From an optimization exercise on the open Yosys and OpenROAD flow, aimed at a short achievable clock period and few clock cycles; shortcuts taken in it are not production practice. RTL that was checked went through simulation tests only; none was proved equivalent to the original. Some runs may be left out. An edit can pass the tests and still lose a function that they never use. For runs 2 to 7, 9 and 10, only the layout was checked, not whether the RTL still works.

--- config.mk ---
export PLATFORM = sky130hd
export DESIGN_NAME = SCPU
export DESIGN_NICKNAME = SCPU
export VERILOG_FILES = /design/flow/design.v
export SDC_FILE = /design/flow/constraint.sdc
export NUM_CORES = 8
export LEC_CHECK = 0
export CAP_MARGIN = 20
export CORE_MARGIN = 2
export CORE_UTILIZATION = 40
export PLACE_DENSITY = 0.6
export SLEW_MARGIN = 20
--- constraint.sdc ---
create_clock -name core_clock -period 15.0 [get_ports {clk}]
set_input_delay 3.0000 -clock core_clock [delete_from_list [all_inputs] [get_ports {clk}]]
set_output_delay 3.0000 -clock core_clock [all_outputs]
set_load 0.01 [all_outputs]
--- design.v ---
`timescale 1ns / 1ps
module ALU(
    input [31:0] A,
    input [31:0] B,
    input [3:0] ALU_operation,
    output reg [31:0] res,
    output zero
    );
    assign zero = (res == 0);
    always @(*) begin
        case(ALU_operation)
            4'b0000: res = $signed(A) + $signed(B);
            4'b0001: res = $signed(A) - $signed(B);
            4'b0010: res = A << B[4:0];
            4'b0011: res = ($signed(A) < $signed(B));
            4'b0100: res = ($unsigned(A) < $unsigned(B));
            4'b0101: res = A ^ B;
            4'b0110: res = A >> B[4:0];
            4'b0111: res = $signed(A) >>> B[4:0];
            4'b1000: res = A | B;
            4'b1001: res = A & B;
            default: res = 32'b0;
        endcase
    end
endmodule
`timescale 1ns / 1ps
module Regs(
    input clk,
    input rst,
    input [4:0] Rs1_addr, 
    input [4:0] Rs2_addr, 
    input [4:0] Wt_addr, 
    input [31:0] Wt_data, 
    input RegWrite, 
    output [31:0] Rs1_data, 
    output [31:0] Rs2_data
    );
    reg [31:0] temp [31:0];
    assign Rs1_data = temp[Rs1_addr];
    assign Rs2_data = temp[Rs2_addr];
    always @(negedge clk or posedge rst) begin
        if (rst) begin
            temp [0] <= 32'b0;
            temp [1] <= 32'b0;
            temp [2] <= 32'b0;
            temp [3] <= 32'b0;
            temp [4] <= 32'b0;
            temp [5] <= 32'b0;
            temp [6] <= 32'b0;
            temp [7] <= 32'b0;
            temp [8] <= 32'b0;
            temp [9] <= 32'b0;
            temp [10] <= 32'b0;
            temp [11] <= 32'b0;
            temp [12] <= 32'b0;
            temp [13] <= 32'b0;
            temp [14] <= 32'b0;
            temp [15] <= 32'b0;
            temp [16] <= 32'b0;
            temp [17] <= 32'b0;
            temp [18] <= 32'b0;
            temp [19] <= 32'b0;
            temp [20] <= 32'b0;
            temp [21] <= 32'b0;
            temp [22] <= 32'b0;
            temp [23] <= 32'b0;
            temp [24] <= 32'b0;
            temp [25] <= 32'b0;
            temp [26] <= 32'b0;
            temp [27] <= 32'b0;
            temp [28] <= 32'b0;
            temp [29] <= 32'b0;
            temp [30] <= 32'b0;
            temp [31] <= 32'b0;
        end else begin 
            if (RegWrite) begin
                if (Wt_addr != 5'b00000) begin
                    temp[Wt_addr] <= Wt_data;
                end else begin
                    temp[0] = 32'b0;
                end
            end
        end
    end
endmodule
`timescale 1ns / 1ps
module ImmGen(
    input [31:0] inst_field,
    input [2:0] ImmSel,
    output reg [31:0] Imm_out
    );
    always @(*) begin
        case(ImmSel) 
            3'd0: Imm_out = {{20{inst_field[31]}}, inst_field[31:20]};
            3'd1: Imm_out = {{20{inst_field[31]}}, inst_field[31:25], inst_field[11:7]};
            3'd2: Imm_out = {{19{inst_field[31]}}, inst_field[31], inst_field[7], inst_field[30:25], inst_field[11:8], 1'b0};
            3'd3: Imm_out = {{11{inst_field[31]}}, inst_field[31], inst_field[19:12], inst_field[20], inst_field[30:21], 1'b0};
            3'd4: Imm_out = {inst_field[31:12], 12'b0};
            default: Imm_out = 32'b0;
        endcase
    end
endmodule
`timescale 1ns / 1ps
module ALU_ctrl(
    input [2:0]       Fun3,
    input             Fun7,
    input [1:0]       ALU_op,
    output reg [3:0]  ALU_Control
    );
always @(*) begin
    case(ALU_op) 
    2'b00: ALU_Control = 4'd0;  
    2'b01: begin
        case(Fun3) 
        3'd0: ALU_Control = 4'd5;  
        3'd1: ALU_Control = 4'd5;  
        3'd4: ALU_Control = 4'd3;  
        3'd5: ALU_Control = 4'd3;  
        3'd6: ALU_Control = 4'd4;  
        3'd7: ALU_Control = 4'd4;  
        default: ALU_Control = 4'd10;
        endcase
    end
    2'b10: begin
        case(Fun3)
        3'd0: ALU_Control = Fun7 ? 4'd1 : 4'd0;  
        3'd1: ALU_Control = 4'd2;  
        3'd2: ALU_Control = 4'd3;  
        3'd3: ALU_Control = 4'd4;  
        3'd4: ALU_Control = 4'd5;  
        3'd5: ALU_Control = Fun7 ? 4'd7 : 4'd6;  
        3'd6: ALU_Control = 4'd8;  
        3'd7: ALU_Control = 4'd9;  
        default: ALU_Control = 4'd10;
        endcase
    end
    2'b11: begin
        case(Fun3)
        3'd0: ALU_Control = 4'd0;  
        3'd1: ALU_Control = 4'd2;  
        3'd2: ALU_Control = 4'd3;  
        3'd3: ALU_Control = 4'd4;  
        3'd4: ALU_Control = 4'd5;  
        3'd5: ALU_Control = Fun7 ? 4'd7 : 4'd6;  
        3'd6: ALU_Control = 4'd8;  
        3'd7: ALU_Control =  4'd9;  
        default: ALU_Control = 4'd10;
    endcase
    end
    default: ALU_Control = 4'd10;
    endcase
end
endmodule
`timescale 1ns / 1ps
module main_ctrl(
    input [6:0]       OPcode,
    input [2:0]       Fun3,
    input             Fun7,
    output reg [2:0]  ImmSel,
    output reg        ALUSrc_A,   
    output reg        ALUSrc_B,
    output reg [2:0]  MemtoReg,
    output reg [1:0]  Jump,  
    output reg [2:0]  Branch, 
    output reg        sign,  
    output reg [1:0]  width,
    output reg        RegWrite,
    output reg        MemWrite,  
    output reg        MemRead,  
    output reg [1:0]  ALU_op,
    output reg        CPU_MIO
    );
always @(*) begin
    case(OPcode)
    7'b0110011: begin  
        ImmSel = 3'b000;
        ALUSrc_A = 0;
        ALUSrc_B = 0;
        MemtoReg = 3'b000;
        Jump = 2'b00;
        Branch = 3'b000;
        RegWrite = 1;
        MemWrite = 0;
        MemRead = 0;
        ALU_op = 2'b10;
        CPU_MIO = 0;
        if (Fun3 == 3'b011) begin
            sign = 1;
        end else begin 
            sign = 0;
        end
        width = 2'b00;
    end
    7'b0010011: begin  
        ImmSel = 3'b000;
        ALUSrc_A = 0;
        ALUSrc_B = 1;
        MemtoReg = 3'b000;
        Jump = 2'b00;
        Branch = 3'b000;
        RegWrite = 1;
        MemWrite = 0;
        MemRead = 0;
        ALU_op = 2'b11;
        CPU_MIO = 0;
        if (Fun3 == 3'b011) begin
            sign = 1;
        end else begin 
            sign = 0;
        end
        width = 2'b00;
    end
    7'b0000011: begin  
        ImmSel = 3'b000;
        ALUSrc_A = 0;
        ALUSrc_B = 1;
        MemtoReg = 3'b001;
        Jump = 2'b00;
        Branch = 3'b000;
        RegWrite = 1;
        MemWrite = 0;
        MemRead = 1;
        ALU_op = 2'b00;
        CPU_MIO = 1;
        sign = Fun3[2];
        width = Fun3[1:0];
    end
    7'b1100111: begin  
        ImmSel = 3'b000;
        ALUSrc_A = 0;
        ALUSrc_B = 1;
        MemtoReg = 3'b010;
        Jump = 2'b11;
        Branch = 3'b000;
        RegWrite = 1;
        MemWrite = 0;
        MemRead = 0;
        ALU_op = 2'b00;
        CPU_MIO = 0;
        sign = 0;
        width = 2'b00;
    end
    7'b0100011: begin  
        ImmSel = 3'b001;
        ALUSrc_A = 0;
        ALUSrc_B = 1;
        MemtoReg = 3'b000;
        Jump = 2'b00;
        Branch = 3'b000;
        RegWrite = 0;
        MemWrite = 1;
        MemRead = 0;
        ALU_op = 2'b00;
        CPU_MIO = 1;
        sign = 0;
        width = Fun3[1:0];
    end
    7'b1100011: begin  
        ImmSel = 3'b010;
        ALUSrc_A = 0;
        ALUSrc_B = 0;
        MemtoReg = 3'b000;
        Jump = 2'b00;
        case (Fun3)
        3'b000: begin
            Branch = 3'b100;  
            sign = 0;
        end
        3'b001: begin 
            Branch = 3'b101;  
            sign = 0;
        end
        3'b100: begin 
            Branch = 3'b110;  
            sign = 0;
        end
        3'b101: begin 
            Branch = 3'b111;  
            sign = 0;
        end
        3'b110: begin 
            Branch = 3'b110;  
            sign = 1;
        end
        3'b111: begin 
            Branch = 3'b111;  
            sign = 1;
        end
        default: begin 
            Branch = 3'b000;
            sign = 0;
        end
        endcase
        RegWrite = 0;
        MemWrite = 0;
        MemRead = 0;
        ALU_op = 2'b01;
        CPU_MIO = 0;
        width = 2'b00;
    end
    7'b1101111: begin  
        ImmSel = 3'b011;
        ALUSrc_A = 0;
        ALUSrc_B = 0;
        MemtoReg = 3'b010;
        Jump = 2'b10;
        Branch = 3'b000;
        RegWrite = 1;
        MemWrite = 0;
        MemRead = 0;
        ALU_op = 2'b00;
        CPU_MIO = 0;
        sign = 0;
        width = 2'b00;
    end
    7'b0110111: begin  
        ImmSel = 3'b100;
        ALUSrc_A = 0;
        ALUSrc_B = 1;
        MemtoReg = 3'b011;
        Jump = 2'b00;
        Branch = 3'b000;
        RegWrite = 1;
        MemWrite = 0;
        MemRead = 0;
        ALU_op = 2'b00;
        CPU_MIO = 0;
        sign = 0;
        width = 2'b00;
    end
    7'b0010111: begin  
        ImmSel = 3'b100;
        ALUSrc_A = 1;
        ALUSrc_B = 1;
        MemtoReg = 3'b100;
        Jump = 2'b00;
        Branch = 3'b000;
        RegWrite = 1;
        MemWrite = 0;
        MemRead = 0;
        ALU_op = 2'b00;
        CPU_MIO = 0;
        sign = 0;
        width = 2'b00;
    end
    default: begin
        ImmSel = 3'b000;
        ALUSrc_A = 0;
        ALUSrc_B = 0;
        MemtoReg = 3'b000;
        Jump = 2'b00;
        Branch = 3'b000;
        RegWrite = 0;
        MemWrite = 0;
        MemRead = 0;
        ALU_op = 2'b00;
        CPU_MIO = 0;
        sign = 0;
        width = 2'b00;
    end
    endcase
end
endmodule
`timescale 1ns / 1ps
module SCPU_ctrl(
  input [6:0]       OPcode, 
  input [2:0]       Fun3,
  input             Fun7,
  input             MIO_ready,
  output [2:0]  ImmSel,
  output        ALUSrc_A,
  output        ALUSrc_B,
  output  [2:0]  MemtoReg,
  output  [1:0]  Jump,
  output  [2:0]  Branch,
  output         RegWrite,
  output         MemWrite,
  output         MemRead,
  output  [3:0]  ALU_Control,
  output         CPU_MIO,
  output         sign,
  output  [1:0]  width
);
wire [1:0] ALU_op;
main_ctrl U1(.OPcode(OPcode), .Fun3(Fun3), .Fun7(Fun7), .ImmSel(ImmSel), .ALUSrc_A(ALUSrc_A), .ALUSrc_B(ALUSrc_B), .MemtoReg(MemtoReg), .Jump(Jump), .Branch(Branch), .sign(sign), .width(width), .RegWrite(RegWrite), .MemWrite(MemWrite), .MemRead(MemRead), .ALU_op(ALU_op), .CPU_MIO(CPU_MIO));
ALU_ctrl U2(.ALU_op(ALU_op), .Fun3(Fun3), .Fun7(Fun7), .ALU_Control(ALU_Control));
endmodule
`timescale 1ns / 1ps
module stall(
    input [4:0] IF_ID_rs1,
    input [4:0] IF_ID_rs2,
    input [4:0] ID_EX_rd,
    input       ID_EX_MemRead,
    input       BJ,
    input       ID_EX_RegWrite,
    output      bubble
    );
    assign bubble = (ID_EX_MemRead && ID_EX_rd != 0 && ((ID_EX_rd == IF_ID_rs1) || (ID_EX_rd == IF_ID_rs2))) || (BJ && ID_EX_RegWrite && ID_EX_rd!= 0 && ((ID_EX_rd == IF_ID_rs1) || (ID_EX_rd == IF_ID_rs2)));
endmodule
`timescale 1ns / 1ps
module forwarding(
    input [4:0] EX_MEM_rd,
    input [4:0] MEM_WB_rd,
    input [4:0] ID_EX_rs1,
    input [4:0] ID_EX_rs2,
    input [2:0] EX_MEM_MemtoReg,
    input [2:0] MEM_WB_MemtoReg,
    input       EX_MEM_RegWrite,
    input       MEM_WB_RegWrite,
    input       ID_EX_ALUSrc_A, 
    input       ID_EX_ALUSrc_B, 
    output reg [2:0] forwardA,  
    output reg [2:0] forwardB,  
    output reg [1:0] forwardC  
    );
    always @(*) begin
        if (ID_EX_ALUSrc_A) begin
            forwardA = 3'b011;
        end else begin
            if (EX_MEM_RegWrite == 1 && EX_MEM_rd != 0 && EX_MEM_rd == ID_EX_rs1) begin
                if (EX_MEM_MemtoReg == 3'd3) begin 
                    forwardA = 3'b110;
                end else if (EX_MEM_MemtoReg == 3'd2) begin 
                    forwardA = 3'b100;
                end else begin 
                    forwardA = 3'b001;
                end
            end else if (MEM_WB_RegWrite == 1 && MEM_WB_rd != 0 && MEM_WB_rd == ID_EX_rs1) begin
                if (MEM_WB_MemtoReg == 3'd3) begin 
                    forwardA = 3'b111;
                end else if (MEM_WB_MemtoReg == 3'd2) begin 
                    forwardA = 3'b101;
                end else begin 
                    forwardA = 3'b010;
                end
            end else begin
                forwardA = 3'b000;
            end
        end
        if (ID_EX_ALUSrc_B) begin
            forwardB = 3'b011;
        end else begin
            if (EX_MEM_RegWrite == 1 && EX_MEM_rd != 0 && EX_MEM_rd == ID_EX_rs2) begin
                if (EX_MEM_MemtoReg == 3'd3) begin 
                    forwardB = 3'b110;
                end else if (EX_MEM_MemtoReg == 3'd2) begin 
                    forwardB = 3'b100;
                end else begin 
                    forwardB = 3'b001;
                end
            end else if (MEM_WB_RegWrite == 1 && MEM_WB_rd != 0 && MEM_WB_rd == ID_EX_rs2) begin
                if (MEM_WB_MemtoReg == 3'd3) begin 
                    forwardB = 3'b111;
                end else if (MEM_WB_MemtoReg == 3'd2) begin 
                    forwardB = 3'b101;
                end else begin 
                    forwardB = 3'b010;
                end
            end else begin
                forwardB = 3'b000;
            end
        end
        if (EX_MEM_RegWrite ==1 && EX_MEM_rd != 0 && EX_MEM_rd == ID_EX_rs2) begin 
            forwardC = 2'b01;
        end else if (MEM_WB_RegWrite == 1 && MEM_WB_rd != 0 && MEM_WB_rd == ID_EX_rs2) begin
            forwardC = 2'b10;
        end else begin
            forwardC = 2'b00;
        end
    end
endmodule
`timescale 1ns / 1ps
module SCPU(
    input clk,
    input rst,
    input [31:0] inst_in,
    input [31:0] Data_in,
    output reg [3:0] RAM_mask,
    output reg [31:0] Data_out,
    output reg [31:0] Addr_out,
    output reg        MemWrite,
    output reg [31:0] PC_out
    );
reg [31:0] IF_ID_PC, IF_ID_inst_field;
reg [31:0] ID_EX_PC, ID_EX_rs1_data, ID_EX_rs2_data, ID_EX_imm_data;
reg [4:0]  ID_EX_rs1, ID_EX_rs2, ID_EX_rd;
reg [3:0]  ID_EX_ALU_Control;
reg [2:0]  ID_EX_Branch, ID_EX_MemtoReg;
reg [1:0]  ID_EX_Jump, ID_EX_width;
reg        ID_EX_ALUSrc_A, ID_EX_ALUSrc_B, ID_EX_RegWrite, ID_EX_MemWrite, ID_EX_MemRead, ID_EX_sign;
reg [31:0] EX_MEM_PC, EX_MEM_ALU_out, EX_MEM_rs2_data, EX_MEM_imm_data;
reg [4:0]  EX_MEM_rd;
reg [2:0]  EX_MEM_MemtoReg;
reg [1:0]  EX_MEM_Jump, EX_MEM_width;
reg        EX_MEM_RegWrite, EX_MEM_MemWrite, EX_MEM_sign, EX_MEM_ALU_zero;
reg [31:0] MEM_WB_PC, MEM_WB_ALU_out, MEM_WB_imm_data, MEM_WB_Data_in;
reg [4:0]  MEM_WB_rd;
reg [3:0]  MEM_WB_MemtoReg;
reg [1:0]  MEM_WB_width;
reg        MEM_WB_sign, MEM_WB_RegWrite;
reg [31:0] Wt_data;
wire [31:0] PC_next;
reg  [31:0] PC;
always @(*) begin
    PC_out = PC;
end
always @(posedge clk or posedge rst) begin
    if(rst) begin
        PC <= 32'b0;
        IF_ID_PC <= 32'b0;
        IF_ID_inst_field <= 32'b0;
        ID_EX_PC <= 32'b0;
        ID_EX_rs1 <= 5'b0;
        ID_EX_rs2 <= 5'b0;
        ID_EX_rs1_data <= 32'b0;
        ID_EX_rs2_data <= 32'b0;
        ID_EX_imm_data <= 32'b0;
        ID_EX_rd <= 5'b0;
        ID_EX_ALU_Control <= 4'b0;
        ID_EX_Branch <= 3'b0;
        ID_EX_MemtoReg <= 3'b0;
        ID_EX_Jump <= 2'b0;
        ID_EX_width <= 2'b0;
        ID_EX_ALUSrc_A <= 1'b0;
        ID_EX_ALUSrc_B <= 1'b0;
        ID_EX_RegWrite <= 1'b0;
        ID_EX_MemWrite <= 1'b0;
        ID_EX_MemRead <= 1'b0;
        ID_EX_sign <= 1'b0;
        EX_MEM_PC <= 32'b0;
        EX_MEM_ALU_out <= 32'b0;
        EX_MEM_imm_data <= 32'b0;
        EX_MEM_rd <= 5'b0;
        EX_MEM_rs2_data <= 4'b0;
        EX_MEM_MemtoReg <= 3'b0;
        EX_MEM_Jump <= 2'b0;
        EX_MEM_width <= 2'b0;
        EX_MEM_RegWrite <= 1'b0;
        EX_MEM_MemWrite <= 1'b0;
        EX_MEM_sign <= 1'b0;
        EX_MEM_ALU_zero <= 1'b0;
        MEM_WB_PC <= 32'b0;
        MEM_WB_ALU_out <= 32'b0;
        MEM_WB_imm_data <= 32'b0;
        MEM_WB_Data_in <= 32'b0;
        MEM_WB_rd <= 5'b0;
        MEM_WB_MemtoReg <= 3'b0;
        MEM_WB_width <= 2'b0;
        MEM_WB_sign <= 1'b0;
        MEM_WB_RegWrite <= 1'b0;
    end else begin
        if (bubble) begin 
            ID_EX_ALU_Control <= 4'b0;
            ID_EX_Branch <= 3'b0;
            ID_EX_MemtoReg <= 3'b0;
            ID_EX_Jump <= 2'b0;
            ID_EX_width <= 2'b0;
            ID_EX_ALUSrc_A <= 1'b0;
            ID_EX_ALUSrc_B <= 1'b0;
            ID_EX_RegWrite <= 1'b0;
            ID_EX_MemWrite <= 1'b0;
            ID_EX_MemRead <= 1'b0;
            ID_EX_sign <= 1'b0;
        end else if (BJ) begin
            PC <= PC_next;
            IF_ID_PC <= PC;
            IF_ID_inst_field <= 32'h00000013;
            ID_EX_PC <= IF_ID_PC;
            ID_EX_rs1 <= IF_ID_inst_field[19:15];
            ID_EX_rs2 <= IF_ID_inst_field[24:20];
            ID_EX_rs1_data <= rs1_data;
            ID_EX_rs2_data <= rs2_data;
            ID_EX_imm_data <= imm_data;
            ID_EX_rd <= IF_ID_inst_field[11:7];
            ID_EX_ALU_Control <= ALU_Control;
            ID_EX_Branch <= Branch;
            ID_EX_MemtoReg <= MemtoReg;
            ID_EX_Jump <= Jump;
            ID_EX_width <= width;
            ID_EX_ALUSrc_A <= ALUSrc_A;
            ID_EX_ALUSrc_B <= ALUSrc_B;
            ID_EX_RegWrite <= RegWrite;
            ID_EX_MemWrite <= MemWrite_temp;
            ID_EX_MemRead <= MemRead_temp;
            ID_EX_sign <= sign;
        end else begin 
            PC <= PC_next;
            IF_ID_PC <= PC;
            IF_ID_inst_field <= inst_in;
            ID_EX_PC <= IF_ID_PC;
            ID_EX_rs1 <= IF_ID_inst_field[19:15];
            ID_EX_rs2 <= IF_ID_inst_field[24:20];
            ID_EX_rs1_data <= rs1_data;
            ID_EX_rs2_data <= rs2_data;
            ID_EX_imm_data <= imm_data;
            ID_EX_rd <= IF_ID_inst_field[11:7];
            ID_EX_ALU_Control <= ALU_Control;
            ID_EX_Branch <= Branch;
            ID_EX_MemtoReg <= MemtoReg;
            ID_EX_Jump <= Jump;
            ID_EX_width <= width;
            ID_EX_ALUSrc_A <= ALUSrc_A;
            ID_EX_ALUSrc_B <= ALUSrc_B;
            ID_EX_RegWrite <= RegWrite;
            ID_EX_MemWrite <= MemWrite_temp;
            ID_EX_MemRead <= MemRead_temp;
            ID_EX_sign <= sign;
        end
        EX_MEM_PC <= ID_EX_PC;
        EX_MEM_ALU_out <= ALU_res;
        EX_MEM_rs2_data <= rs2_data_temp;
        EX_MEM_imm_data <= ID_EX_imm_data;
        EX_MEM_rd <= ID_EX_rd;
        EX_MEM_MemtoReg <= ID_EX_MemtoReg;
        EX_MEM_Jump <= ID_EX_Jump;
        EX_MEM_width <= ID_EX_width;
        EX_MEM_RegWrite <= ID_EX_RegWrite;
        EX_MEM_MemWrite <= ID_EX_MemWrite;
        EX_MEM_sign <= ID_EX_sign;
        EX_MEM_ALU_zero <= ALU_zero;
        MEM_WB_PC <= EX_MEM_PC;
        MEM_WB_ALU_out <= EX_MEM_ALU_out;
        MEM_WB_imm_data <= EX_MEM_imm_data;
        MEM_WB_Data_in <= Data_in_temp;
        MEM_WB_rd <= EX_MEM_rd;
        MEM_WB_MemtoReg <= EX_MEM_MemtoReg;
        MEM_WB_width <= EX_MEM_width;
        MEM_WB_sign <= EX_MEM_sign;
        MEM_WB_RegWrite <= EX_MEM_RegWrite;
    end
end
wire [31:0] rs1_data, rs2_data, imm_data;
wire [31:0] reg1_data, reg2_data;
wire [31:0] PC_temp;
wire [31:0] jal_addr, jalr_addr, ALU_res_temp;
wire [3:0]  ALU_Control;
wire [2:0]  Branch;
wire [2:0]  MemtoReg, ImmSel;
wire [1:0]  Jump;
wire [1:0]  width;
wire        ALUSrc_A, ALUSrc_B, RegWrite, MemWrite_temp, MemRead_temp, CPU_MIO_temp, sign, BJ, Branch_temp;
assign BJ = (Jump[1] | Branch[2]);
wire [31:0] EX_MEM_result = (EX_MEM_MemtoReg == 3'd1) ? Data_in_temp :
                            (EX_MEM_MemtoReg == 3'd3) ? EX_MEM_imm_data :
                            (EX_MEM_MemtoReg == 3'd2) ? EX_MEM_PC + 4 : EX_MEM_ALU_out;
assign reg1_data = (BJ && EX_MEM_RegWrite && EX_MEM_rd != 0 && (EX_MEM_rd == IF_ID_inst_field[19:15])) ? EX_MEM_result : rs1_data;
assign reg2_data = (BJ && EX_MEM_RegWrite && EX_MEM_rd != 0 && (EX_MEM_rd == IF_ID_inst_field[24:20])) ? EX_MEM_result : rs2_data;
assign jal_addr = IF_ID_PC + imm_data;
assign jalr_addr = reg1_data + imm_data;
assign ALU_res_temp = 
(ALU_Control == 4'd5) ? (reg1_data ^ reg2_data) :
(ALU_Control == 4'd4) ? (reg1_data < reg2_data) :
($signed(reg1_data) < $signed(reg2_data));
assign Branch_temp = Branch[2] && ( ((ALU_res_temp == 32'b0) && (Branch[1:0] == 2'b00)) || ((ALU_res_temp != 32'b0) && (Branch[1:0] == 2'b01)) || ((ALU_res_temp[0] == 1) && (Branch[1:0] == 2'b10)) || ((ALU_res_temp[0] == 0) && (Branch[1:0] == 2'b11)));
assign PC_temp = BJ ? PC : PC + 4;
assign PC_next = Jump[1] ? (Jump[0] ? jalr_addr : jal_addr) : (Branch_temp ? (IF_ID_PC + imm_data) : PC_temp);
Regs U1(
    .clk(clk),
    .rst(rst),
    .RegWrite(MEM_WB_RegWrite),
    .Rs1_addr(IF_ID_inst_field[19:15]),
    .Rs2_addr(IF_ID_inst_field[24:20]),
    .Wt_addr(MEM_WB_rd),
    .Wt_data(Wt_data),
    .Rs1_data(rs1_data),
    .Rs2_data(rs2_data)
);
SCPU_ctrl U2(
    .OPcode(IF_ID_inst_field[6:0]),
    .Fun3(IF_ID_inst_field[14:12]),
    .Fun7(IF_ID_inst_field[30]),
    .MIO_ready(1'b0),
    .ImmSel(ImmSel),
    .ALUSrc_A(ALUSrc_A),
    .ALUSrc_B(ALUSrc_B),
    .MemtoReg(MemtoReg),
    .Jump(Jump),
    .Branch(Branch),
    .RegWrite(RegWrite),
    .MemWrite(MemWrite_temp),
    .MemRead(MemRead_temp),
    .ALU_Control(ALU_Control),
    .CPU_MIO(CPU_MIO_temp),
    .sign(sign),
    .width(width)
);
ImmGen U3(
    .inst_field(IF_ID_inst_field),
    .ImmSel(ImmSel),
    .Imm_out(imm_data)
);
wire bubble;
stall U6(
    .IF_ID_rs1(IF_ID_inst_field[19:15]),
    .IF_ID_rs2(IF_ID_inst_field[24:20]),
    .ID_EX_rd(ID_EX_rd),
    .ID_EX_MemRead(ID_EX_MemRead),
    .BJ(BJ),
    .ID_EX_RegWrite(ID_EX_RegWrite),
    .bubble(bubble)
);
wire [31:0] ALU_A, ALU_B, ALU_res;
wire [31:0] rs2_data_temp;
wire        ALU_zero;
wire [2:0] forwardA, forwardB;
wire [1:0] forwardC;
forwarding U5(
    .EX_MEM_rd(EX_MEM_rd),
    .MEM_WB_rd(MEM_WB_rd),
    .ID_EX_rs1(ID_EX_rs1),
    .ID_EX_rs2(ID_EX_rs2),
    .EX_MEM_RegWrite(EX_MEM_RegWrite),
    .EX_MEM_MemtoReg(EX_MEM_MemtoReg),
    .MEM_WB_RegWrite(MEM_WB_RegWrite),
    .MEM_WB_MemtoReg(MEM_WB_MemtoReg),
    .ID_EX_ALUSrc_A(ID_EX_ALUSrc_A),
    .ID_EX_ALUSrc_B(ID_EX_ALUSrc_B),
    .forwardA(forwardA),
    .forwardB(forwardB),
    .forwardC(forwardC)
);
assign ALU_A = forwardA[2] ? (forwardA[1] ? (forwardA[0] ? MEM_WB_imm_data : EX_MEM_imm_data) : (forwardA[0] ? MEM_WB_PC + 4 : EX_MEM_PC + 4)) : (forwardA[1] ? (forwardA[0] ? ID_EX_PC : Wt_data) : (forwardA[0] ? EX_MEM_ALU_out : ID_EX_rs1_data));
assign ALU_B = forwardB[2] ? (forwardB[1] ? (forwardB[0] ? MEM_WB_imm_data : EX_MEM_imm_data) : (forwardB[0] ? MEM_WB_PC + 4 : EX_MEM_PC + 4)) : (forwardB[1] ? (forwardB[0] ? ID_EX_imm_data : Wt_data) : (forwardB[0] ? EX_MEM_ALU_out : ID_EX_rs2_data));
assign rs2_data_temp = forwardC[1] ? (forwardC[0] ? 32'b0 : Wt_data) : (forwardC[0] ? EX_MEM_result : ID_EX_rs2_data);
ALU U4(
    .A(ALU_A),
    .B(ALU_B),
    .ALU_operation(ID_EX_ALU_Control),
    .res(ALU_res),
    .zero(ALU_zero)
);
always @(*) begin
    Addr_out = EX_MEM_ALU_out;
    MemWrite = EX_MEM_MemWrite;
    Data_out = 32'b0;
    RAM_mask = 4'b0000;
    if({EX_MEM_sign, EX_MEM_width} == 3'd0) begin
        case(EX_MEM_ALU_out[1:0])
            2'd0: begin
                Data_out = {24'b0, EX_MEM_rs2_data[7:0]};
                RAM_mask = 4'b0001;
            end
            2'd1: begin
                Data_out = {16'b0, EX_MEM_rs2_data[7:0], 8'b0};
                RAM_mask = 4'b0010;
            end
            2'd2: begin
                Data_out = {8'b0, EX_MEM_rs2_data[7:0], 16'b0};
                RAM_mask = 4'b0100;
            end
            2'd3: begin
                Data_out = {EX_MEM_rs2_data[7:0], 24'b0};
                RAM_mask = 4'b1000;
            end
            default: begin
                Data_out = 32'b0;
                RAM_mask = 4'b0000;
            end
        endcase
    end else if ({EX_MEM_sign, EX_MEM_width} == 3'd1) begin
        case(EX_MEM_ALU_out[1:0])
            2'd0: begin
                Data_out = {16'b0, EX_MEM_rs2_data[15:0]};
                RAM_mask = 4'b0011;
            end
            2'd1: begin
                Data_out = {8'b0, EX_MEM_rs2_data[15:0], 8'b0};
                RAM_mask = 4'b0110;
            end
            2'd2: begin
                Data_out = {EX_MEM_rs2_data[15:0], 16'b0};
                RAM_mask = 4'b1100;
            end
            default: begin
                Data_out = 32'b0;
                RAM_mask = 4'b0000;
            end
        endcase
    end else if ({EX_MEM_sign, EX_MEM_width} == 3'd2) begin
        Data_out = EX_MEM_rs2_data;
        RAM_mask = 4'b1111;
    end
end
reg [31:0] Data_in_temp;
always @(*) begin 
    case({EX_MEM_sign, EX_MEM_width, EX_MEM_ALU_out[1:0]})
        {3'd0, 2'd0}: Data_in_temp = {{24{Data_in[7]}}, Data_in[7:0]};
        {3'd0, 2'd1}: Data_in_temp = {{24{Data_in[15]}}, Data_in[15:8]};
        {3'd0, 2'd2}: Data_in_temp = {{24{Data_in[23]}}, Data_in[23:16]};
        {3'd0, 2'd3}: Data_in_temp = {{24{Data_in[31]}}, Data_in[31:24]}; 
        {3'd1, 2'd0}: Data_in_temp = {{16{Data_in[15]}}, Data_in[15:0]};
        {3'd1, 2'd1}: Data_in_temp = {{16{Data_in[23]}}, Data_in[23:8]};
        {3'd1, 2'd2}: Data_in_temp = {{16{Data_in[31]}}, Data_in[31:16]};
        {3'd2, 2'd0}: Data_in_temp = Data_in;
        {3'd4, 2'd0}: Data_in_temp = {{24{1'b0}}, Data_in[7:0]};
        {3'd4, 2'd1}: Data_in_temp = {{24{1'b0}}, Data_in[15:8]};
        {3'd4, 2'd2}: Data_in_temp = {{24{1'b0}}, Data_in[23:16]};
        {3'd4, 2'd3}: Data_in_temp = {{24{1'b0}}, Data_in[31:24]};
        {3'd5, 2'd0}: Data_in_temp = {{16{1'b0}}, Data_in[15:0]};
        {3'd5, 2'd1}: Data_in_temp = {{16{1'b0}}, Data_in[23:8]};
        {3'd5, 2'd2}: Data_in_temp = {{16{1'b0}}, Data_in[31:16]};
        default: Data_in_temp = 32'b0;
    endcase
end
always @(*) begin
    case(MEM_WB_MemtoReg) 
        3'd0: Wt_data = MEM_WB_ALU_out;
        3'd1: Wt_data = MEM_WB_Data_in;
        3'd2: Wt_data = MEM_WB_PC + 4;
        3'd3: Wt_data = MEM_WB_imm_data;
        3'd4: Wt_data = MEM_WB_ALU_out;
        default: Wt_data = 32'b0;
    endcase
end
endmodule
--- run.sh ---
#!/bin/bash
# synth_recipe.tcl (not shown) runs the flow's synth.tcl, then flattens the netlist and writes it again
# the make line also repeats each setting of config.mk as NAME=value (left out here)
make -C /OpenROAD-flow-scripts/flow DESIGN_CONFIG=/design/flow/config.mk WORK_HOME=/design/flow/orfs CLKGATE_MAP_FILE= SYNTH_SCRIPT=/design/flow/synth_recipe.tcl finish
==> flow_summary.ini, run 1 <==
[routing]
dr.pass1.iters = 10
drtAntennaViolNets = 0
vias = 91700
wl_per_cell_um = 37.5
viasPerCell = 7.06
drt_iter0_drc = 16300

[timing]
setup_tns_ns = 0
hold_violations = 0
setup_viol = 0
rsz0062_at_grt = false
finalClockSkew_ns = 0.130

[layout]
multi_input_gates = 7519
area_delta_synth_final_pct = 13.1
ff_latch_area_um2 = 38900
mostFrequentLayoutCells = 1336 x nand2_1, 1054 x nor2_1, 1031 x a21oi_1
fill_cells = 21300
final_common_cell = nand2_1
multi_input_area_share_pct = 46.7
top_area_cell_class = multi-input gates
nonClockBufferCount = 453
finalInstanceArea_um2 = 100000
drive_gt1_share_pct = 9.04
n_clock_buffer = 255
multi_input_area_um2 = 46800
inverters_excl_clock = 150

[grt]
antenna_found_initial = 34
grt_max_degree = 162
grt-ovfl-total = 0

[worst_setup_path]
reg2reg_from = U1.temp[11][31]$_DFFE_NP0P_
crit_chain = a22o_1 > a221oi_1 > nand3_1 > o32a_1 > mux2i_1 > inv_1 > ha_1 > nand2_1 > nor4_1 > and2_1 > a211oi_1 > a21boi_0 > a211o_1 > a21oi_1 > o221a_2 > o221ai_1 > buf_4 > nand2_1 > o311ai_0 > a22o_1
path_class = reg -> reg
reg2regPathDepth = 20
r2r_slack_ns = 0.77
startpoint_type = flip-flop
cp_max_fo = 21
critPathBufInv = 2
required_ns = 15.81

[placement]
dp.cells = 12600
hpwl_mm = 311

[die]
die_width_um = 475
die_h_um = 475
io_pins = 167
fp.coreArea_um2 = 220000

[cts]
root_buffer = clkbuf_16
h-tree-depth = 4
cts_tree = yes
clk_latency_ns = 0.90
cts_setup_buffers = 0

[synth]
yosys.cell_types.count = 119
syn-num-nets = 10300
async_flop_share_pct = 100
avgSynthCellArea_um2 = 8.81
synth-seq-cells = 1556
synth-edff-count = 0
yosysMostFrequentCell = nand2_1

[run_status]
outcome = complete, no violations

[hold_path]
min-delay-start = ID_EX_width[0]$_DFF_PP0_
Testbench counts for the RTL of run 1, summed over its fixed seeds: cycles 69,080.
## run 1: kinds of logic after synthesis
family | Yosys count | share of synthesized area [%]
AND/OR/NAND/NOR | 3327 | 16.4
AO/OA/AOI/OAI | 3515 | 26.9
adder cells (fa/ha/maj) | 210 | 3.00
buffers and inverters | 990 | 4.43
XOR/XNOR | 167 | 1.65
multiplexers | 300 | 3.66
flip-flops | 1556 | 43.9
## run 1: flip-flops by register name, indices dropped and copies added, names as in the netlist, 5 cells and up
register	cells
MEM_WB_imm_data	32
ID_EX_rs1	5
ID_EX_imm_data	32
MEM_WB_rd	5
IF_ID_PC	32
ID_EX_rd	5
EX_MEM_PC	32
IF_ID_inst_field	32
ID_EX_rs2_data	32
ID_EX_PC	32
EX_MEM_rs2_data	32
EX_MEM_imm_data	32
EX_MEM_rd	5
MEM_WB_PC	32
MEM_WB_ALU_out	32
ID_EX_rs2	5
ID_EX_rs1_data	32
U1.temp	1024
MEM_WB_Data_in	32
EX_MEM_ALU_out	32
PC	32
## run 1: stage by stage
stage	utilization, %	worst slack, ns	hold slack [ns]
2_1_floorplan	-	-16.51	0.331
3_3_place_gp	42.7	1.07	0.339
3_5_place_dp	42.7	1.16	0.336
4_1_cts	45.5	1.21	0.348
5_1_grt	45.5	0.580	0.372
6_report	45.6	0.772	0.350
## run 1: per-layer routing
layer	track usage [%]	wire, µm
met1	54.1	179000
met2	56.7	190000
met3	18.3	76800
met4	27.7	42100
met5	0.606	478
## run 1: worst max path at each step
stage                                startpoint                   endpoint  slack (ns)  depth (start not counted)
floorplan                                   rst  U1.temp[0][0]$_DFFE_NP0P_      -16.51                          1
global placement    U1.temp[11][31]$_DFFE_NP0P_         PC[17]$_DFFE_PP0P_        1.07                         20
detailed placement  U1.temp[11][31]$_DFFE_NP0P_         PC[13]$_DFFE_PP0P_        1.16                         20
CTS                 U1.temp[11][31]$_DFFE_NP0P_         PC[13]$_DFFE_PP0P_        1.21                         20
global route         U1.temp[1][31]$_DFFE_NP0P_         PC[13]$_DFFE_PP0P_        0.58                         20
finish              U1.temp[11][31]$_DFFE_NP0P_         PC[13]$_DFFE_PP0P_        0.77                         20
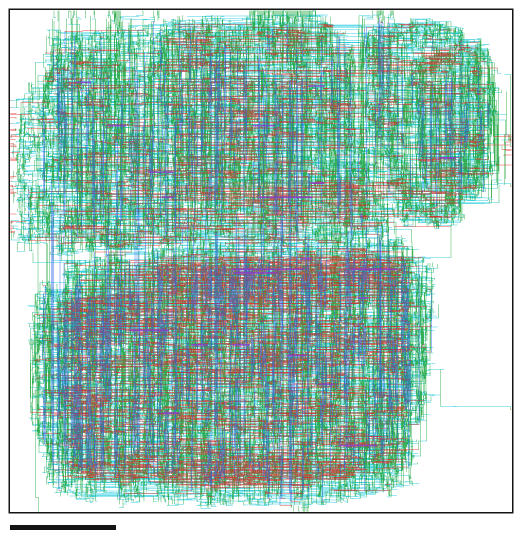
**Above:** run 1 (wiring by layer).
The bar under the picture is 100 µm long.
layer	color	wire length
met4	blue	42.1 mm
met2	green	190 mm
met3	red	76.8 mm
met1	cyan	179 mm
met5	purple	479 µm

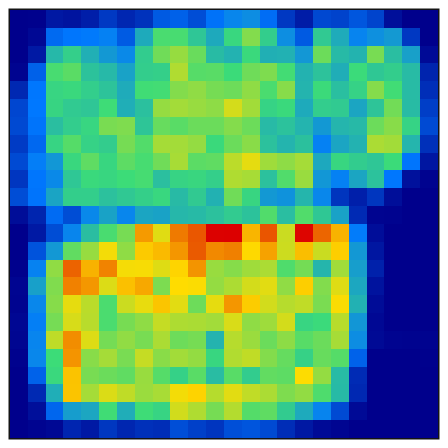
**Above:** run 1 (wire density map).
24 x 24 tiles, from dark blue (low) to red (high), scaled to the fullest tile. Values are wire area over tile area, all layers added.
mean over tiles	0.40
fullest tile	0.99
nearly empty tiles	13%
densest ninth of the die	center
tiles over half the peak	41%

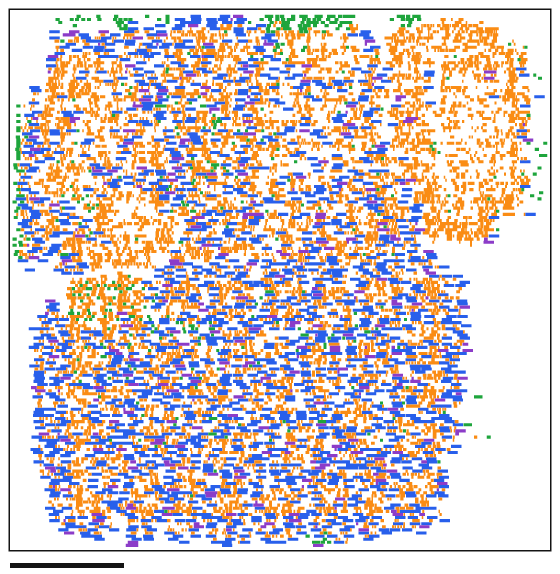
**Above:** run 1 (placement by cell class).
The bar under the picture is 100 µm long.
class	color	cells	share of their area
flip-flops	blue	1556	40%
other buffers and delay cells	green	453	4.1%
clock drivers and dummy loads	purple	320	6.4%
all other logic	orange	7669	49%

--- run 2 (changed files replaced; the others as in run 1) ---
==> design.v <==
module Regs(
    input clk,
    input [4:0] Rs1_addr,
    input [4:0] Rs2_addr,
    input [4:0] Wt_addr,
    input [31:0] Wt_data,
    input RegWrite,
    output [31:0] Rs1_data,
    output [31:0] Rs2_data
    );
    reg [31:0] r [1:31];
    assign Rs1_data = (Rs1_addr == 5'd0) ? 32'b0 : r[Rs1_addr];
    assign Rs2_data = (Rs2_addr == 5'd0) ? 32'b0 : r[Rs2_addr];
    always @(posedge clk) begin
        if (RegWrite && Wt_addr != 5'd0)
            r[Wt_addr] <= Wt_data;
    end
endmodule
`timescale 1ns / 1ps
module SCPU(
    input clk,
    input rst,
    input [31:0] inst_in,
    input [31:0] Data_in,
    output [3:0] RAM_mask,
    output [31:0] Data_out,
    output [31:0] Addr_out,
    output        MemWrite,
    output [31:0] PC_out
    );
localparam OP_ADD  = 4'd0;
localparam OP_SUB  = 4'd1;
localparam OP_SLL  = 4'd2;
localparam OP_SLT  = 4'd3;
localparam OP_SLTU = 4'd4;
localparam OP_XOR  = 4'd5;
localparam OP_SRL  = 4'd6;
localparam OP_SRA  = 4'd7;
localparam OP_OR   = 4'd8;
localparam OP_AND  = 4'd9;
localparam OP_PASS = 4'd10;
localparam OP_LINK = 4'd11;
reg  [31:0] PC;
reg         d_valid;
reg  [31:0] d_inst, d_pc;
reg         e_valid;
reg  [31:0] e_pc, e_rs1v, e_rs2v, e_imm, e_altpc;
reg  [4:0]  e_rd;
reg  [3:0]  e_op;
reg  [2:0]  e_f3;
reg         e_we, e_load, e_store, e_br, e_jalr, e_pred, e_bimm;
reg         e_fa_m, e_fa_w, e_fb_m, e_fb_w;
reg         m_valid;
reg  [31:0] m_res;
reg  [4:0]  m_rd;
reg         m_we, m_load;
reg  [2:0]  m_f3;
reg         m_store;
reg  [31:0] m_sdata;
reg  [3:0]  m_mask;
reg  [31:0] w_res, w_din;
reg  [4:0]  w_rd;
reg         w_we, w_load;
reg  [2:0]  w_f3;
reg  [1:0]  w_a;
assign PC_out   = PC;
assign Addr_out = m_res;
assign MemWrite = m_store;
assign Data_out = m_sdata;
assign RAM_mask = m_mask;
reg [31:0] w_ld;
always @(*) begin
    case (w_f3)
        3'd0: case (w_a)
                2'd0: w_ld = {{24{w_din[7]}},  w_din[7:0]};
                2'd1: w_ld = {{24{w_din[15]}}, w_din[15:8]};
                2'd2: w_ld = {{24{w_din[23]}}, w_din[23:16]};
                default: w_ld = {{24{w_din[31]}}, w_din[31:24]};
              endcase
        3'd1: w_ld = w_a[1] ? {{16{w_din[31]}}, w_din[31:16]} : {{16{w_din[15]}}, w_din[15:0]};
        3'd4: case (w_a)
                2'd0: w_ld = {24'b0, w_din[7:0]};
                2'd1: w_ld = {24'b0, w_din[15:8]};
                2'd2: w_ld = {24'b0, w_din[23:16]};
                default: w_ld = {24'b0, w_din[31:24]};
              endcase
        3'd5: w_ld = w_a[1] ? {16'b0, w_din[31:16]} : {16'b0, w_din[15:0]};
        default: w_ld = w_din;
    endcase
end
wire [31:0] w_data = w_load ? w_ld : w_res;
wire [6:0] d_opc7 = d_inst[6:0];
wire [4:0] d_opc = d_inst[6:2];
wire [4:0] d_rs1 = d_inst[19:15];
wire [4:0] d_rs2 = d_inst[24:20];
wire [4:0] d_rd  = d_inst[11:7];
wire [2:0] d_f3  = d_inst[14:12];
wire is_lui   = d_opc == 5'b01101;
wire is_auipc = d_opc == 5'b00101;
wire is_jal   = d_opc == 5'b11011;
wire is_jalr  = d_opc == 5'b11001;
wire is_br    = d_opc == 5'b11000;
wire is_load  = d_opc == 5'b00000;
wire is_store = d_opc == 5'b01000;
wire is_opimm = d_opc == 5'b00100;
wire is_op    = d_opc == 5'b01100;
wire uses1 = is_jalr | is_br | is_load | is_store | is_opimm | is_op;
wire uses2 = is_br | is_store | is_op;
wire d_we  = (is_lui | is_auipc | is_jal | is_jalr | is_load | is_opimm | is_op) & (d_rd != 5'd0);
wire [31:0] immI = {{20{d_inst[31]}}, d_inst[31:20]};
wire [31:0] immS = {{20{d_inst[31]}}, d_inst[31:25], d_inst[11:7]};
wire [31:0] immB = {{19{d_inst[31]}}, d_inst[31], d_inst[7], d_inst[30:25], d_inst[11:8], 1'b0};
wire [31:0] immJ = {{11{d_inst[31]}}, d_inst[31], d_inst[19:12], d_inst[20], d_inst[30:21], 1'b0};
wire [31:0] immU = {d_inst[31:12], 12'b0};
wire [31:0] d_tgt = d_pc + (is_jal ? immJ : is_auipc ? immU : immB);
wire [31:0] d_pc4 = d_pc + 32'd4;
reg [3:0] d_op;
always @(*) begin
    if (is_op | is_opimm) begin
        case (d_f3)
            3'd0: d_op = (is_op & d_inst[30]) ? OP_SUB : OP_ADD;
            3'd1: d_op = OP_SLL;
            3'd2: d_op = OP_SLT;
            3'd3: d_op = OP_SLTU;
            3'd4: d_op = OP_XOR;
            3'd5: d_op = d_inst[30] ? OP_SRA : OP_SRL;
            3'd6: d_op = OP_OR;
            default: d_op = OP_AND;
        endcase
    end else if (is_lui | is_auipc | is_jal)
        d_op = OP_PASS;
    else if (is_jalr)
        d_op = OP_LINK;
    else
        d_op = OP_ADD;
end
wire [31:0] d_imm = is_lui ? immU : is_auipc ? d_tgt : is_jal ? d_pc4 : is_store ? immS : immI;
wire [31:0] rf1, rf2;
Regs U1(
    .clk(clk),
    .Rs1_addr(d_rs1),
    .Rs2_addr(d_rs2),
    .Wt_addr(w_rd),
    .Wt_data(w_data),
    .RegWrite(w_we),
    .Rs1_data(rf1),
    .Rs2_data(rf2)
);
wire [31:0] d_rs1v = (w_we && w_rd == d_rs1) ? w_data : rf1;
wire [31:0] d_rs2v = (w_we && w_rd == d_rs2) ? w_data : rf2;
wire stall = d_valid & e_valid & e_load &
             ((uses1 & e_rd == d_rs1) | (uses2 & e_rd == d_rs2));
wire d_pred = is_br & d_inst[31];
wire id_redirect = d_valid & ~stall & (is_jal | d_pred);
wire fa_m = e_valid & e_we & (e_rd == d_rs1);
wire fa_w = m_valid & m_we & (m_rd == d_rs1);
wire fb_m = e_valid & e_we & (e_rd == d_rs2);
wire fb_w = m_valid & m_we & (m_rd == d_rs2);
wire [31:0] ea = e_fa_m ? m_res : e_fa_w ? w_data : e_rs1v;
wire [31:0] eb = e_fb_m ? m_res : e_fb_w ? w_data : e_rs2v;
wire [31:0] bop = e_bimm ? e_imm : eb;
wire [31:0] sum = ea + bop;
wire [31:0] dif = ea - bop;
wire        slt  = $signed(ea) < $signed(bop);
wire        sltu = ea < bop;
reg [31:0] alu;
always @(*) begin
    case (e_op)
        OP_ADD:  alu = sum;
        OP_SUB:  alu = dif;
        OP_SLL:  alu = ea << bop[4:0];
        OP_SLT:  alu = {31'b0, slt};
        OP_SLTU: alu = {31'b0, sltu};
        OP_XOR:  alu = ea ^ bop;
        OP_SRL:  alu = ea >> bop[4:0];
        OP_SRA:  alu = $signed(ea) >>> bop[4:0];
        OP_OR:   alu = ea | bop;
        OP_AND:  alu = ea & bop;
        OP_PASS: alu = e_imm;
        default: alu = e_altpc;
    endcase
end
wire beq  = ea == eb;
wire blt  = $signed(ea) < $signed(eb);
wire bltu = ea < eb;
reg  btaken;
always @(*) begin
    case (e_f3)
        3'd0: btaken = beq;
        3'd1: btaken = ~beq;
        3'd4: btaken = blt;
        3'd5: btaken = ~blt;
        3'd6: btaken = bltu;
        default: btaken = ~bltu;
    endcase
end
wire x_redirect = e_valid & ((e_br & (btaken ^ e_pred)) | e_jalr);
wire [31:0] x_target = e_jalr ? {sum[31:1], 1'b0} : e_altpc;
wire [31:0] sdata = (e_f3[1:0] == 2'd0) ? {4{eb[7:0]}} :
                    (e_f3[1:0] == 2'd1) ? {2{eb[15:0]}} : eb;
wire [3:0]  smask = (e_f3[1:0] == 2'd0) ? (4'b0001 << sum[1:0]) :
                    (e_f3[1:0] == 2'd1) ? (sum[1] ? 4'b1100 : 4'b0011) : 4'b1111;
always @(posedge clk or posedge rst) begin
    if (rst) begin
        PC      <= 32'b0;
        d_valid <= 1'b0;
        e_valid <= 1'b0;
        m_valid <= 1'b0;
        m_store <= 1'b0;
        m_we    <= 1'b0;
        w_we    <= 1'b0;
    end else begin
        if (x_redirect) begin
            PC      <= x_target;
            d_valid <= 1'b0;
        end else if (stall) begin
            PC      <= PC;
        end else if (id_redirect) begin
            PC      <= d_tgt;
            d_valid <= 1'b0;
        end else begin
            PC      <= PC + 32'd4;
            d_valid <= 1'b1;
        end
        e_valid <= d_valid & ~stall & ~x_redirect;
        m_valid <= e_valid;
        m_we    <= e_valid & e_we;
        m_store <= e_valid & e_store;
        w_we    <= m_we;
    end
end
always @(posedge clk) begin
    if (!stall) begin
        d_inst <= inst_in;
        d_pc   <= PC;
    end
    e_pc    <= d_pc;
    e_rs1v  <= d_rs1v;
    e_rs2v  <= d_rs2v;
    e_imm   <= d_imm;
    e_altpc <= (is_br & ~d_inst[31]) ? d_tgt : d_pc4;
    e_rd    <= d_rd;
    e_op    <= d_op;
    e_f3    <= d_f3;
    e_we    <= d_we;
    e_load  <= is_load;
    e_store <= is_store;
    e_br    <= is_br;
    e_jalr  <= is_jalr;
    e_pred  <= d_pred;
    e_bimm  <= ~(is_op | is_br);
    e_fa_m  <= fa_m;
    e_fa_w  <= fa_w;
    e_fb_m  <= fb_m;
    e_fb_w  <= fb_w;
    m_res   <= alu;
    m_rd    <= e_rd;
    m_load  <= e_load;
    m_f3    <= e_f3;
    m_sdata <= sdata;
    m_mask  <= smask;
    w_res   <= m_res;
    w_din   <= Data_in;
    w_rd    <= m_rd;
    w_load  <= m_load;
    w_f3    <= m_f3;
    w_a     <= m_res[1:0];
end
endmodule
==> config.mk <==
export PLATFORM = sky130hd
export DESIGN_NAME = SCPU
export DESIGN_NICKNAME = SCPU
export VERILOG_FILES = /design/flow/design.v
export SDC_FILE = /design/flow/constraint.sdc
export NUM_CORES = 8
export LEC_CHECK = 0
export ABC_CLOCK_PERIOD_IN_PS = 4000
export CAP_MARGIN = 20
export CORE_MARGIN = 2
export CORE_UTILIZATION = 40
export PLACE_DENSITY = 0.6
export SETUP_SLACK_MARGIN = 5
export SLEW_MARGIN = 20
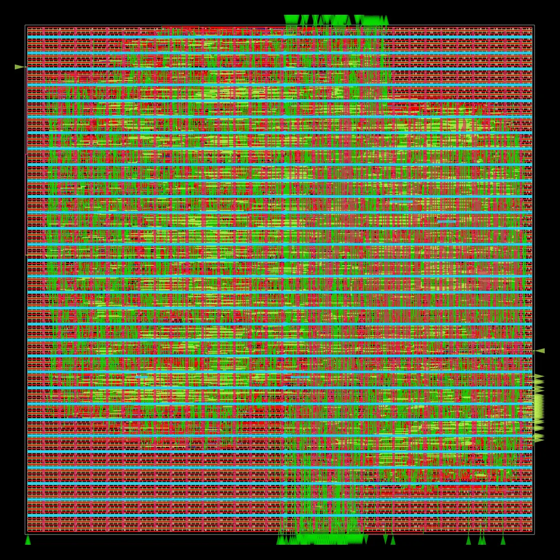
**Above:** run 2 (the whole layout, all layers).
FP Rows: 158
area of the die: 189000 µm²
die width: 435 µm
Die Y: 435 µm

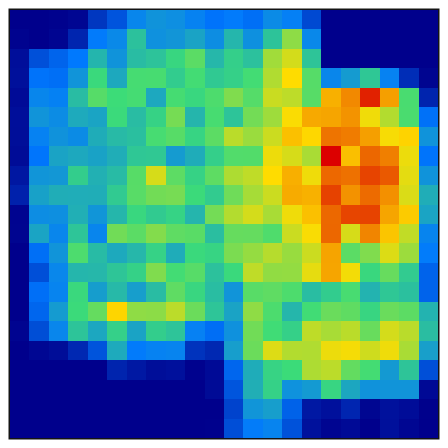
**Above:** run 2 (wire density map).
22 x 22 tiles, from dark blue (low) to red (high), scaled to the fullest tile. Values are wire area over tile area, all layers added.
nearly empty tiles	17%
emptiest ninth of the die	south-west
fullest tile	0.67
tiles over half the peak	36%
densest ninth of the die	east
mean over tiles	0.26

==> run 2 against run 1 <==
  * Setup slack better by 5.8 ns
  * Via count decreased by 41%
  * Die area is 16% lower
  * Clock skew decreased by 0.050 ns
  * Non-clock buffer count fell by 137
  * Synthesized area down 16%
  * Final cell count fell by 36%
  * Core utilization about the same
  * Synthesized cell count decreased by 43%
==> flow_summary.ini, run 2 <==
[timing]
setup_viol = 0
hold_violations = 0
timing.hold.ws_ns = 0.328

[layout]
n_clock_buffer = 198
largest_register_ffs = 992
final_common_cell = edfxtp_1
fill_cells = 16400
multi_input_gates = 3702
drive_gt1_share_pct = 18.3
inverters_excl_clock = 180
area_delta_synth_final_pct = 13.5
top_register = U1.r
multi_input_area_um2 = 33400
top_area_cell_class = registers
mostFrequentLayoutCells = 1054 x edfxtp_1, 553 x mux4_2, 413 x nor2_1

[synth]
async_flop_share_pct = 2.71
syn-num-nets = 5928
yosys.cell_types.count = 101
synth-seq-cells = 1403
synth-edff-count = 1054

[cts]
clk_latency_ns = 0.85
h-tree-depth = 4
cts_tree = yes

[die]
fp.coreArea_um2 = 185000

[routing]
top_layer_used = met5
drt_iter0_drc = 6649
drtAntennaViolNets = 0
vias = 53900
viasPerCell = 6.44
dr.pass1.iters = 6
wl_per_cell_um = 34.0
routed-wl-met2_mm = 133
met1Wirelength_mm = 102

[worst_setup_path]
cp_max_fo = 32
path_class = reg -> reg
startpoint_type = flip-flop

[run_status]
outcome = complete, no violations

[grt]
top_usage_layer = met2
use_met1_pct = 36.2
grt-ovfl-total = 0
antenna_found_initial = 18
grt_util_met3_pct = 6.45

[placement]
hpwl_mm = 191
-- run 2: critical path, stage by stage (launching register included) --
cell	delay [ns]
dfxtp_1	0.83
nor2b_1	0.81
a32oi_1	0.22
o211ai_1	0.39
and2_1	0.30
inv_1	0.42
a221o_1	0.66
ha_1	0.53
nand2b_1	0.20
o311a_1	0.43
o31ai_1	0.68
a31oi_1	0.41
o31ai_1	0.75
a211o_1	0.24
xnor2_1	0.19
a22o_1	0.27
nor4_1	0.67
o22ai_1	0.23
-- run 2: worst paths after layout --
kind | cells past startpoint | slack [ns] | start | end
max in group asynchronous | 2 | 11.68 | rst | PC[27]$_DFFE_PP0P_
hold / removal | 0 | 0.33 | m_f3[1]$_DFF_P_ | w_f3[1]$_DFF_P_
min in group asynchronous | 2 | 2.71 | rst | PC[8]$_DFFE_PP0P_
setup / recovery | 17 | 6.52 | w_res[1]$_DFF_P_ | m_res[30]$_DFF_P_
setup reg to reg | 17 | 6.52 | w_res[1]$_DFF_P_ | m_res[30]$_DFF_P_
hold reg to reg | 0 | 0.33 | m_f3[1]$_DFF_P_ | w_f3[1]$_DFF_P_
-- run 2: cells by family (layout without fill, tap and decap cells) --
group / Yosys count / in the layout / share of synthesized area (%)
compound gates: 1384 / 1384 / 12.3
xor+xnor: 136 / 136 / 1.61
fa+ha+maj: 164 / 164 / 2.80
buf+inv: 593 / 780 / 3.07
flops: 1403 / 1403 / 52.3
mux: 850 / 850 / 20.8
other cells: 0 / 12 / 0
simple gates: 1168 / 1168 / 7.06
-- run 2: stage by stage --
stage	instance area [µm²]	setup WS (ns)	cells	util [%]
after floorplan	74200	9.62	5698	-
after global placement	78800	6.93	8077	42.6
after detailed placement	78800	6.81	8077	42.6
after CTS	84100	6.76	8361	45.5
after global routing	84100	6.44	8368	45.5
final	84200	6.52	8377	45.5
--- run 3 (diff from run 2) ---
==> flow/run.sh (new file) <==
#!/bin/bash
# Standard ORFS flow; timing repair aims for slack MARGIN ns beyond the clock period
set -euo pipefail
MARGIN=${MARGIN:-11}
bash standard.sh SETUP_SLACK_MARGIN=$MARGIN finish > flow_make.log 2>&1
==> standard.sh (new file) <==
#!/bin/bash
# synth_recipe.tcl (not shown) runs the flow's synth.tcl, then flattens the netlist and writes it again
# the make line also repeats each setting of config.mk as NAME=value (left out here)
make -C /OpenROAD-flow-scripts/flow DESIGN_CONFIG=/design/flow/config.mk WORK_HOME=/design/flow/orfs CLKGATE_MAP_FILE= SYNTH_SCRIPT=/design/flow/synth_recipe.tcl "${@:-finish}"
removed: run.sh
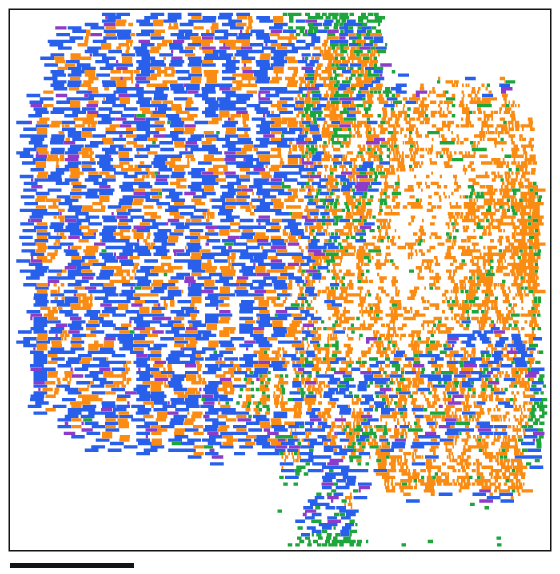
**Above:** run 3 (placement by cell class).
The bar under the picture is 100 µm long.
class	color	cells	share of their area
clock drivers and dummy loads	purple	282	5.6%
all other logic	orange	3911	43%
other buffers and delay cells	green	749	8.0%
flip-flops	blue	1403	44%

==> run 3 against run 2 <==
  * Wire length is 9.0% higher
  * Cell area is 9.9% higher
  * Core utilization up 4.5 points
  * Via count grew 6.1%
  * Die area unchanged
  * Sequential share of layout area fell by 3.9 points
  * Final cell count increased by 5.5%
  * Clock skew decreased by 0.021 ns
  * Count of clock-buffer cells in the layout up 9
  * Critical path type unchanged
==> flow_summary.ini, run 3 <==
[run_status]
outcome = complete, no violations

[hold_path]
hold_end = w_f3[1]$_DFF_P_
worst_hold_path.num_cells = 0
min-delay-start = m_f3[1]$_DFF_P_

[die]
dieArea_um2 = 189000
std_cell_rows = 158
die_h_um = 435

[timing]
setup_viol = 0
setup_tns_ns = 0
rsz0062_at_grt = true
setup_slack_ns = 9.58

[layout]
largest_register_ffs = 992
final_common_cell = edfxtp_1
mostFrequentLayoutCells = 1054 x edfxtp_1, 553 x mux4_2, 460 x buf_4
multi_input_area_um2 = 37100
area_delta_synth_final_pct = 24.7
ff_latch_area_um2 = 39100

[synth]
syn-num-nets = 5928
synth-edff-count = 1054
async_flop_share_pct = 2.71
avgSynthCellArea_um2 = 13.0
yosysMostFrequentCell = edfxtp_1
synth-seq-cells = 1403
yosys.cell_types.count = 101

[routing]
viasPerCell = 6.48
routed-wl-met2_mm = 140
dr.pass1.iters = 12
vias = 57200

[worst_setup_path]
r2r_slack_ns = 9.58
cpLargestDelayFamily = compound AO/OA/AOI/OAI gates
cp_slowest_cell = mux4_2
reg2reg_from = w_res[1]$_DFF_P_
required_ns = 15.68
startpoint_type = flip-flop
r2r-end = m_res[17]$_DFF_P_
path_class = reg -> reg
cp_max_fo = 7
critPathBufInv = 4

[placement]
hpwl_mm = 191
dp.cells = 8075

[grt]
top_usage_layer = met2
grtUsageMet2_pct = 50.1
grt_max_degree = 129

[cts]
h-tree-depth = 4
clk_latency_ns = 0.82
cts_tree = yes
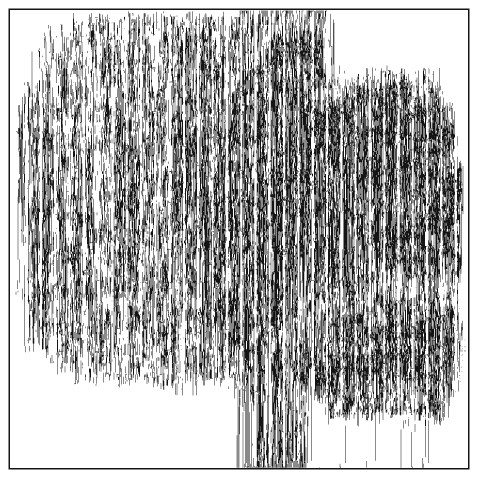
**Above:** run 3 (metal 2).
nets with wire on the layer	5684
wire length on this layer	140 mm
share of all routed wire	45%

-- run 3: cell counts after synthesis --
Identical to the previous run, type by type.
-- run 3: worst max path at each step --
stage	startpoint	cells past startpoint	to	slack (ns)
floorplan	w_res[1]$_DFF_P_	23	PC[9]$_DFFE_PP0P_	10.02
global placement	w_load$_DFF_P_	19	m_res[30]$_DFF_P_	7.51
detailed placement	w_load$_DFF_P_	19	m_res[30]$_DFF_P_	7.48
CTS	w_res[1]$_DFF_P_	21	m_res[27]$_DFF_P_	9.83
global route	w_res[1]$_DFF_P_	22	PC[16]$_DFFE_PP0P_	9.53
finish	w_res[1]$_DFF_P_	18	m_res[17]$_DFF_P_	9.58
-- run 3: per-stage QoR --
| stage | area [µm²] | util, % |
|---|---|---|
| 6_report | 92500 | 50.0 |
| 2_1_floorplan | 74800 | - |
| 3_3_place_gp | 79300 | 42.9 |
| 3_5_place_dp | 79300 | 42.9 |
| 4_1_cts | 90500 | 48.9 |
| 5_1_grt | 92400 | 50.0 |
-- run 3: final cells by class --
| type | instances | area share (%) |
|---|---|---|
| Sequential cell | 1403 | 42.3 |
| Multi-Input combinational cell | 3709 | 40.1 |
| Timing Repair Buffer | 749 | 7.76 |
| Clock buffer | 207 | 4.56 |
| Tap cell | 2480 | 3.36 |
| Inverter | 180 | 0.934 |
| Clock inverter | 75 | 0.840 |
| Timing Repair inverter | 22 | 0.139 |
| Antenna cell | 9 | 0.0244 |
-- run 3: logic make-up (layout without fill, tap and decap cells) --
kind of cell | count (synthesis) | after routing | synth area share, %
mux | 850 | 850 | 20.8
other cells | 0 | 9 | 0
xor+xnor | 136 | 136 | 1.61
buf+inv | 593 | 1233 | 3.07
fa+ha+maj | 164 | 164 | 2.80
compound gates | 1384 | 1385 | 12.3
flops | 1403 | 1403 | 52.3
simple gates | 1168 | 1174 | 7.06
-- run 3: timing repair --
action,4_1_cts,5_1_grt
hold buffers,0,0
endpoints found under the setup margin,247,199
setup buffers,345,83
resized for setup,1193,278
pin swaps,193,156
cloned,39,1
endpoints found under the hold margin,0,0
**Run 3: wire density map**

22 x 22 tiles, from dark blue (low) to red (high), scaled to the fullest tile. Values are wire area over tile area, all layers added.
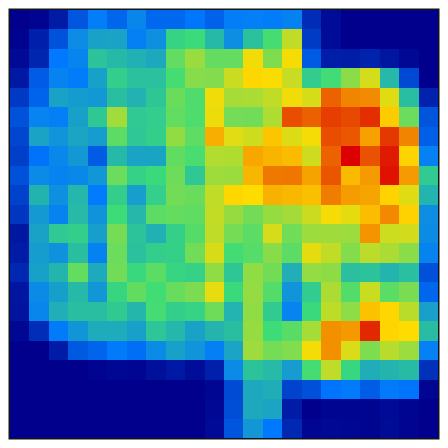

--- run 4 (diff from run 3) ---
--- a/design.v
+++ b/design.v
@@ -45,5 +45,5 @@
 reg  [31:0] d_inst, d_pc;
 reg         e_valid;
-reg  [31:0] e_pc, e_rs1v, e_rs2v, e_imm, e_altpc;
+reg  [31:0] e_rs1v, e_rs2v, e_imm, e_altpc;
 reg  [4:0]  e_rd;
 reg  [3:0]  e_op;
@@ -59,9 +59,7 @@
 reg  [31:0] m_sdata;
 reg  [3:0]  m_mask;
-reg  [31:0] w_res, w_din;
+reg  [31:0] w_val;
 reg  [4:0]  w_rd;
-reg         w_we, w_load;
-reg  [2:0]  w_f3;
-reg  [1:0]  w_a;
+reg         w_we;
 assign PC_out   = PC;
 assign Addr_out = m_res;
@@ -69,25 +67,25 @@
 assign Data_out = m_sdata;
 assign RAM_mask = m_mask;
-reg [31:0] w_ld;
-always @(*) begin
-    case (w_f3)
-        3'd0: case (w_a)
-                2'd0: w_ld = {{24{w_din[7]}},  w_din[7:0]};
-                2'd1: w_ld = {{24{w_din[15]}}, w_din[15:8]};
-                2'd2: w_ld = {{24{w_din[23]}}, w_din[23:16]};
-                default: w_ld = {{24{w_din[31]}}, w_din[31:24]};
+reg [31:0] m_ld;
+always @(*) begin
+    case (m_f3)
+        3'd0: case (m_res[1:0])
+                2'd0: m_ld = {{24{Data_in[7]}},  Data_in[7:0]};
+                2'd1: m_ld = {{24{Data_in[15]}}, Data_in[15:8]};
+                2'd2: m_ld = {{24{Data_in[23]}}, Data_in[23:16]};
+                default: m_ld = {{24{Data_in[31]}}, Data_in[31:24]};
               endcase
-        3'd1: w_ld = w_a[1] ? {{16{w_din[31]}}, w_din[31:16]} : {{16{w_din[15]}}, w_din[15:0]};
-        3'd4: case (w_a)
-                2'd0: w_ld = {24'b0, w_din[7:0]};
-                2'd1: w_ld = {24'b0, w_din[15:8]};
-                2'd2: w_ld = {24'b0, w_din[23:16]};
-                default: w_ld = {24'b0, w_din[31:24]};
+        3'd1: m_ld = m_res[1] ? {{16{Data_in[31]}}, Data_in[31:16]} : {{16{Data_in[15]}}, Data_in[15:0]};
+        3'd4: case (m_res[1:0])
+                2'd0: m_ld = {24'b0, Data_in[7:0]};
+                2'd1: m_ld = {24'b0, Data_in[15:8]};
+                2'd2: m_ld = {24'b0, Data_in[23:16]};
+                default: m_ld = {24'b0, Data_in[31:24]};
               endcase
-        3'd5: w_ld = w_a[1] ? {16'b0, w_din[31:16]} : {16'b0, w_din[15:0]};
-        default: w_ld = w_din;
+        3'd5: m_ld = m_res[1] ? {16'b0, Data_in[31:16]} : {16'b0, Data_in[15:0]};
+        default: m_ld = Data_in;
     endcase
 end
-wire [31:0] w_data = w_load ? w_ld : w_res;
+wire [31:0] w_data = w_val;
 wire [6:0] d_opc7 = d_inst[6:0];
 wire [4:0] d_opc = d_inst[6:2];
@@ -235,5 +233,4 @@
         d_pc   <= PC;
     end
-    e_pc    <= d_pc;
     e_rs1v  <= d_rs1v;
     e_rs2v  <= d_rs2v;
@@ -260,10 +257,6 @@
     m_sdata <= sdata;
     m_mask  <= smask;
-    w_res   <= m_res;
-    w_din   <= Data_in;
+    w_val   <= m_load ? m_ld : m_res;
     w_rd    <= m_rd;
-    w_load  <= m_load;
-    w_f3    <= m_f3;
-    w_a     <= m_res[1:0];
 end
 endmodule
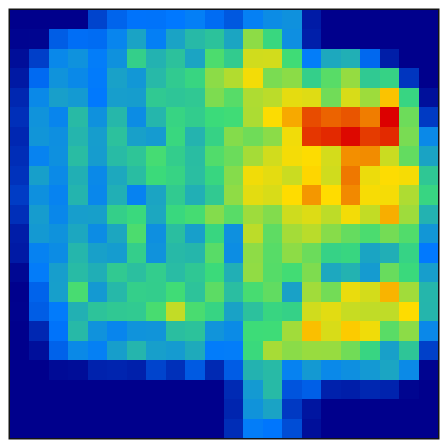
**Above:** run 4 (wire density map).
22 x 22 tiles, from dark blue (low) to red (high), scaled to the fullest tile. Values are wire area over tile area, all layers added.
final wirelength: 296 mm
Total Routing Usage GR: 31.1%
via count: 55000

==> run 4 against run 3 <==
  * Synthesized area is 1.3% lower
  * First-iteration DRC count is 12% lower
  * Highest routed layer is now met5
  * Die area is 1.3% lower
  * Final cell count is 2.8% lower
  * Non-clock buffer count is 42 lower
  * Count of clock-buffer cells in the layout is 15 lower
  * Flip-flop and latch count is 36 lower
  * Core utilization is 0.66 points lower
  * Still clean on timing, DRC and antenna
==> flow_summary.ini, run 4 <==
[timing]
rsz0062_at_grt = true
setup_viol = 0
hold_violations = 0
setup_tns_ns = 0
finalClockSkew_ns = 0.0594
setup_slack_ns = 10.51

[synth]
synth_mux_area_share_pct = 22.3
avgSynthCellArea_um2 = 13.0
synthAdderAreaFrac_pct = 2.83
synth-seq-cells = 1367
yosysMostFrequentCell = edfxtp_1
synth-edff-count = 1054
synth_xor_xnor_area_share_pct = 1.94
synth_top_family_by_area = multiplexers
synth_compound_area_share_pct = 10.7
synth_simple_gate_area_share_pct = 7.17
yosys.cell_types.count = 90
syn-num-nets = 5847

[worst_setup_path]
required_ns = 15.67
cpLargestDelayFamily = simple AND/OR/NAND/NOR gates
cp_slowest_cell = or4_4
cp.arrival_ns = 5.17
crit_chain = buf_12 > buf_16 > buf_12 > buf_6 > mux2i_4 > o21ai_2 > buf_6 > ha_4 > nand4_1 > buf_4 > nor4_4 > a211oi_2 > or4_4 > a211o_4 > nand3_4 > buf_6 > buf_8 > buf_12 > nand2_8 > a221o_1
critPathBufInv = 9
reg2reg_from = e_fa_w$_DFF_P_
startpoint = e_fa_w$_DFF_P_
critPathMaxStageDelay_ns = 0.55
startpoint_type = flip-flop
path_class = reg -> reg
cp_max_fo = 6

[routing]
wl_per_cell_um = 34.5
drt_iter0_drc = 6542
viasPerCell = 6.41
dr.pass1.iters = 6
drtAntennaViolNets = 0

[cts]
root_buffer = clkbuf_16
clk_latency_ns = 0.83
h-tree-depth = 4
cts_tree = yes

[die]
die_width_um = 432
io_pins = 167
fp.coreArea_um2 = 182000

[layout]
final_common_cell = edfxtp_1
largest_register_ffs = 992
fill_cells = 15600
area_delta_synth_final_pct = 23.0
mostFrequentLayoutCells = 1054 x edfxtp_1, 562 x mux4_2, 432 x nand2_1
top_register = U1.r

[placement]
hpwl_mm = 183
dp_slack_ns = 8.64

[hold_path]
min-delay-start = e_load$_DFF_P_

[grt]
grt-ovfl-total = 0

[run_status]
outcome = complete, no violations
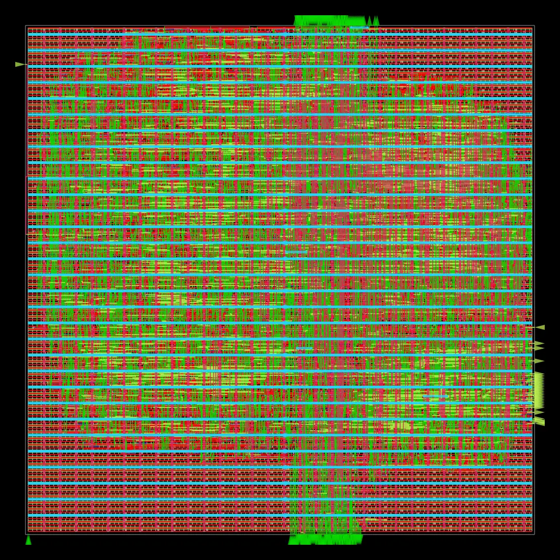
**Above:** run 4 (the whole layout, all layers).
area of the die: 187000 µm²
Die Y: 432 µm

==> run 4: changes by cell type in the layout (fill, tap and decap cells not counted), sizes merged, moves of 36 or more <==
cell	previous run	this run
dfxtp	311	275
a211oi	132	93
inv	173	136
o21ai	255	303
o21a	25	68
o22ai	112	21
buf	675	634
mux2i	272	318
nand2	334	455
==> run 4: area by class of cell <==
cell class                      instances  area, µm²  share of cell area [%]
Clock inverter                         78        736                   0.817
Inverter                              145        643                   0.714
Sequential cell                      1367      38400                    42.6
Timing Repair Buffer                  707       7050                    7.83
Clock buffer                          192       3980                    4.42
Antenna cell                            9       22.5                  0.0250
Multi-Input combinational cell       3708      36300                    40.3
Tap cell                             2385       2980                    3.31
==> run 4: layer usage <==
metal / global-route usage, % / vias up / wire length, µm
li1: - / 22900 / -
met1: 37.5 / 28000 / 104000
met2: 49.7 / 3196 / 137000
met3: 6.51 / 938 / 27900
met4: 22.2 / 8 / 27100
met5: 0 / - / 61
==> run 4: metrics by stage <==
stage	instances	area (µm²)	util [%]	hold slack [ns]
2_1_floorplan	5617	73400	-	0.330
3_3_place_gp	7917	77900	42.7	0.368
3_5_place_dp	7917	77900	42.7	0.372
4_1_cts	8492	88000	48.2	0.374
5_1_grt	8583	90100	49.4	0.394
6_report	8591	90100	49.4	0.372
==> run 4: worst paths after layout <==
| check | slack (ns) | to | depth (start not counted) |
|---|---|---|---|
| min reg2reg | 0.37 | m_load$_DFF_P_ | 0 |
| min in group asynchronous | 2.72 | PC[1]$_DFFE_PP0P_ | 2 |
| min | 0.37 | m_load$_DFF_P_ | 0 |
| max reg2reg | 10.51 | PC[5]$_DFFE_PP0P_ | 20 |
| max | 10.51 | PC[5]$_DFFE_PP0P_ | 20 |
| max in group asynchronous | 11.59 | PC[23]$_DFFE_PP0P_ | 2 |
==> run 4: repair_timing <==
| item | 4_1_cts | 5_1_grt |
|---|---|---|
| pin swaps | 113 | 146 |
| gates resized for setup | 1150 | 288 |
| gates cloned | 23 | 3 |
| endpoints found under the setup margin | 289 | 249 |
| buffers inserted | 282 | 86 |
--- run 5 (changed files replaced; the others as in run 4) ---
==> design.v <==
module Regs(
    input clk,
    input [4:0] Rs1_addr,
    input [4:0] Rs2_addr,
    input [4:0] Wt_addr,
    input [31:0] Wt_data,
    input RegWrite,
    output [31:0] Rs1_data,
    output [31:0] Rs2_data
    );
    reg [31:0] r [1:31];
    assign Rs1_data = (Rs1_addr == 5'd0) ? 32'b0 : r[Rs1_addr];
    assign Rs2_data = (Rs2_addr == 5'd0) ? 32'b0 : r[Rs2_addr];
    always @(posedge clk) begin
        if (RegWrite && Wt_addr != 5'd0)
            r[Wt_addr] <= Wt_data;
    end
endmodule
`timescale 1ns / 1ps
module SCPU(
    input clk,
    input rst,
    input [31:0] inst_in,
    input [31:0] Data_in,
    output [3:0] RAM_mask,
    output [31:0] Data_out,
    output [31:0] Addr_out,
    output        MemWrite,
    output [31:0] PC_out
    );
reg  [31:0] PC;
reg         d_valid;
reg  [31:0] d_inst, d_pc;
reg  [31:0] e_rs1v, e_rs2v, e_imm, e_kval, e_altpc;
reg  [4:0]  e_rd;
reg  [1:0]  e_w;
reg         e_we, e_load, e_store, e_bimm, e_lu;
reg         e_fa_m, e_fa_w, e_fb_m, e_fb_w;
reg         s_add, s_sub, s_sll, s_sr, s_sra, s_slt, s_sltu, s_xor, s_or, s_and, s_k;
reg         c_eq, c_ne, c_lt, c_ge, c_ltu, c_geu, c_jalr;
reg  [31:0] m_res;
reg  [4:0]  m_rd;
reg         m_we, m_load;
reg  [2:0]  m_f3;
reg         m_store;
reg  [31:0] m_sdata;
reg  [3:0]  m_mask;
reg  [31:0] w_val;
reg  [4:0]  w_rd;
reg         w_we;
assign PC_out   = PC;
assign Addr_out = m_res;
assign MemWrite = m_store;
assign Data_out = m_sdata;
assign RAM_mask = m_mask;
reg [31:0] m_ld;
always @(*) begin
    case (m_f3)
        3'd0: case (m_res[1:0])
                2'd0: m_ld = {{24{Data_in[7]}},  Data_in[7:0]};
                2'd1: m_ld = {{24{Data_in[15]}}, Data_in[15:8]};
                2'd2: m_ld = {{24{Data_in[23]}}, Data_in[23:16]};
                default: m_ld = {{24{Data_in[31]}}, Data_in[31:24]};
              endcase
        3'd1: m_ld = m_res[1] ? {{16{Data_in[31]}}, Data_in[31:16]} : {{16{Data_in[15]}}, Data_in[15:0]};
        3'd4: case (m_res[1:0])
                2'd0: m_ld = {24'b0, Data_in[7:0]};
                2'd1: m_ld = {24'b0, Data_in[15:8]};
                2'd2: m_ld = {24'b0, Data_in[23:16]};
                default: m_ld = {24'b0, Data_in[31:24]};
              endcase
        3'd5: m_ld = m_res[1] ? {16'b0, Data_in[31:16]} : {16'b0, Data_in[15:0]};
        default: m_ld = Data_in;
    endcase
end
wire [4:0] d_opc = d_inst[6:2];
wire [4:0] d_rs1 = d_inst[19:15];
wire [4:0] d_rs2 = d_inst[24:20];
wire [4:0] d_rd  = d_inst[11:7];
wire [2:0] d_f3  = d_inst[14:12];
wire is_lui   = d_opc == 5'b01101;
wire is_auipc = d_opc == 5'b00101;
wire is_jal   = d_opc == 5'b11011;
wire is_jalr  = d_opc == 5'b11001;
wire is_br    = d_opc == 5'b11000;
wire is_load  = d_opc == 5'b00000;
wire is_store = d_opc == 5'b01000;
wire is_opimm = d_opc == 5'b00100;
wire is_op    = d_opc == 5'b01100;
wire is_alu   = is_op | is_opimm;
wire uses1 = is_jalr | is_br | is_load | is_store | is_alu;
wire uses2 = is_br | is_store | is_op;
wire d_we  = (is_lui | is_auipc | is_jal | is_jalr | is_load | is_alu) & (d_rd != 5'd0);
wire [31:0] immI = {{20{d_inst[31]}}, d_inst[31:20]};
wire [31:0] immS = {{20{d_inst[31]}}, d_inst[31:25], d_inst[11:7]};
wire [31:0] immB = {{19{d_inst[31]}}, d_inst[31], d_inst[7], d_inst[30:25], d_inst[11:8], 1'b0};
wire [31:0] immJ = {{11{d_inst[31]}}, d_inst[31], d_inst[19:12], d_inst[20], d_inst[30:21], 1'b0};
wire [31:0] immU = {d_inst[31:12], 12'b0};
wire [31:0] d_tgt = d_pc + (is_jal ? immJ : is_auipc ? immU : immB);
wire [31:0] d_pc4 = d_pc + 32'd4;
wire [31:0] rf1, rf2;
Regs U1(
    .clk(clk),
    .Rs1_addr(d_rs1),
    .Rs2_addr(d_rs2),
    .Wt_addr(w_rd),
    .Wt_data(w_val),
    .RegWrite(w_we),
    .Rs1_data(rf1),
    .Rs2_data(rf2)
);
wire [31:0] d_rs1v = (w_we && w_rd == d_rs1) ? w_val : rf1;
wire [31:0] d_rs2v = (w_we && w_rd == d_rs2) ? w_val : rf2;
wire stall = d_valid & e_load &
             ((uses1 & e_rd == d_rs1) | (uses2 & e_rd == d_rs2));
wire d_pred = is_br & d_inst[31];
wire id_redirect = d_valid & ~stall & (is_jal | d_pred);
wire fa_m = e_we & (e_rd == d_rs1);
wire fa_w = m_we & (m_rd == d_rs1);
wire fb_m = e_we & (e_rd == d_rs2);
wire fb_w = m_we & (m_rd == d_rs2);
wire [31:0] ea = e_fa_m ? m_res : e_fa_w ? w_val : e_rs1v;
wire [31:0] eb = e_fb_m ? m_res : e_fb_w ? w_val : e_rs2v;
wire [31:0] bop = e_bimm ? e_imm : eb;
wire [31:0] sum  = ea + bop;
wire [31:0] dif  = ea - eb;
wire        slt  = $signed(ea) < $signed(bop);
wire        sltu = ea < bop;
wire [31:0] sll  = ea << bop[4:0];
wire [32:0] sra_in = {s_sra & ea[31], ea};
wire [32:0] sr33 = $signed(sra_in) >>> bop[4:0];
wire [31:0] srx  = sr33[31:0];
wire [31:0] alu = ({32{s_add}}  & sum)
                | ({32{s_sub}}  & dif)
                | ({32{s_sll}}  & sll)
                | ({32{s_sr}}   & srx)
                | ({32{s_xor}}  & (ea ^ bop))
                | ({32{s_or}}   & (ea | bop))
                | ({32{s_and}}  & (ea & bop))
                | ({32{s_k}}    & e_kval)
                | {31'b0, (s_slt & slt) | (s_sltu & sltu)};
wire beq  = ea == eb;
wire blt  = $signed(ea) < $signed(eb);
wire bltu = ea < eb;
wire x_redirect = (c_eq & beq) | (c_ne & ~beq) | (c_lt & blt) | (c_ge & ~blt) |
                  (c_ltu & bltu) | (c_geu & ~bltu) | c_jalr;
wire [31:0] jt = ea + e_imm;
wire [31:0] x_target = c_jalr ? {jt[31:1], 1'b0} : e_altpc;
wire [31:0] sdata = (e_w == 2'd0) ? {4{eb[7:0]}} :
                    (e_w == 2'd1) ? {2{eb[15:0]}} : eb;
wire [3:0]  smask = (e_w == 2'd0) ? (4'b0001 << sum[1:0]) :
                    (e_w == 2'd1) ? (sum[1] ? 4'b1100 : 4'b0011) : 4'b1111;
wire [2:0] bf = d_pred ? {d_f3[2:1], ~d_f3[0]} : d_f3;    
wire       v_in = d_valid & ~stall & ~x_redirect;
wire       alu_add = (is_alu & d_f3 == 3'd0 & ~(is_op & d_inst[30])) | is_load | is_store;
always @(posedge clk or posedge rst) begin
    if (rst) begin
        PC      <= 32'b0;
        d_valid <= 1'b0;
        e_we    <= 1'b0;
        e_load  <= 1'b0;
        e_store <= 1'b0;
        c_eq    <= 1'b0;
        c_ne    <= 1'b0;
        c_lt    <= 1'b0;
        c_ge    <= 1'b0;
        c_ltu   <= 1'b0;
        c_geu   <= 1'b0;
        c_jalr  <= 1'b0;
        m_store <= 1'b0;
        m_we    <= 1'b0;
        w_we    <= 1'b0;
    end else begin
        if (x_redirect) begin
            PC      <= x_target;
            d_valid <= 1'b0;
        end else if (stall) begin
            PC      <= PC;
        end else if (id_redirect) begin
            PC      <= d_tgt;
            d_valid <= 1'b0;
        end else begin
            PC      <= PC + 32'd4;
            d_valid <= 1'b1;
        end
        e_we    <= v_in & d_we;
        e_load  <= v_in & is_load;
        e_store <= v_in & is_store;
        c_eq    <= v_in & is_br & (bf == 3'd0);
        c_ne    <= v_in & is_br & (bf == 3'd1);
        c_lt    <= v_in & is_br & (bf == 3'd4);
        c_ge    <= v_in & is_br & (bf == 3'd5);
        c_ltu   <= v_in & is_br & (bf == 3'd6);
        c_geu   <= v_in & is_br & (bf == 3'd7);
        c_jalr  <= v_in & is_jalr;
        m_we    <= e_we;
        m_store <= e_store;
        w_we    <= m_we;
    end
end
always @(posedge clk) begin
    if (!stall) begin
        d_inst <= inst_in;
        d_pc   <= PC;
    end
    e_rs1v  <= d_rs1v;
    e_rs2v  <= d_rs2v;
    e_imm   <= is_store ? immS : immI;
    e_kval  <= is_lui ? immU : is_auipc ? d_tgt : d_pc4;
    e_altpc <= (is_br & ~d_inst[31]) ? d_tgt : d_pc4;
    e_rd    <= d_rd;
    e_w     <= d_f3[1:0];
    e_lu    <= d_f3[2];
    e_bimm  <= ~(is_op | is_br);
    e_fa_m  <= fa_m;
    e_fa_w  <= fa_w;
    e_fb_m  <= fb_m;
    e_fb_w  <= fb_w;
    s_add   <= alu_add;
    s_sub   <= is_op & d_f3 == 3'd0 & d_inst[30];
    s_sll   <= is_alu & d_f3 == 3'd1;
    s_slt   <= is_alu & d_f3 == 3'd2;
    s_sltu  <= is_alu & d_f3 == 3'd3;
    s_xor   <= is_alu & d_f3 == 3'd4;
    s_sr    <= is_alu & d_f3 == 3'd5;
    s_sra   <= d_inst[30];
    s_or    <= is_alu & d_f3 == 3'd6;
    s_and   <= is_alu & d_f3 == 3'd7;
    s_k     <= is_lui | is_auipc | is_jal | is_jalr;
    m_res   <= alu;
    m_rd    <= e_rd;
    m_load  <= e_load;
    m_f3    <= {e_lu, e_w};
    m_sdata <= sdata;
    m_mask  <= smask;
    w_val   <= m_load ? m_ld : m_res;
    w_rd    <= m_rd;
end
endmodule
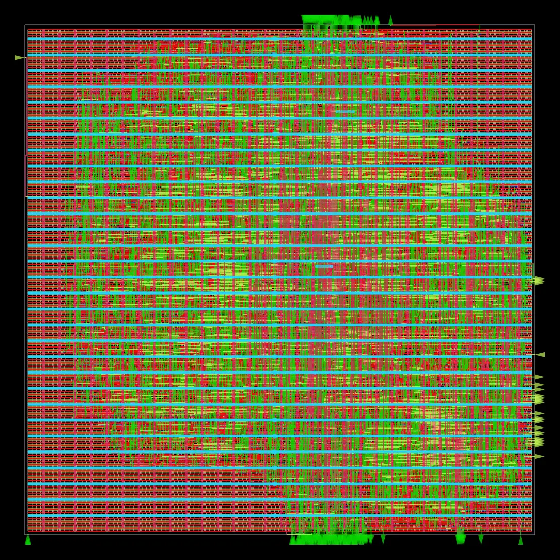
**Above:** run 5 (the whole layout, all layers).
area of the die: 190000 µm²
final wirelength: 290 mm

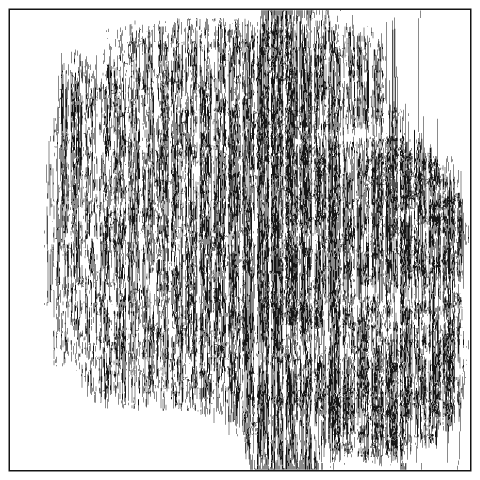
**Above:** run 5 (metal 2).
main direction	vertical
share of all routed wire	46%
longest straight run	153 µm
wire length on this layer	133 mm

==> run 5 against run 4 <==
  * Still clean
  * Flip-flop and latch count grew 20
  * Global-route usage fell by 1.3 points
  * Highest routed layer unchanged
  * Critical path depth fell by 18
  * Sequential share of layout area is 0.20 points higher
  * Fmax up 1.1%
==> flow_summary.ini, run 5 <==
[layout]
top_register = U1.r
largest_register_ffs = 992
area_delta_synth_final_pct = 21.4
mostFrequentLayoutCells = 1054 x edfxtp_1, 557 x mux4_2, 400 x nand2_1

[cts]
root_buffer = clkbuf_16
h-tree-depth = 4
cts_tree = yes

[routing]
met1Wirelength_mm = 107
vias = 55100
wl_met3_mm = 26.9
dr.pass1.iters = 6
drt_iter0_drc = 6747
drtAntennaViolNets = 0

[synth]
synth_compound_area_share_pct = 10.8
synth_xor_xnor_area_share_pct = 1.91
synth_top_family_by_area = multiplexers
syn-num-nets = 5913
yosys.cell_types.count = 96
yosysMostFrequentCell = edfxtp_1
avgSynthCellArea_um2 = 13.2
synthAdderAreaFrac_pct = 3.36

[die]
std_cell_rows = 158
io_pins = 167
die_h_um = 436

[timing]
hold_violations = 0
finalClockSkew_ns = 0.0345
setup_tns_ns = 0
rsz0062_at_grt = true

[grt]
grt_util_met3_pct = 6.53
grtUsageMet2_pct = 46.6
grt_usage_pct = 29.8
use_met1_pct = 37.2

[worst_setup_path]
path_class = reg -> out
startpoint_type = flip-flop
required_ns = 12.00

[run_status]
outcome = complete, no violations
==> run 5: cell types whose count changed after synthesis, sizes merged, moves of 20 or more <==
cell,delta
a21o,+36
a21oi,-38
and3,+20
ha,+33
mux2i,+52
nand2,-34
nor2,-79
o21ai,-67
xnor2,-27
xor2,+28
==> run 5: final cells by class <==
cell class | instances | area (µm²) | share of cell area [%]
Sequential cell | 1387 | 38900 | 42.8
Multi-Input combinational cell | 3709 | 36800 | 40.6
Timing Repair Buffer | 617 | 6340 | 6.99
Clock buffer | 201 | 4140 | 4.57
Tap cell | 2480 | 3100 | 3.42
Clock inverter | 82 | 769 | 0.848
Inverter | 151 | 688 | 0.759
Antenna cell | 7 | 17.5 | 0.0193
==> run 5: stage by stage <==
stage	cell area [µm²]	setup slack (ns)	util, %	std cells
floorplan	74800	10.85	-	5649
global placement	79400	9.33	42.8	8039
detailed placement	79400	9.24	42.8	8039
CTS	89100	10.50	48.1	8570
global route	90700	10.53	48.9	8627
finish	90700	10.55	48.9	8634
==> run 5: worst max-delay path, stage by stage (launching register included) <==
cell and delay, ns:
dfxtp_4 0.35, buf_12 0.14, buf_6 0.12
==> run 5: what timing repair did <==
item,in CTS,in global routing
hold endpoints to repair,0,0
setup endpoints to repair,286,228
cloned,24,0
resized for setup,1083,243
pin swaps,79,115
buffers inserted,224,57
==> run 5: path summary, 6_finish.rpt <==
kind	from	endpoint	slack, ns	cells after the start
setup / recovery	m_res[1]$_DFF_P_	Addr_out[1]	10.55	2
hold / removal	e_store$_DFF_PP0_	m_store$_DFF_PP0_	0.35	0
setup reg to reg	e_fa_w$_DFF_P_	PC[24]$_DFFE_PP0P_	10.61	18
hold reg to reg	e_store$_DFF_PP0_	m_store$_DFF_PP0_	0.35	0
max in group asynchronous	rst	PC[19]$_DFFE_PP0P_	11.67	3
min in group asynchronous	rst	PC[8]$_DFFE_PP0P_	2.76	3
**Run 5: wire density map**

22 x 22 tiles, from dark blue (low) to red (high), scaled to the fullest tile. Values are wire area over tile area, all layers added.
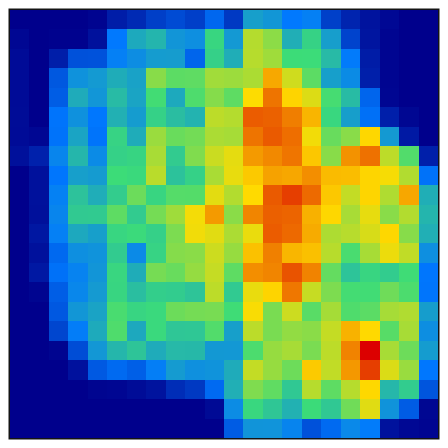

--- run 6 (diff from run 5) ---
--- a/config.mk
+++ b/config.mk
@@ -9,6 +9,6 @@
 export CAP_MARGIN = 20
 export CORE_MARGIN = 2
-export CORE_UTILIZATION = 40
-export PLACE_DENSITY = 0.6
+export CORE_UTILIZATION = 60
+export PLACE_DENSITY = 0.72
 export SETUP_SLACK_MARGIN = 5
 export SLEW_MARGIN = 20
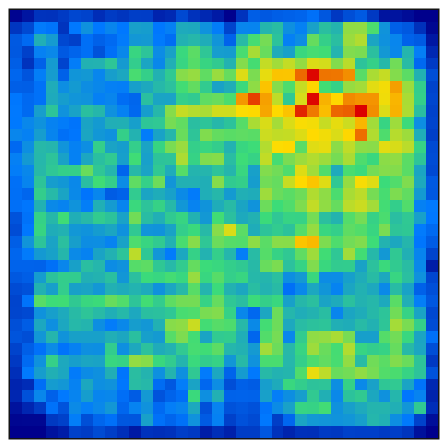
**Above:** run 6 (wire density map).
36 x 36 tiles, from dark blue (low) to red (high), scaled to the fullest tile. Values are wire area over tile area, all layers added.
nearly empty tiles	0.90%
mean over tiles	0.41
densest ninth of the die	north-east

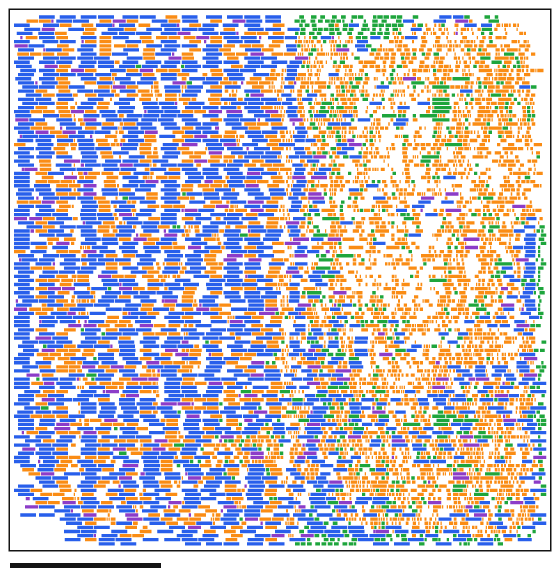
**Above:** run 6 (placement by cell class).
The bar under the picture is 100 µm long.
class	color	cells	share of their area
flip-flops	blue	1387	44%
other buffers and delay cells	green	676	7.8%
all other logic	orange	3862	42%
clock drivers and dummy loads	purple	266	5.6%

==> run 6 against run 5 <==
  * Hold slack improved by 0.047 ns
  * Cell area decreased by 0.87%
  * Count of clock-buffer cells in the layout decreased by 17
==> flow_summary.ini, run 6 <==
[synth]
synth-edff-count = 1054
avgSynthCellArea_um2 = 13.2
synth-seq-cells = 1387
syn-num-nets = 5913
async_flop_share_pct = 3.32
yosys.cell_types.count = 96
yosysMostFrequentCell = edfxtp_1

[cts]
cts_tree = yes
clk_latency_ns = 0.83

[die]
fp.coreArea_um2 = 124000
die_width_um = 357
die_h_um = 357
io_pins = 167

[timing]
timing.hold.ws_ns = 0.396
hold_violations = 0
setup_tns_ns = 0
rsz0062_at_grt = true

[layout]
area_delta_synth_final_pct = 20.4
fill_cells = 8058
top_register = U1.r
largest_register_ffs = 992
mostFrequentLayoutCells = 1054 x edfxtp_1, 557 x mux4_2, 408 x nand2_1
finalInstanceArea_um2 = 89900

[placement]
hpwl_mm = 167
postPlaceCellArea_um2 = 78200

[routing]
drt_iter0_drc = 7830
drtAntennaViolNets = 0
viasPerCell = 7.22
dr.pass1.iters = 7
vias = 56600

[grt]
antenna_found_initial = 24

[worst_setup_path]
crit_chain = buf_6
cp_max_fo = 2
critPathBufInv = 1
required_ns = 12.00
path_class = reg -> out
cp.arrival_ns = 1.42
cp_slowest_cell = dfxtp_4

[hold_path]
min-delay-start = m_rd[2]$_DFF_P_

[run_status]
outcome = complete, no violations
## run 6: stage by stage
step                utilization (%)  worst slack, ns  instances
floorplan                         -            10.85       5649
global placement               63.2             8.83       7186
detailed placement             63.2             8.82       7186
CTS                            71.0            10.57       7715
global route                   72.7            10.56       7830
finish                         72.7            10.58       7840
## run 6: repair_timing
action | 4_1_cts | 5_1_grt
pin swaps | 84 | 109
endpoints found under the setup margin | 334 | 229
gates resized for setup | 1033 | 246
setup buffers | 236 | 106
gates cloned | 27 | 5
## run 6: metal layers
metal  track usage (%)  vias to the layer above  wire [µm]
met2              67.2                     4209     127000
met5                 0                        -        376
met4              36.0                       32      28900
li1                  -                    23100          -
met1              52.7                    28000      93100
met3              13.6                     1311      32900
## run 6: final timing paths
path                                            to  cells past startpoint  slack (ns)
worst max-delay path                  Addr_out[14]                      1       10.58
worst min-delay path               w_rd[2]$_DFF_P_                      0        0.40
worst max register to register    c_jalr$_DFF_PP0_                     18       10.65
worst min register to register     w_rd[2]$_DFF_P_                      0        0.40
max in group asynchronous       PC[11]$_DFFE_PP0P_                      3       11.65
min in group asynchronous        PC[9]$_DFFE_PP0P_                      3        2.75
## run 6: cell families after synthesis
family	after synthesis	share of synthesized area (%)
compound gates	1229	10.8
xor+xnor	163	1.91
fa+ha+maj	198	3.36
buf+inv	554	2.99
flops	1387	51.6
mux	963	22.4
simple gates	1155	7.03
## run 6: final cells by class
class / instances / area (µm²) / area share [%]
repair buffers: 676 / 6810 / 7.58
clock inverters: 82 / 1010 / 1.12
well taps: 1637 / 2050 / 2.28
diodes: 12 / 30.0 / 0.0334
flip-flops and latches: 1387 / 38800 / 43.2
inverters: 151 / 694 / 0.772
clock buffers: 184 / 3930 / 4.37
multi-input cells: 3711 / 36600 / 40.7
--- run 7 (diff from run 6) ---
--- a/design.v
+++ b/design.v
@@ -30,10 +30,10 @@
     );
 reg  [31:0] PC;
-reg         d_valid;
+reg         d_valid, d_bp;
 reg  [31:0] d_inst, d_pc;
 reg  [31:0] e_rs1v, e_rs2v, e_imm, e_kval, e_altpc;
 reg  [4:0]  e_rd;
 reg  [1:0]  e_w;
-reg         e_we, e_load, e_store, e_bimm, e_lu;
+reg         e_we, e_load, e_store, e_bimm, e_lu, e_kn, e_skip1;
 reg         e_fa_m, e_fa_w, e_fb_m, e_fb_w;
 reg         s_add, s_sub, s_sll, s_sr, s_sra, s_slt, s_sltu, s_xor, s_or, s_and, s_k;
@@ -115,9 +115,24 @@
              ((uses1 & e_rd == d_rs1) | (uses2 & e_rd == d_rs2));
 wire d_pred = is_br & d_inst[31];
-wire id_redirect = d_valid & ~stall & (is_jal | d_pred);
+wire want_br = is_jal | d_pred;
 wire fa_m = e_we & (e_rd == d_rs1);
 wire fa_w = m_we & (m_rd == d_rs1);
 wire fb_m = e_we & (e_rd == d_rs2);
 wire fb_w = m_we & (m_rd == d_rs2);
+wire jf_ok = is_jalr & ((fa_m & e_kn) | (~fa_m & fa_w & ~m_load));
+wire [31:0] jf_sum = (fa_m ? e_kval : m_res) + immI;
+wire [31:0] id_target = {jf_sum[31:1], 1'b0};
+wire id_go = d_valid & ~stall & jf_ok & ~d_bp;
+wire i_jal = inst_in[6:0] == 7'b1101111;
+wire i_bbr = (inst_in[6:0] == 7'b1100011) & inst_in[31];
+wire [31:0] i_tj = PC + {{11{inst_in[31]}}, inst_in[31], inst_in[19:12], inst_in[20], inst_in[30:21], 1'b0};
+wire [31:0] i_tb = PC + {{19{inst_in[31]}}, inst_in[31], inst_in[7], inst_in[30:25], inst_in[11:8], 1'b0};
+wire        i_jalr = inst_in[6:0] == 7'b1100111;
+wire [31:0] d_kv   = is_auipc ? d_tgt : immU;
+wire        i_fuse = i_jalr & d_valid & (is_auipc | is_lui) & (d_rd != 5'd0) &
+                     (d_rd == inst_in[19:15]) & ~x_squash;
+wire [31:0] i_tr   = d_kv + {{20{inst_in[31]}}, inst_in[31:20]};
+wire        i_pred = i_jal | i_bbr | i_fuse;
+wire [31:0] i_next = i_jal ? i_tj : i_bbr ? i_tb : i_fuse ? {i_tr[31:1], 1'b0} : PC + 32'd4;
 wire [31:0] ea = e_fa_m ? m_res : e_fa_w ? w_val : e_rs1v;
 wire [31:0] eb = e_fb_m ? m_res : e_fb_w ? w_val : e_rs2v;
@@ -143,6 +158,9 @@
 wire blt  = $signed(ea) < $signed(eb);
 wire bltu = ea < eb;
-wire x_redirect = (c_eq & beq) | (c_ne & ~beq) | (c_lt & blt) | (c_ge & ~blt) |
-                  (c_ltu & bltu) | (c_geu & ~bltu) | c_jalr;
+wire x_cond = (c_eq & beq) | (c_ne & ~beq) | (c_lt & blt) | (c_ge & ~blt) |
+              (c_ltu & bltu) | (c_geu & ~bltu);
+wire x_squash   = x_cond & e_skip1 & d_valid & ~d_bp;
+wire x_redirect = (x_cond & ~(e_skip1 & d_valid & ~d_bp)) | c_jalr;
+wire id_redirect = id_go & ~x_squash;
 wire [31:0] jt = ea + e_imm;
 wire [31:0] x_target = c_jalr ? {jt[31:1], 1'b0} : e_altpc;
@@ -152,5 +170,5 @@
                     (e_w == 2'd1) ? (sum[1] ? 4'b1100 : 4'b0011) : 4'b1111;
 wire [2:0] bf = d_pred ? {d_f3[2:1], ~d_f3[0]} : d_f3;    
-wire       v_in = d_valid & ~stall & ~x_redirect;
+wire       v_in = d_valid & ~stall & ~x_redirect & ~x_squash;
 wire       alu_add = (is_alu & d_f3 == 3'd0 & ~(is_op & d_inst[30])) | is_load | is_store;
 always @(posedge clk or posedge rst) begin
@@ -178,8 +196,8 @@
             PC      <= PC;
         end else if (id_redirect) begin
-            PC      <= d_tgt;
+            PC      <= id_target;
             d_valid <= 1'b0;
         end else begin
-            PC      <= PC + 32'd4;
+            PC      <= i_next;
             d_valid <= 1'b1;
         end
@@ -193,5 +211,5 @@
         c_ltu   <= v_in & is_br & (bf == 3'd6);
         c_geu   <= v_in & is_br & (bf == 3'd7);
-        c_jalr  <= v_in & is_jalr;
+        c_jalr  <= v_in & is_jalr & ~jf_ok & ~d_bp;
         m_we    <= e_we;
         m_store <= e_store;
@@ -203,4 +221,5 @@
         d_inst <= inst_in;
         d_pc   <= PC;
+        d_bp   <= i_pred;
     end
     e_rs1v  <= d_rs1v;
@@ -228,4 +247,6 @@
     s_and   <= is_alu & d_f3 == 3'd7;
     s_k     <= is_lui | is_auipc | is_jal | is_jalr;
+    e_kn    <= is_lui | is_auipc | is_jal | is_jalr;
+    e_skip1 <= is_br & (immB == 32'd8);
     m_res   <= alu;
     m_rd    <= e_rd;
--- a/config.mk
+++ b/config.mk
@@ -9,6 +9,6 @@
 export CAP_MARGIN = 20
 export CORE_MARGIN = 2
-export CORE_UTILIZATION = 60
-export PLACE_DENSITY = 0.72
+export CORE_UTILIZATION = 40
+export PLACE_DENSITY = 0.6
 export SETUP_SLACK_MARGIN = 5
 export SLEW_MARGIN = 20
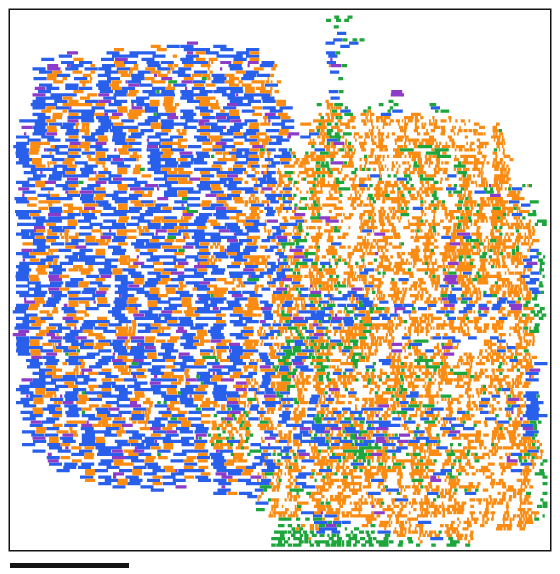
**Above:** run 7 (placement by cell class).
The bar under the picture is 100 µm long.
class	color	cells	share of their area
all other logic	orange	4768	46%
flip-flops	blue	1389	40%
clock drivers and dummy loads	purple	289	5.5%
other buffers and delay cells	green	785	8.2%

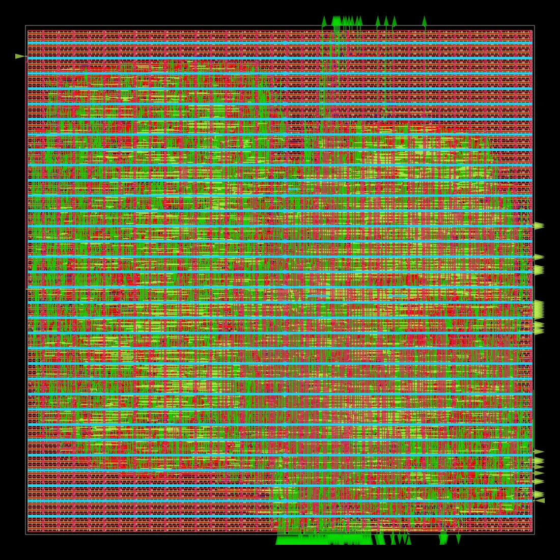
**Above:** run 7 (the whole layout, all layers).
final wirelength: 339 mm
# IOs: 167
Final Util: 50.0%

==> run 7 against run 6 <==
  * Count of clock-buffer cells in the layout rose by 16
  * Clock skew rose by 0.0015 ns
  * Wire length rose by 20%
  * Global-route usage fell by 12 points
  * Via count rose by 14%
  * Die area rose by 61%
  * Setup slack got worse by 1.4 ns
  * Critical path depth rose by 13
  * Core utilization fell by 23 points
  * Fmax fell by 24%
==> flow_summary.ini, run 7 <==
[run_status]
outcome = complete, no violations

[synth]
synth_xor_xnor_area_share_pct = 3.00
synth_compound_area_share_pct = 12.9
synth_mux_area_share_pct = 20.7
syn-num-nets = 6949
synthAdderAreaFrac_pct = 4.89
async_flop_share_pct = 3.31
avgSynthCellArea_um2 = 12.3
synth_simple_gate_area_share_pct = 7.92

[worst_setup_path]
startpoint_type = input port
required_ns = 15.71
critPathMaxStageDelay_ns = 0.50

[layout]
top_register = U1.r
ff_latch_area_um2 = 38900
fill_cells = 17300
layout.cells.non_filler = 9898

[timing]
finalClockSkew_ns = 0.0630
setup_tns_ns = 0

[routing]
vias = 64200
drt_iter0_drc = 8667

[die]
dieArea_um2 = 206000
fp.coreArea_um2 = 200000
std_cell_rows = 164
die_width_um = 453

[placement]
hpwl_mm = 211

[cts]
clk_latency_ns = 0.85
root_buffer = clkbuf_16
cts_tree = yes
ctsHoldBuffers = 0
-- run 7: changes by cell type in the layout (fill, tap and decap cells not counted), moves of 59 or more --
cell | previous run | this run
a21o_1 | 73 | 137
a21oi_1 | 291 | 375
buf_4 | 383 | 452
ha_1 | 156 | 225
nand3_1 | 62 | 124
nor2_1 | 318 | 395
o21ai_0 | 186 | 245
xnor2_1 | 77 | 140
-- run 7: area by class of cell --
type                            instances  share of cell area (%)
Multi-Input combinational cell       4595                    43.8
Sequential cell                      1389                    38.9
Timing Repair Buffer                  785                    7.95
Clock buffer                          200                    4.25
Tap cell                             2656                    3.32
Clock inverter                         89                    1.06
Inverter                              173                   0.729
Antenna cell                           11                  0.0275
-- run 7: metal layers --
layer | share of wire (%) | global-route usage (%) | vias to the layer above
met5 | 0.011 | 0 | -
met3 | 10 | 8.20 | 1136
met2 | 45 | 49.3 | 3896
met1 | 36 | 39.2 | 32500
met4 | 8.7 | 22.6 | 6
li1 | - | - | 26700
-- run 7: cell families (layout without fill, tap and decap cells) --
group	after synthesis	in the layout
other cells	0	11
simple gates	1423	1423
buf+inv	589	1247
mux	963	963
xor+xnor	275	275
compound gates	1622	1623
fa+ha+maj	311	311
flops	1389	1389
-- run 7: worst paths after layout --
kind	endpoint	slack [ns]	start	depth (start not counted)
setup / recovery	PC[28]$_DFFE_PP0P_	9.16	inst_in[31]	14
hold reg to reg	m_f3[2]$_DFF_P_	0.33	e_lu$_DFF_P_	0
max in group asynchronous	PC[25]$_DFFE_PP0P_	11.62	rst	3
hold / removal	m_f3[2]$_DFF_P_	0.33	e_lu$_DFF_P_	0
min in group asynchronous	e_store$_DFF_PP0_	2.77	rst	3
setup reg to reg	PC[30]$_DFFE_PP0P_	9.18	d_inst[5]$_DFFE_PN_	30
-- run 7: what timing repair did --
item	CTS	global route
setup buffers	307	107
endpoints found under the hold margin	0	0
gates resized for setup	1291	281
cloned	18	7
setup endpoints to repair	270	255
pin swaps	178	197
-- run 7: through the flow --
step	setup WS (ns)
2_1_floorplan	9.55
3_3_place_gp	8.27
3_5_place_dp	8.24
6_report	9.16
4_1_cts	9.14
5_1_grt	9.01
**Run 7: wire density map**

23 x 23 tiles, from dark blue (low) to red (high), scaled to the fullest tile. Values are wire area over tile area, all layers added.
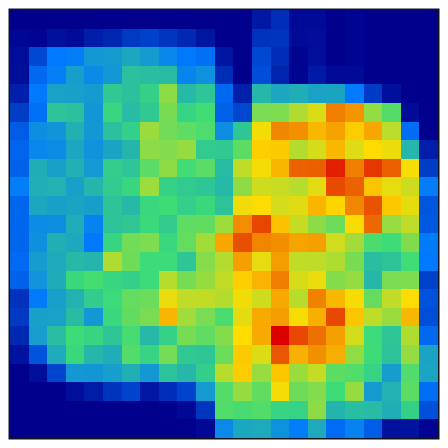

--- run 8 (diff from run 7) ---
--- a/design.v
+++ b/design.v
@@ -32,4 +32,8 @@
 reg         d_valid, d_bp;
 reg  [31:0] d_inst, d_pc;
+reg  [3:0]  bt_v;
+reg  [1:0]  bt_ptr;
+reg  [31:2] bt_pc [0:3];
+reg  [31:2] bt_tg [0:3];
 reg  [31:0] e_rs1v, e_rs2v, e_imm, e_kval, e_altpc;
 reg  [4:0]  e_rd;
@@ -122,17 +126,20 @@
 wire jf_ok = is_jalr & ((fa_m & e_kn) | (~fa_m & fa_w & ~m_load));
 wire [31:0] jf_sum = (fa_m ? e_kval : m_res) + immI;
-wire [31:0] id_target = {jf_sum[31:1], 1'b0};
-wire id_go = d_valid & ~stall & jf_ok & ~d_bp;
-wire i_jal = inst_in[6:0] == 7'b1101111;
-wire i_bbr = (inst_in[6:0] == 7'b1100011) & inst_in[31];
-wire [31:0] i_tj = PC + {{11{inst_in[31]}}, inst_in[31], inst_in[19:12], inst_in[20], inst_in[30:21], 1'b0};
-wire [31:0] i_tb = PC + {{19{inst_in[31]}}, inst_in[31], inst_in[7], inst_in[30:25], inst_in[11:8], 1'b0};
-wire        i_jalr = inst_in[6:0] == 7'b1100111;
-wire [31:0] d_kv   = is_auipc ? d_tgt : immU;
-wire        i_fuse = i_jalr & d_valid & (is_auipc | is_lui) & (d_rd != 5'd0) &
-                     (d_rd == inst_in[19:15]) & ~x_squash;
-wire [31:0] i_tr   = d_kv + {{20{inst_in[31]}}, inst_in[31:20]};
-wire        i_pred = i_jal | i_bbr | i_fuse;
-wire [31:0] i_next = i_jal ? i_tj : i_bbr ? i_tb : i_fuse ? {i_tr[31:1], 1'b0} : PC + 32'd4;
+wire want = want_br | jf_ok;
+wire [31:0] id_target = jf_ok ? {jf_sum[31:1], 1'b0} : want_br ? d_tgt : d_pc4;
+wire id_go = d_valid & ~stall & (d_bp ? ~want_br : want);
+wire bt_ins = d_valid & ~stall & ~d_bp & want_br;
+reg         bt_hit;
+reg  [31:2] bt_tgt;
+integer bi;
+always @(*) begin
+    bt_hit = 1'b0;
+    bt_tgt = 30'b0;
+    for (bi = 0; bi < 4; bi = bi + 1)
+        if (bt_v[bi] && bt_pc[bi] == PC[31:2]) begin
+            bt_hit = 1'b1;
+            bt_tgt = bt_tgt | bt_tg[bi];
+        end
+end
 wire [31:0] ea = e_fa_m ? m_res : e_fa_w ? w_val : e_rs1v;
 wire [31:0] eb = e_fb_m ? m_res : e_fb_w ? w_val : e_rs2v;
@@ -176,4 +183,6 @@
         PC      <= 32'b0;
         d_valid <= 1'b0;
+        bt_v    <= 4'b0;
+        bt_ptr  <= 2'b0;
         e_we    <= 1'b0;
         e_load  <= 1'b0;
@@ -199,6 +208,10 @@
             d_valid <= 1'b0;
         end else begin
-            PC      <= i_next;
+            PC      <= bt_hit ? {bt_tgt, 2'b00} : PC + 32'd4;
             d_valid <= 1'b1;
+        end
+        if (bt_ins & ~x_redirect & ~x_squash) begin
+            bt_v[bt_ptr] <= 1'b1;
+            bt_ptr <= bt_ptr + 2'd1;
         end
         e_we    <= v_in & d_we;
@@ -211,5 +224,5 @@
         c_ltu   <= v_in & is_br & (bf == 3'd6);
         c_geu   <= v_in & is_br & (bf == 3'd7);
-        c_jalr  <= v_in & is_jalr & ~jf_ok & ~d_bp;
+        c_jalr  <= v_in & is_jalr & ~jf_ok;
         m_we    <= e_we;
         m_store <= e_store;
@@ -221,5 +234,9 @@
         d_inst <= inst_in;
         d_pc   <= PC;
-        d_bp   <= i_pred;
+        d_bp   <= bt_hit;
+    end
+    if (bt_ins) begin
+        bt_pc[bt_ptr] <= d_pc[31:2];
+        bt_tg[bt_ptr] <= d_tgt[31:2];
     end
     e_rs1v  <= d_rs1v;
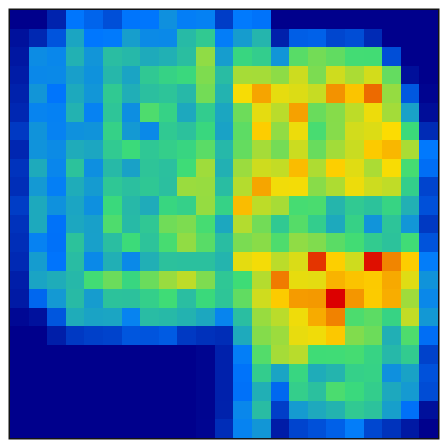
**Above:** run 8 (wire density map).
23 x 23 tiles, from dark blue (low) to red (high), scaled to the fullest tile. Values are wire area over tile area, all layers added.
tiles over half the peak	31%
mean over tiles	0.27
emptiest ninth of the die	south-west
fullest tile	0.71
nearly empty tiles	15%

==> run 8 against run 7 <==
  * Still clean
  * Cell area rose by 6.1%
  * Critical path depth increased by 5
  * Global-route usage down 2.2 points
  * Register-to-register slack improved by 1.2 ns
  * Non-clock buffer count rose by 9
  * First-iteration DRC count fell by 6.8%
  * Synthesized area increased by 7.2%
  * Critical endpoint is now PC[3]$_DFFE_PP0P_
==> flow_summary.ini, run 8 <==
[layout]
layout.cells.non_filler = 10100
largest_register_ffs = 992
mostFrequentLayoutCells = 1295 x edfxtp_1, 561 x mux4_2, 448 x buf_4
top_register = U1.r
area_delta_synth_final_pct = 22.6
drive_gt1_share_pct = 30.1

[cts]
clk_latency_ns = 0.87
h-tree-depth = 4
ctsHoldBuffers = 0
cts_tree = yes

[synth]
avgSynthCellArea_um2 = 13.1
yosys.cell_types.count = 100
synth-seq-cells = 1635
async_flop_share_pct = 3.18
synth-edff-count = 1295
yosysMostFrequentCell = edfxtp_1
syn-num-nets = 6907

[grt]
grt_usage_pct = 29.8
grt-ovfl-total = 0
grt_max_degree = 156

[timing]
rsz0062_at_grt = true
hold_violations = 0
finalClockSkew_ns = 0.0655
timing.hold.ws_ns = 0.349

[routing]
viasPerCell = 6.32
wl_per_cell_um = 33.5
drt_wl_total_mm = 339
drtAntennaViolNets = 0
vias = 64000

[worst_setup_path]
critPathMaxStageDelay_ns = 0.63
cpLargestDelayFamily = simple AND/OR/NAND/NOR gates
cp_max_fo = 8
critPathBufInv = 6
startpoint_type = flip-flop
path_class = reg -> reg
crit_chain = buf_12 > buf_16 > mux2i_4 > nor2_1 > a21oi_2 > buf_6 > clkinvlp_4 > ha_4 > nand4_1 > or4b_4 > buf_6 > nor2_4 > mux2i_4 > nand2_4 > o21ai_4 > buf_12 > a211oi_1 > o31a_1 > a221oi_2
cp_slowest_cell = or4b_4
cp.arrival_ns = 5.35

[placement]
dp.cells = 9355
hpwl_mm = 211
postPlaceCellArea_um2 = 92400

[die]
die_width_um = 469
io_pins = 167
fp.coreArea_um2 = 215000
std_cell_rows = 170
die_h_um = 469

[run_status]
outcome = complete, no violations
Testbench counts for the RTL of run 8, summed over its fixed seeds: cycles 60,095.
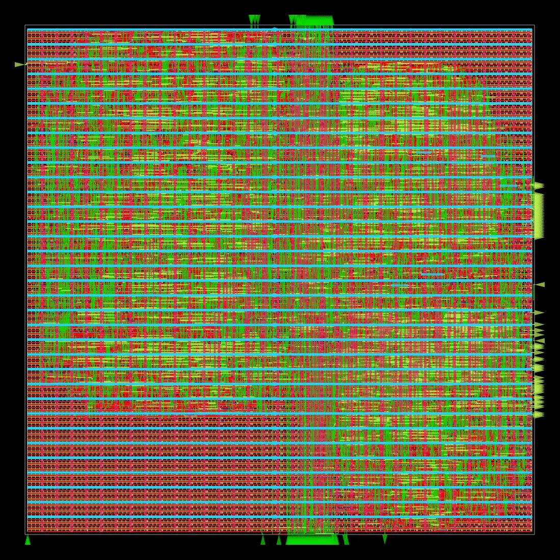
**Above:** run 8 (the whole layout, all layers).
area of the die: 220000 µm²
final instance area: 106000 µm²

[run 8: logic make-up (layout without fill, tap and decap cells)]
family                     Yosys count  count (layout)  synth area share, %
buffers and inverters              625            1295                 2.79
xor gates and xnor gates           327             327                 3.31
other                                0               5                    0
muxes                              955             955                 19.2
AOI/OAI and AO/OA                 1438            1442                 10.8
DFF                               1635            1635                 53.1
adders and majority gates          234             234                 3.42
and+or+nand+nor                   1393            1395                 7.40
[run 8: metrics by stage]
stage	setup slack, ns
finish	10.38
global placement	8.39
detailed placement	8.34
floorplan	10.74
global route	10.35
CTS	10.39
[run 8: worst paths after layout]
kind                                 from                 end  slack, ns  cells after the start
setup / recovery           e_fa_w$_DFF_P_   PC[3]$_DFFE_PP0P_      10.38                     19
hold / removal               e_lu$_DFF_P_     m_f3[2]$_DFF_P_       0.35                      0
setup reg to reg           e_fa_w$_DFF_P_   PC[3]$_DFFE_PP0P_      10.38                     19
hold reg to reg              e_lu$_DFF_P_     m_f3[2]$_DFF_P_       0.35                      0
max in group asynchronous             rst   PC[7]$_DFFE_PP0P_      11.43                      3
min in group asynchronous             rst  PC[29]$_DFFE_PP0P_       2.79                      3
[run 8: layer usage]
| layer | up-vias | share of wire, % | track usage [%] | wire (µm) |
|---|---|---|---|---|
| met5 | - | 0.020 | 0 | 69 |
| met4 | 10 | 7.8 | 19.4 | 26500 |
| met3 | 978 | 9.5 | 6.24 | 32400 |
| met2 | 3713 | 45 | 46.5 | 153000 |
| met1 | 32400 | 37 | 37.8 | 127000 |
| li1 | 26900 | - | - | - |
[run 8: area by class of cell]
class | count | area [µm²] | share of cell area, %
Multi-Input combinational cell | 4353 | 41400 | 39.0
Clock inverter | 111 | 1360 | 1.28
Antenna cell | 5 | 12.5 | 0.0118
Inverter | 170 | 762 | 0.718
Clock buffer | 220 | 4770 | 4.49
Sequential cell | 1635 | 46300 | 43.6
Timing Repair Buffer | 794 | 8050 | 7.58
Tap cell | 2838 | 3550 | 3.34
[run 8: repair_timing]
action                                  CTS  global route
gates resized for setup                1159           217
pin swaps                               128           138
setup endpoints to repair               389           492
buffers inserted                        278           128
gates cloned                             24             5
endpoints found under the hold margin     0             0
## Run 9: large edit since run 8, in outline
design.v: 277 -> 299 lines; modules unchanged: 1
  SCPU: edited, 258 -> 280 lines
--- a/config.mk
+++ b/config.mk
@@ -9,6 +9,6 @@
 export CAP_MARGIN = 20
 export CORE_MARGIN = 2
-export CORE_UTILIZATION = 40
-export PLACE_DENSITY = 0.6
+export CORE_UTILIZATION = 60
+export PLACE_DENSITY = 0.72
 export SETUP_SLACK_MARGIN = 5
 export SLEW_MARGIN = 20
==> run 9 against run 8 <==
  * Global-route usage grew 17 points
  * Synthesized area grew 8.1%
  * Non-clock buffer count grew 64
  * Synthesized cell count grew 15%
  * Highest routed layer unchanged
  * Die area shrank 28%
  * Register-to-register slack lost 0.17 ns
  * Clock skew grew 0.0011 ns
  * Cell area grew 6.2%
  * Hold slack gained 0.0041 ns
  * Still clean
  * Critical path type unchanged
  * Critical path depth is the same
==> flow_summary.ini, run 9 <==
[timing]
hold_violations = 0
setup_slack_ns = 10.20
rsz0062_at_grt = true
finalClockSkew_ns = 0.0666
setup_viol = 0
timing.hold.ws_ns = 0.353

[synth]
synth-edff-count = 1295
avgSynthCellArea_um2 = 12.4
synth-seq-cells = 1678

[routing]
drt_wl_total_mm = 377
dr.pass1.iters = 7
wl_per_cell_um = 36.4

[layout]
fill_cells = 10000
top_register = U1.r
mostFrequentLayoutCells = 1295 x edfxtp_1, 548 x mux4_2, 539 x nand2_1
reg_top3 = U1.r: 992 flops, bt_pc: 120 flops, bt_tg: 120 flops
layout.cells.non_filler = 10400

[worst_setup_path]
reg2regPathDepth = 19
crit_end = m_res[29]$_DFF_P_
reg2reg_from = e_fb_w$_DFF_P_
startpoint = e_fb_w$_DFF_P_
required_ns = 15.71
cp.arrival_ns = 5.50
startpoint_type = flip-flop
r2r_slack_ns = 10.20

[grt]
grt-ovfl-total = 0
grt_max_degree = 126
grt_usage_pct = 46.9

[die]
dieArea_um2 = 159000
die_width_um = 399
die_h_um = 399

[run_status]
outcome = complete, no violations

[placement]
dp.cells = 9508
dp_slack_ns = 8.96
hpwl_mm = 226

[hold_path]
min-delay-start = e_lu$_DFF_P_

[cts]
h-tree-depth = 4
## run 9: routing by layer
metal	track usage [%]	vias up	share of wire, %
met2	67.8	6213	43
met4	36.0	36	9.7
li1	-	30500	-
met3	16.6	1802	14
met5	0	-	0.12
met1	57.8	36400	33
## run 9: logic make-up (layout without fill, tap and decap cells)
group,after synthesis,count (layout),synth area share [%]
AO/OA/AOI/OAI,1735,1735,11.9
XOR/XNOR,324,324,3.03
adder cells (fa/ha/maj),458,458,6.16
buffers and inverters,744,1457,3.00
flip-flops,1678,1678,50.2
multiplexers,939,939,17.4
other,0,29,0
AND/OR/NAND/NOR,1690,1692,8.27
## run 9: final cells by class
| class | count | share of cell area, % |
|---|---|---|
| inverters | 277 | 1.07 |
| well taps | 2044 | 2.27 |
| clock buffers | 213 | 4.08 |
| clock inverters | 107 | 1.10 |
| multi-input cells | 5148 | 41.6 |
| flip-flops and latches | 1678 | 42.0 |
| repair inverters | 2 | 0.0155 |
| repair buffers | 858 | 7.82 |
| diodes | 29 | 0.0644 |
## run 9: per-stage QoR
step	area (µm²)	util (%)
2_1_floorplan	94100	-
3_3_place_gp	98300	63.6
3_5_place_dp	98300	63.6
4_1_cts	111000	71.6
5_1_grt	113000	72.9
6_report	113000	72.9
## run 9: critical path: stages, from the launching register on
cell and delay (ns):
dfxtp_4 0.36, buf_12 0.13, mux2_4 0.32, mux2i_4 0.18
buf_12 0.16, o21a_4 0.14, buf_12 0.14, ha_4 0.20
a21o_1 0.16, a21o_1 0.20, a2111oi_4 0.38, o32ai_4 0.15
a311o_1 0.36, a31o_4 0.26, a22oi_2 0.23, o221ai_2 0.16
o41a_1 0.44, buf_4 0.16, xnor2_2 0.14, a221o_1 0.38
## run 9: timing repair
| action | in CTS | in global routing |
|---|---|---|
| hold buffers | 0 | 0 |
| pin swaps | 137 | 106 |
| cloned | 23 | 4 |
| endpoints found under the setup margin | 634 | 532 |
| setup buffers | 384 | 87 |
| resized for setup | 1164 | 279 |
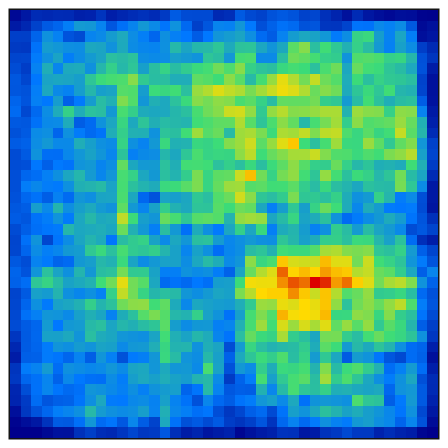
**Above:** run 9 (wire density map).
40 x 40 tiles, from dark blue (low) to red (high), scaled to the fullest tile. Values are wire area over tile area, all layers added.
mean over tiles	0.44
nearly empty tiles	0.70%
fullest tile	1.2
tiles over half the peak	22%

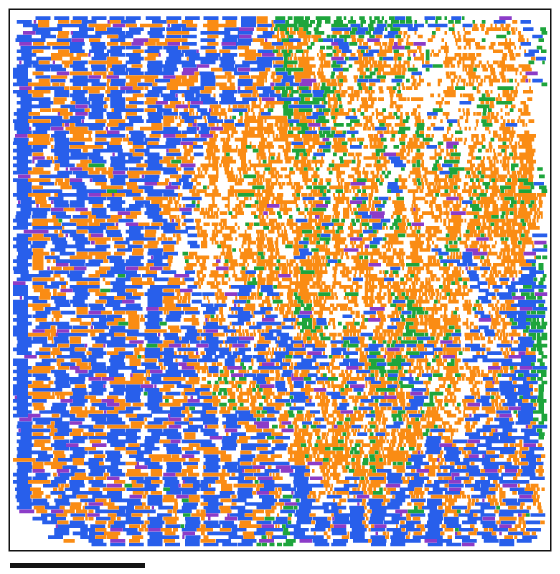
**Above:** run 9 (placement by cell class).
The bar under the picture is 100 µm long.
Core Region: 155000 µm²
final instance area: 113000 µm²
Final Util: 72.9%
FP Rows: 144
fraction of area in registers: 42.0%

--- run 10 (diff from run 9) ---
==> flow/run.sh (replaced) <==
#!/bin/bash
# Standard ORFS flow, with two changes to how it optimises timing:
#  * adders are left to ABC as plain logic instead of the library's half/full
#    adder cells (ADDER_MAP_FILE empty), which gives shallower carry logic;
#  * timing repair aims for slack MARGIN ns beyond the clock period.
set -euo pipefail
MARGIN=${MARGIN:-11}
bash standard.sh SETUP_SLACK_MARGIN=$MARGIN ADDER_MAP_FILE= finish > flow_make.log 2>&1
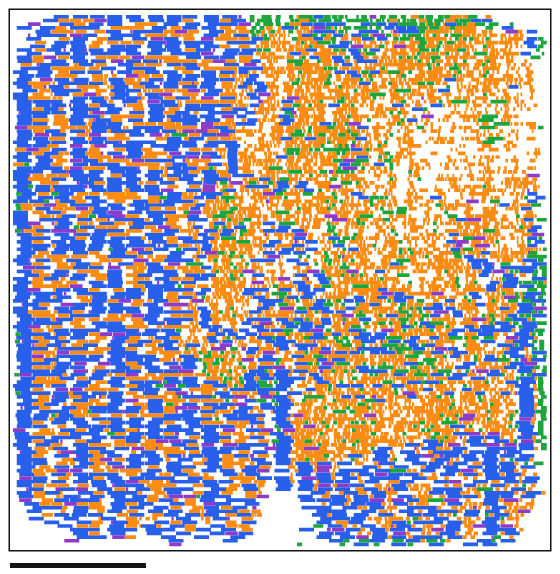
**Above:** run 10 (placement by cell class).
The bar under the picture is 100 µm long.
class	color	cells	share of their area
all other logic	orange	5507	43%
other buffers and delay cells	green	828	8.1%
flip-flops	blue	1678	43%
clock drivers and dummy loads	purple	331	5.3%

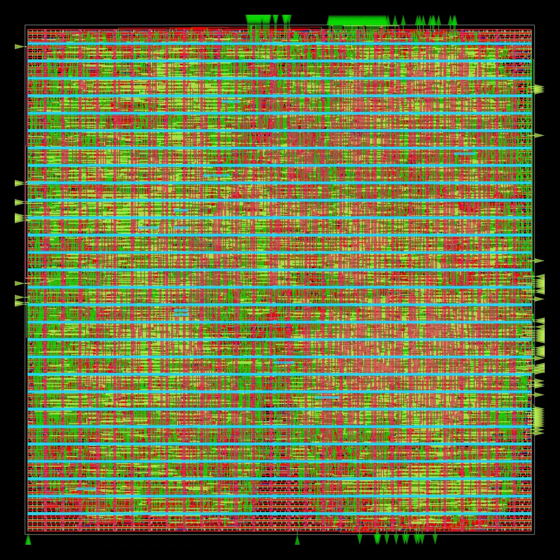
**Above:** run 10 (the whole layout, all layers).
Final Util: 72.5%
area of the die: 158000 µm²
final wirelength: 378 mm
final std cells w/o fill: 10400

==> run 10 against run 9 <==
  * Still clean
  * Critical endpoint is now PC[9]$_DFFE_PP0P_
  * Largest cell class unchanged
  * Core utilization decreased by 0.44 points
  * Clock skew shrank 0.0023 ns
  * Synthesized cell count rose by 3.6%
  * Final cell count is 0.38% higher
  * Fmax increased by 1.7%
==> flow_summary.ini, run 10 <==
[layout]
seq_share_pct = 42.4
flops_and_latches = 1678
bufAreaShareNonClock_pct = 7.96
mostFrequentLayoutCells = 1295 x edfxtp_1, 625 x nand2_1, 562 x nor2_1
reg_top3 = U1.r: 992 flops, bt_pc: 120 flops, bt_tg: 120 flops
multi_input_gates = 5358
diodes = 7

[grt]
grt_usage_pct = 46.5

[die]
die_h_um = 398
tapCellCount = 2044

[routing]
dr.pass1.iters = 9
vias = 76600
viasPerCell = 7.37

[worst_setup_path]
critPathMaxStageDelay_ns = 0.74
cp_slowest_cell = xnor2_1
crit_top_cell = buf_4

[synth]
synth_top_family_by_area = multiplexers
synth_compound_area_share_pct = 12.1
synth_mux_area_share_pct = 17.2
yosys.cell_types.count = 110
synth_simple_gate_area_share_pct = 9.60
yosysMostFrequentCell = edfxtp_1

[cts]
root_buffer = clkbuf_16
cts_tree = yes

[timing]
finalClockSkew_ns = 0.0643

[placement]
postPlaceCellArea_um2 = 96900

[run_status]
outcome = complete, no violations
==> run 10: cell count changes after synthesis, moves of 76 or more <==
| cell | previous run | this run |
|---|---|---|
| a21o_1 | 106 | 25 |
| clkbuf_1 | 354 | 481 |
| ha_1 | 453 | 0 |
| inv_1 | 273 | 139 |
| maj3_1 | 0 | 144 |
| mux2i_1 | 359 | 272 |
| nand2_1 | 564 | 640 |
| nor2_1 | 520 | 618 |
| xnor2_1 | 244 | 419 |
| xor2_1 | 80 | 181 |
==> run 10: kinds of logic (layout without fill, tap and decap cells) <==
logic type | Yosys count | count (layout)
DFF | 1678 | 1678
and+or+nand+nor | 1942 | 1944
adders and majority gates | 148 | 148
xor gates and xnor gates | 600 | 600
other | 0 | 7
muxes | 891 | 891
buffers and inverters | 805 | 1308
AOI/OAI and AO/OA | 1775 | 1775
==> run 10: worst max-delay path: cells and delay by family, from the launching register on <==
kind | cells | cell delay [ns]
xor gates and xnor gates | 1 | 0.74
DFF | 1 | 0.40
and+or+nand+nor | 1 | 0.12
muxes | 1 | 0.39
buffers and inverters | 5 | 0.73
AOI/OAI and AO/OA | 7 | 1.27
adders and majority gates | 3 | 0.94
==> run 10: path summary, 6_finish.rpt <==
check,slack (ns),from,to,cells past startpoint
min reg2reg,0.39,e_rd[1]$_DFF_P_,m_rd[1]$_DFF_P_,0
min in group asynchronous,2.72,rst,m_store$_DFF_PP0_,3
max reg2reg,10.28,e_fa_w$_DFF_P_,PC[9]$_DFFE_PP0P_,18
max in group asynchronous,11.18,rst,PC[25]$_DFFE_PP0P_,4
max,10.28,e_fa_w$_DFF_P_,PC[9]$_DFFE_PP0P_,18
min,0.39,e_rd[1]$_DFF_P_,m_rd[1]$_DFF_P_,0
==> run 10: layer usage <==
metal  vias to the layer above  routed length [µm]  global-route usage (%)
met4                        22               37500                    35.5
met2                      6957              159000                    66.5
met5                         -                 139                       0
met3                      1885               59100                    16.2
li1                      30600                   -                       -
met1                     37100              122000                    58.1
==> run 10: repair_timing <==
| action | CTS | global route |
|---|---|---|
| setup endpoints to repair | 642 | 438 |
| pin swaps | 135 | 148 |
| buffers inserted | 323 | 118 |
| gates resized for setup | 1193 | 300 |
| cloned | 32 | 4 |

port drivers added, routing unchanged:
The flow's constraints put no driver on any port. The routed layouts listed below were extracted and timed again, unchanged, in two steps. Step 1 sets driving cells, clkbuf_16 on the clock port and buf_2 on the other inputs (assumed; they add their load-dependent delay and slew). Step 2 adds t to the input delays and takes it off the output delays; t is the mean of the earliest and latest rising clock arrival at the registers after step 1. Input paths then give back, and output paths get back, about the clock's delay inside the block. Slacks: no drivers / after step 1 / after step 2; pairs: no drivers / after step 1.
run | t (ns) | setup slack, ns | worst setup path at the end | latest minus earliest clock arrival (ns) | pins driven straight from the clock port
run 2 | 0.889 | 6.523 / 6.523 / 6.523 | register to register | 0.084 / 0.085 | 1
run 3 | 0.871 | 9.578 / 9.578 / 9.578 | register to register | 0.059 / 0.060 | 1
run 4 | 0.883 | 10.505 / 10.461 / 10.081 | input to register | 0.062 / 0.062 | 1
run 5 | 0.904 | 10.552 / 10.464 / 10.339 | input to register | 0.055 / 0.056 | 1
run 6 | 0.876 | 10.578 / 10.498 / 10.037 | input to register | 0.062 / 0.062 | 1
run 7 | 0.899 | 9.157 / 9.181 / 8.320 | input to register | 0.063 / 0.064 | 1
run 8 | 0.923 | 10.376 / 10.376 / 10.083 | input to register | 0.079 / 0.079 | 1
run 9 | 0.918 | 10.204 / 10.204 / 10.168 | input to register | 0.068 / 0.068 | 1
run 10 | 0.908 | 10.284 / 10.284 / 10.135 | input to register | 0.067 / 0.068 | 1
After both steps setup and hold are still met in every run listed. For run 7, which loses most, drivers alone change the setup slack by +0.024 ns; drivers and shift together by -0.837 ns.
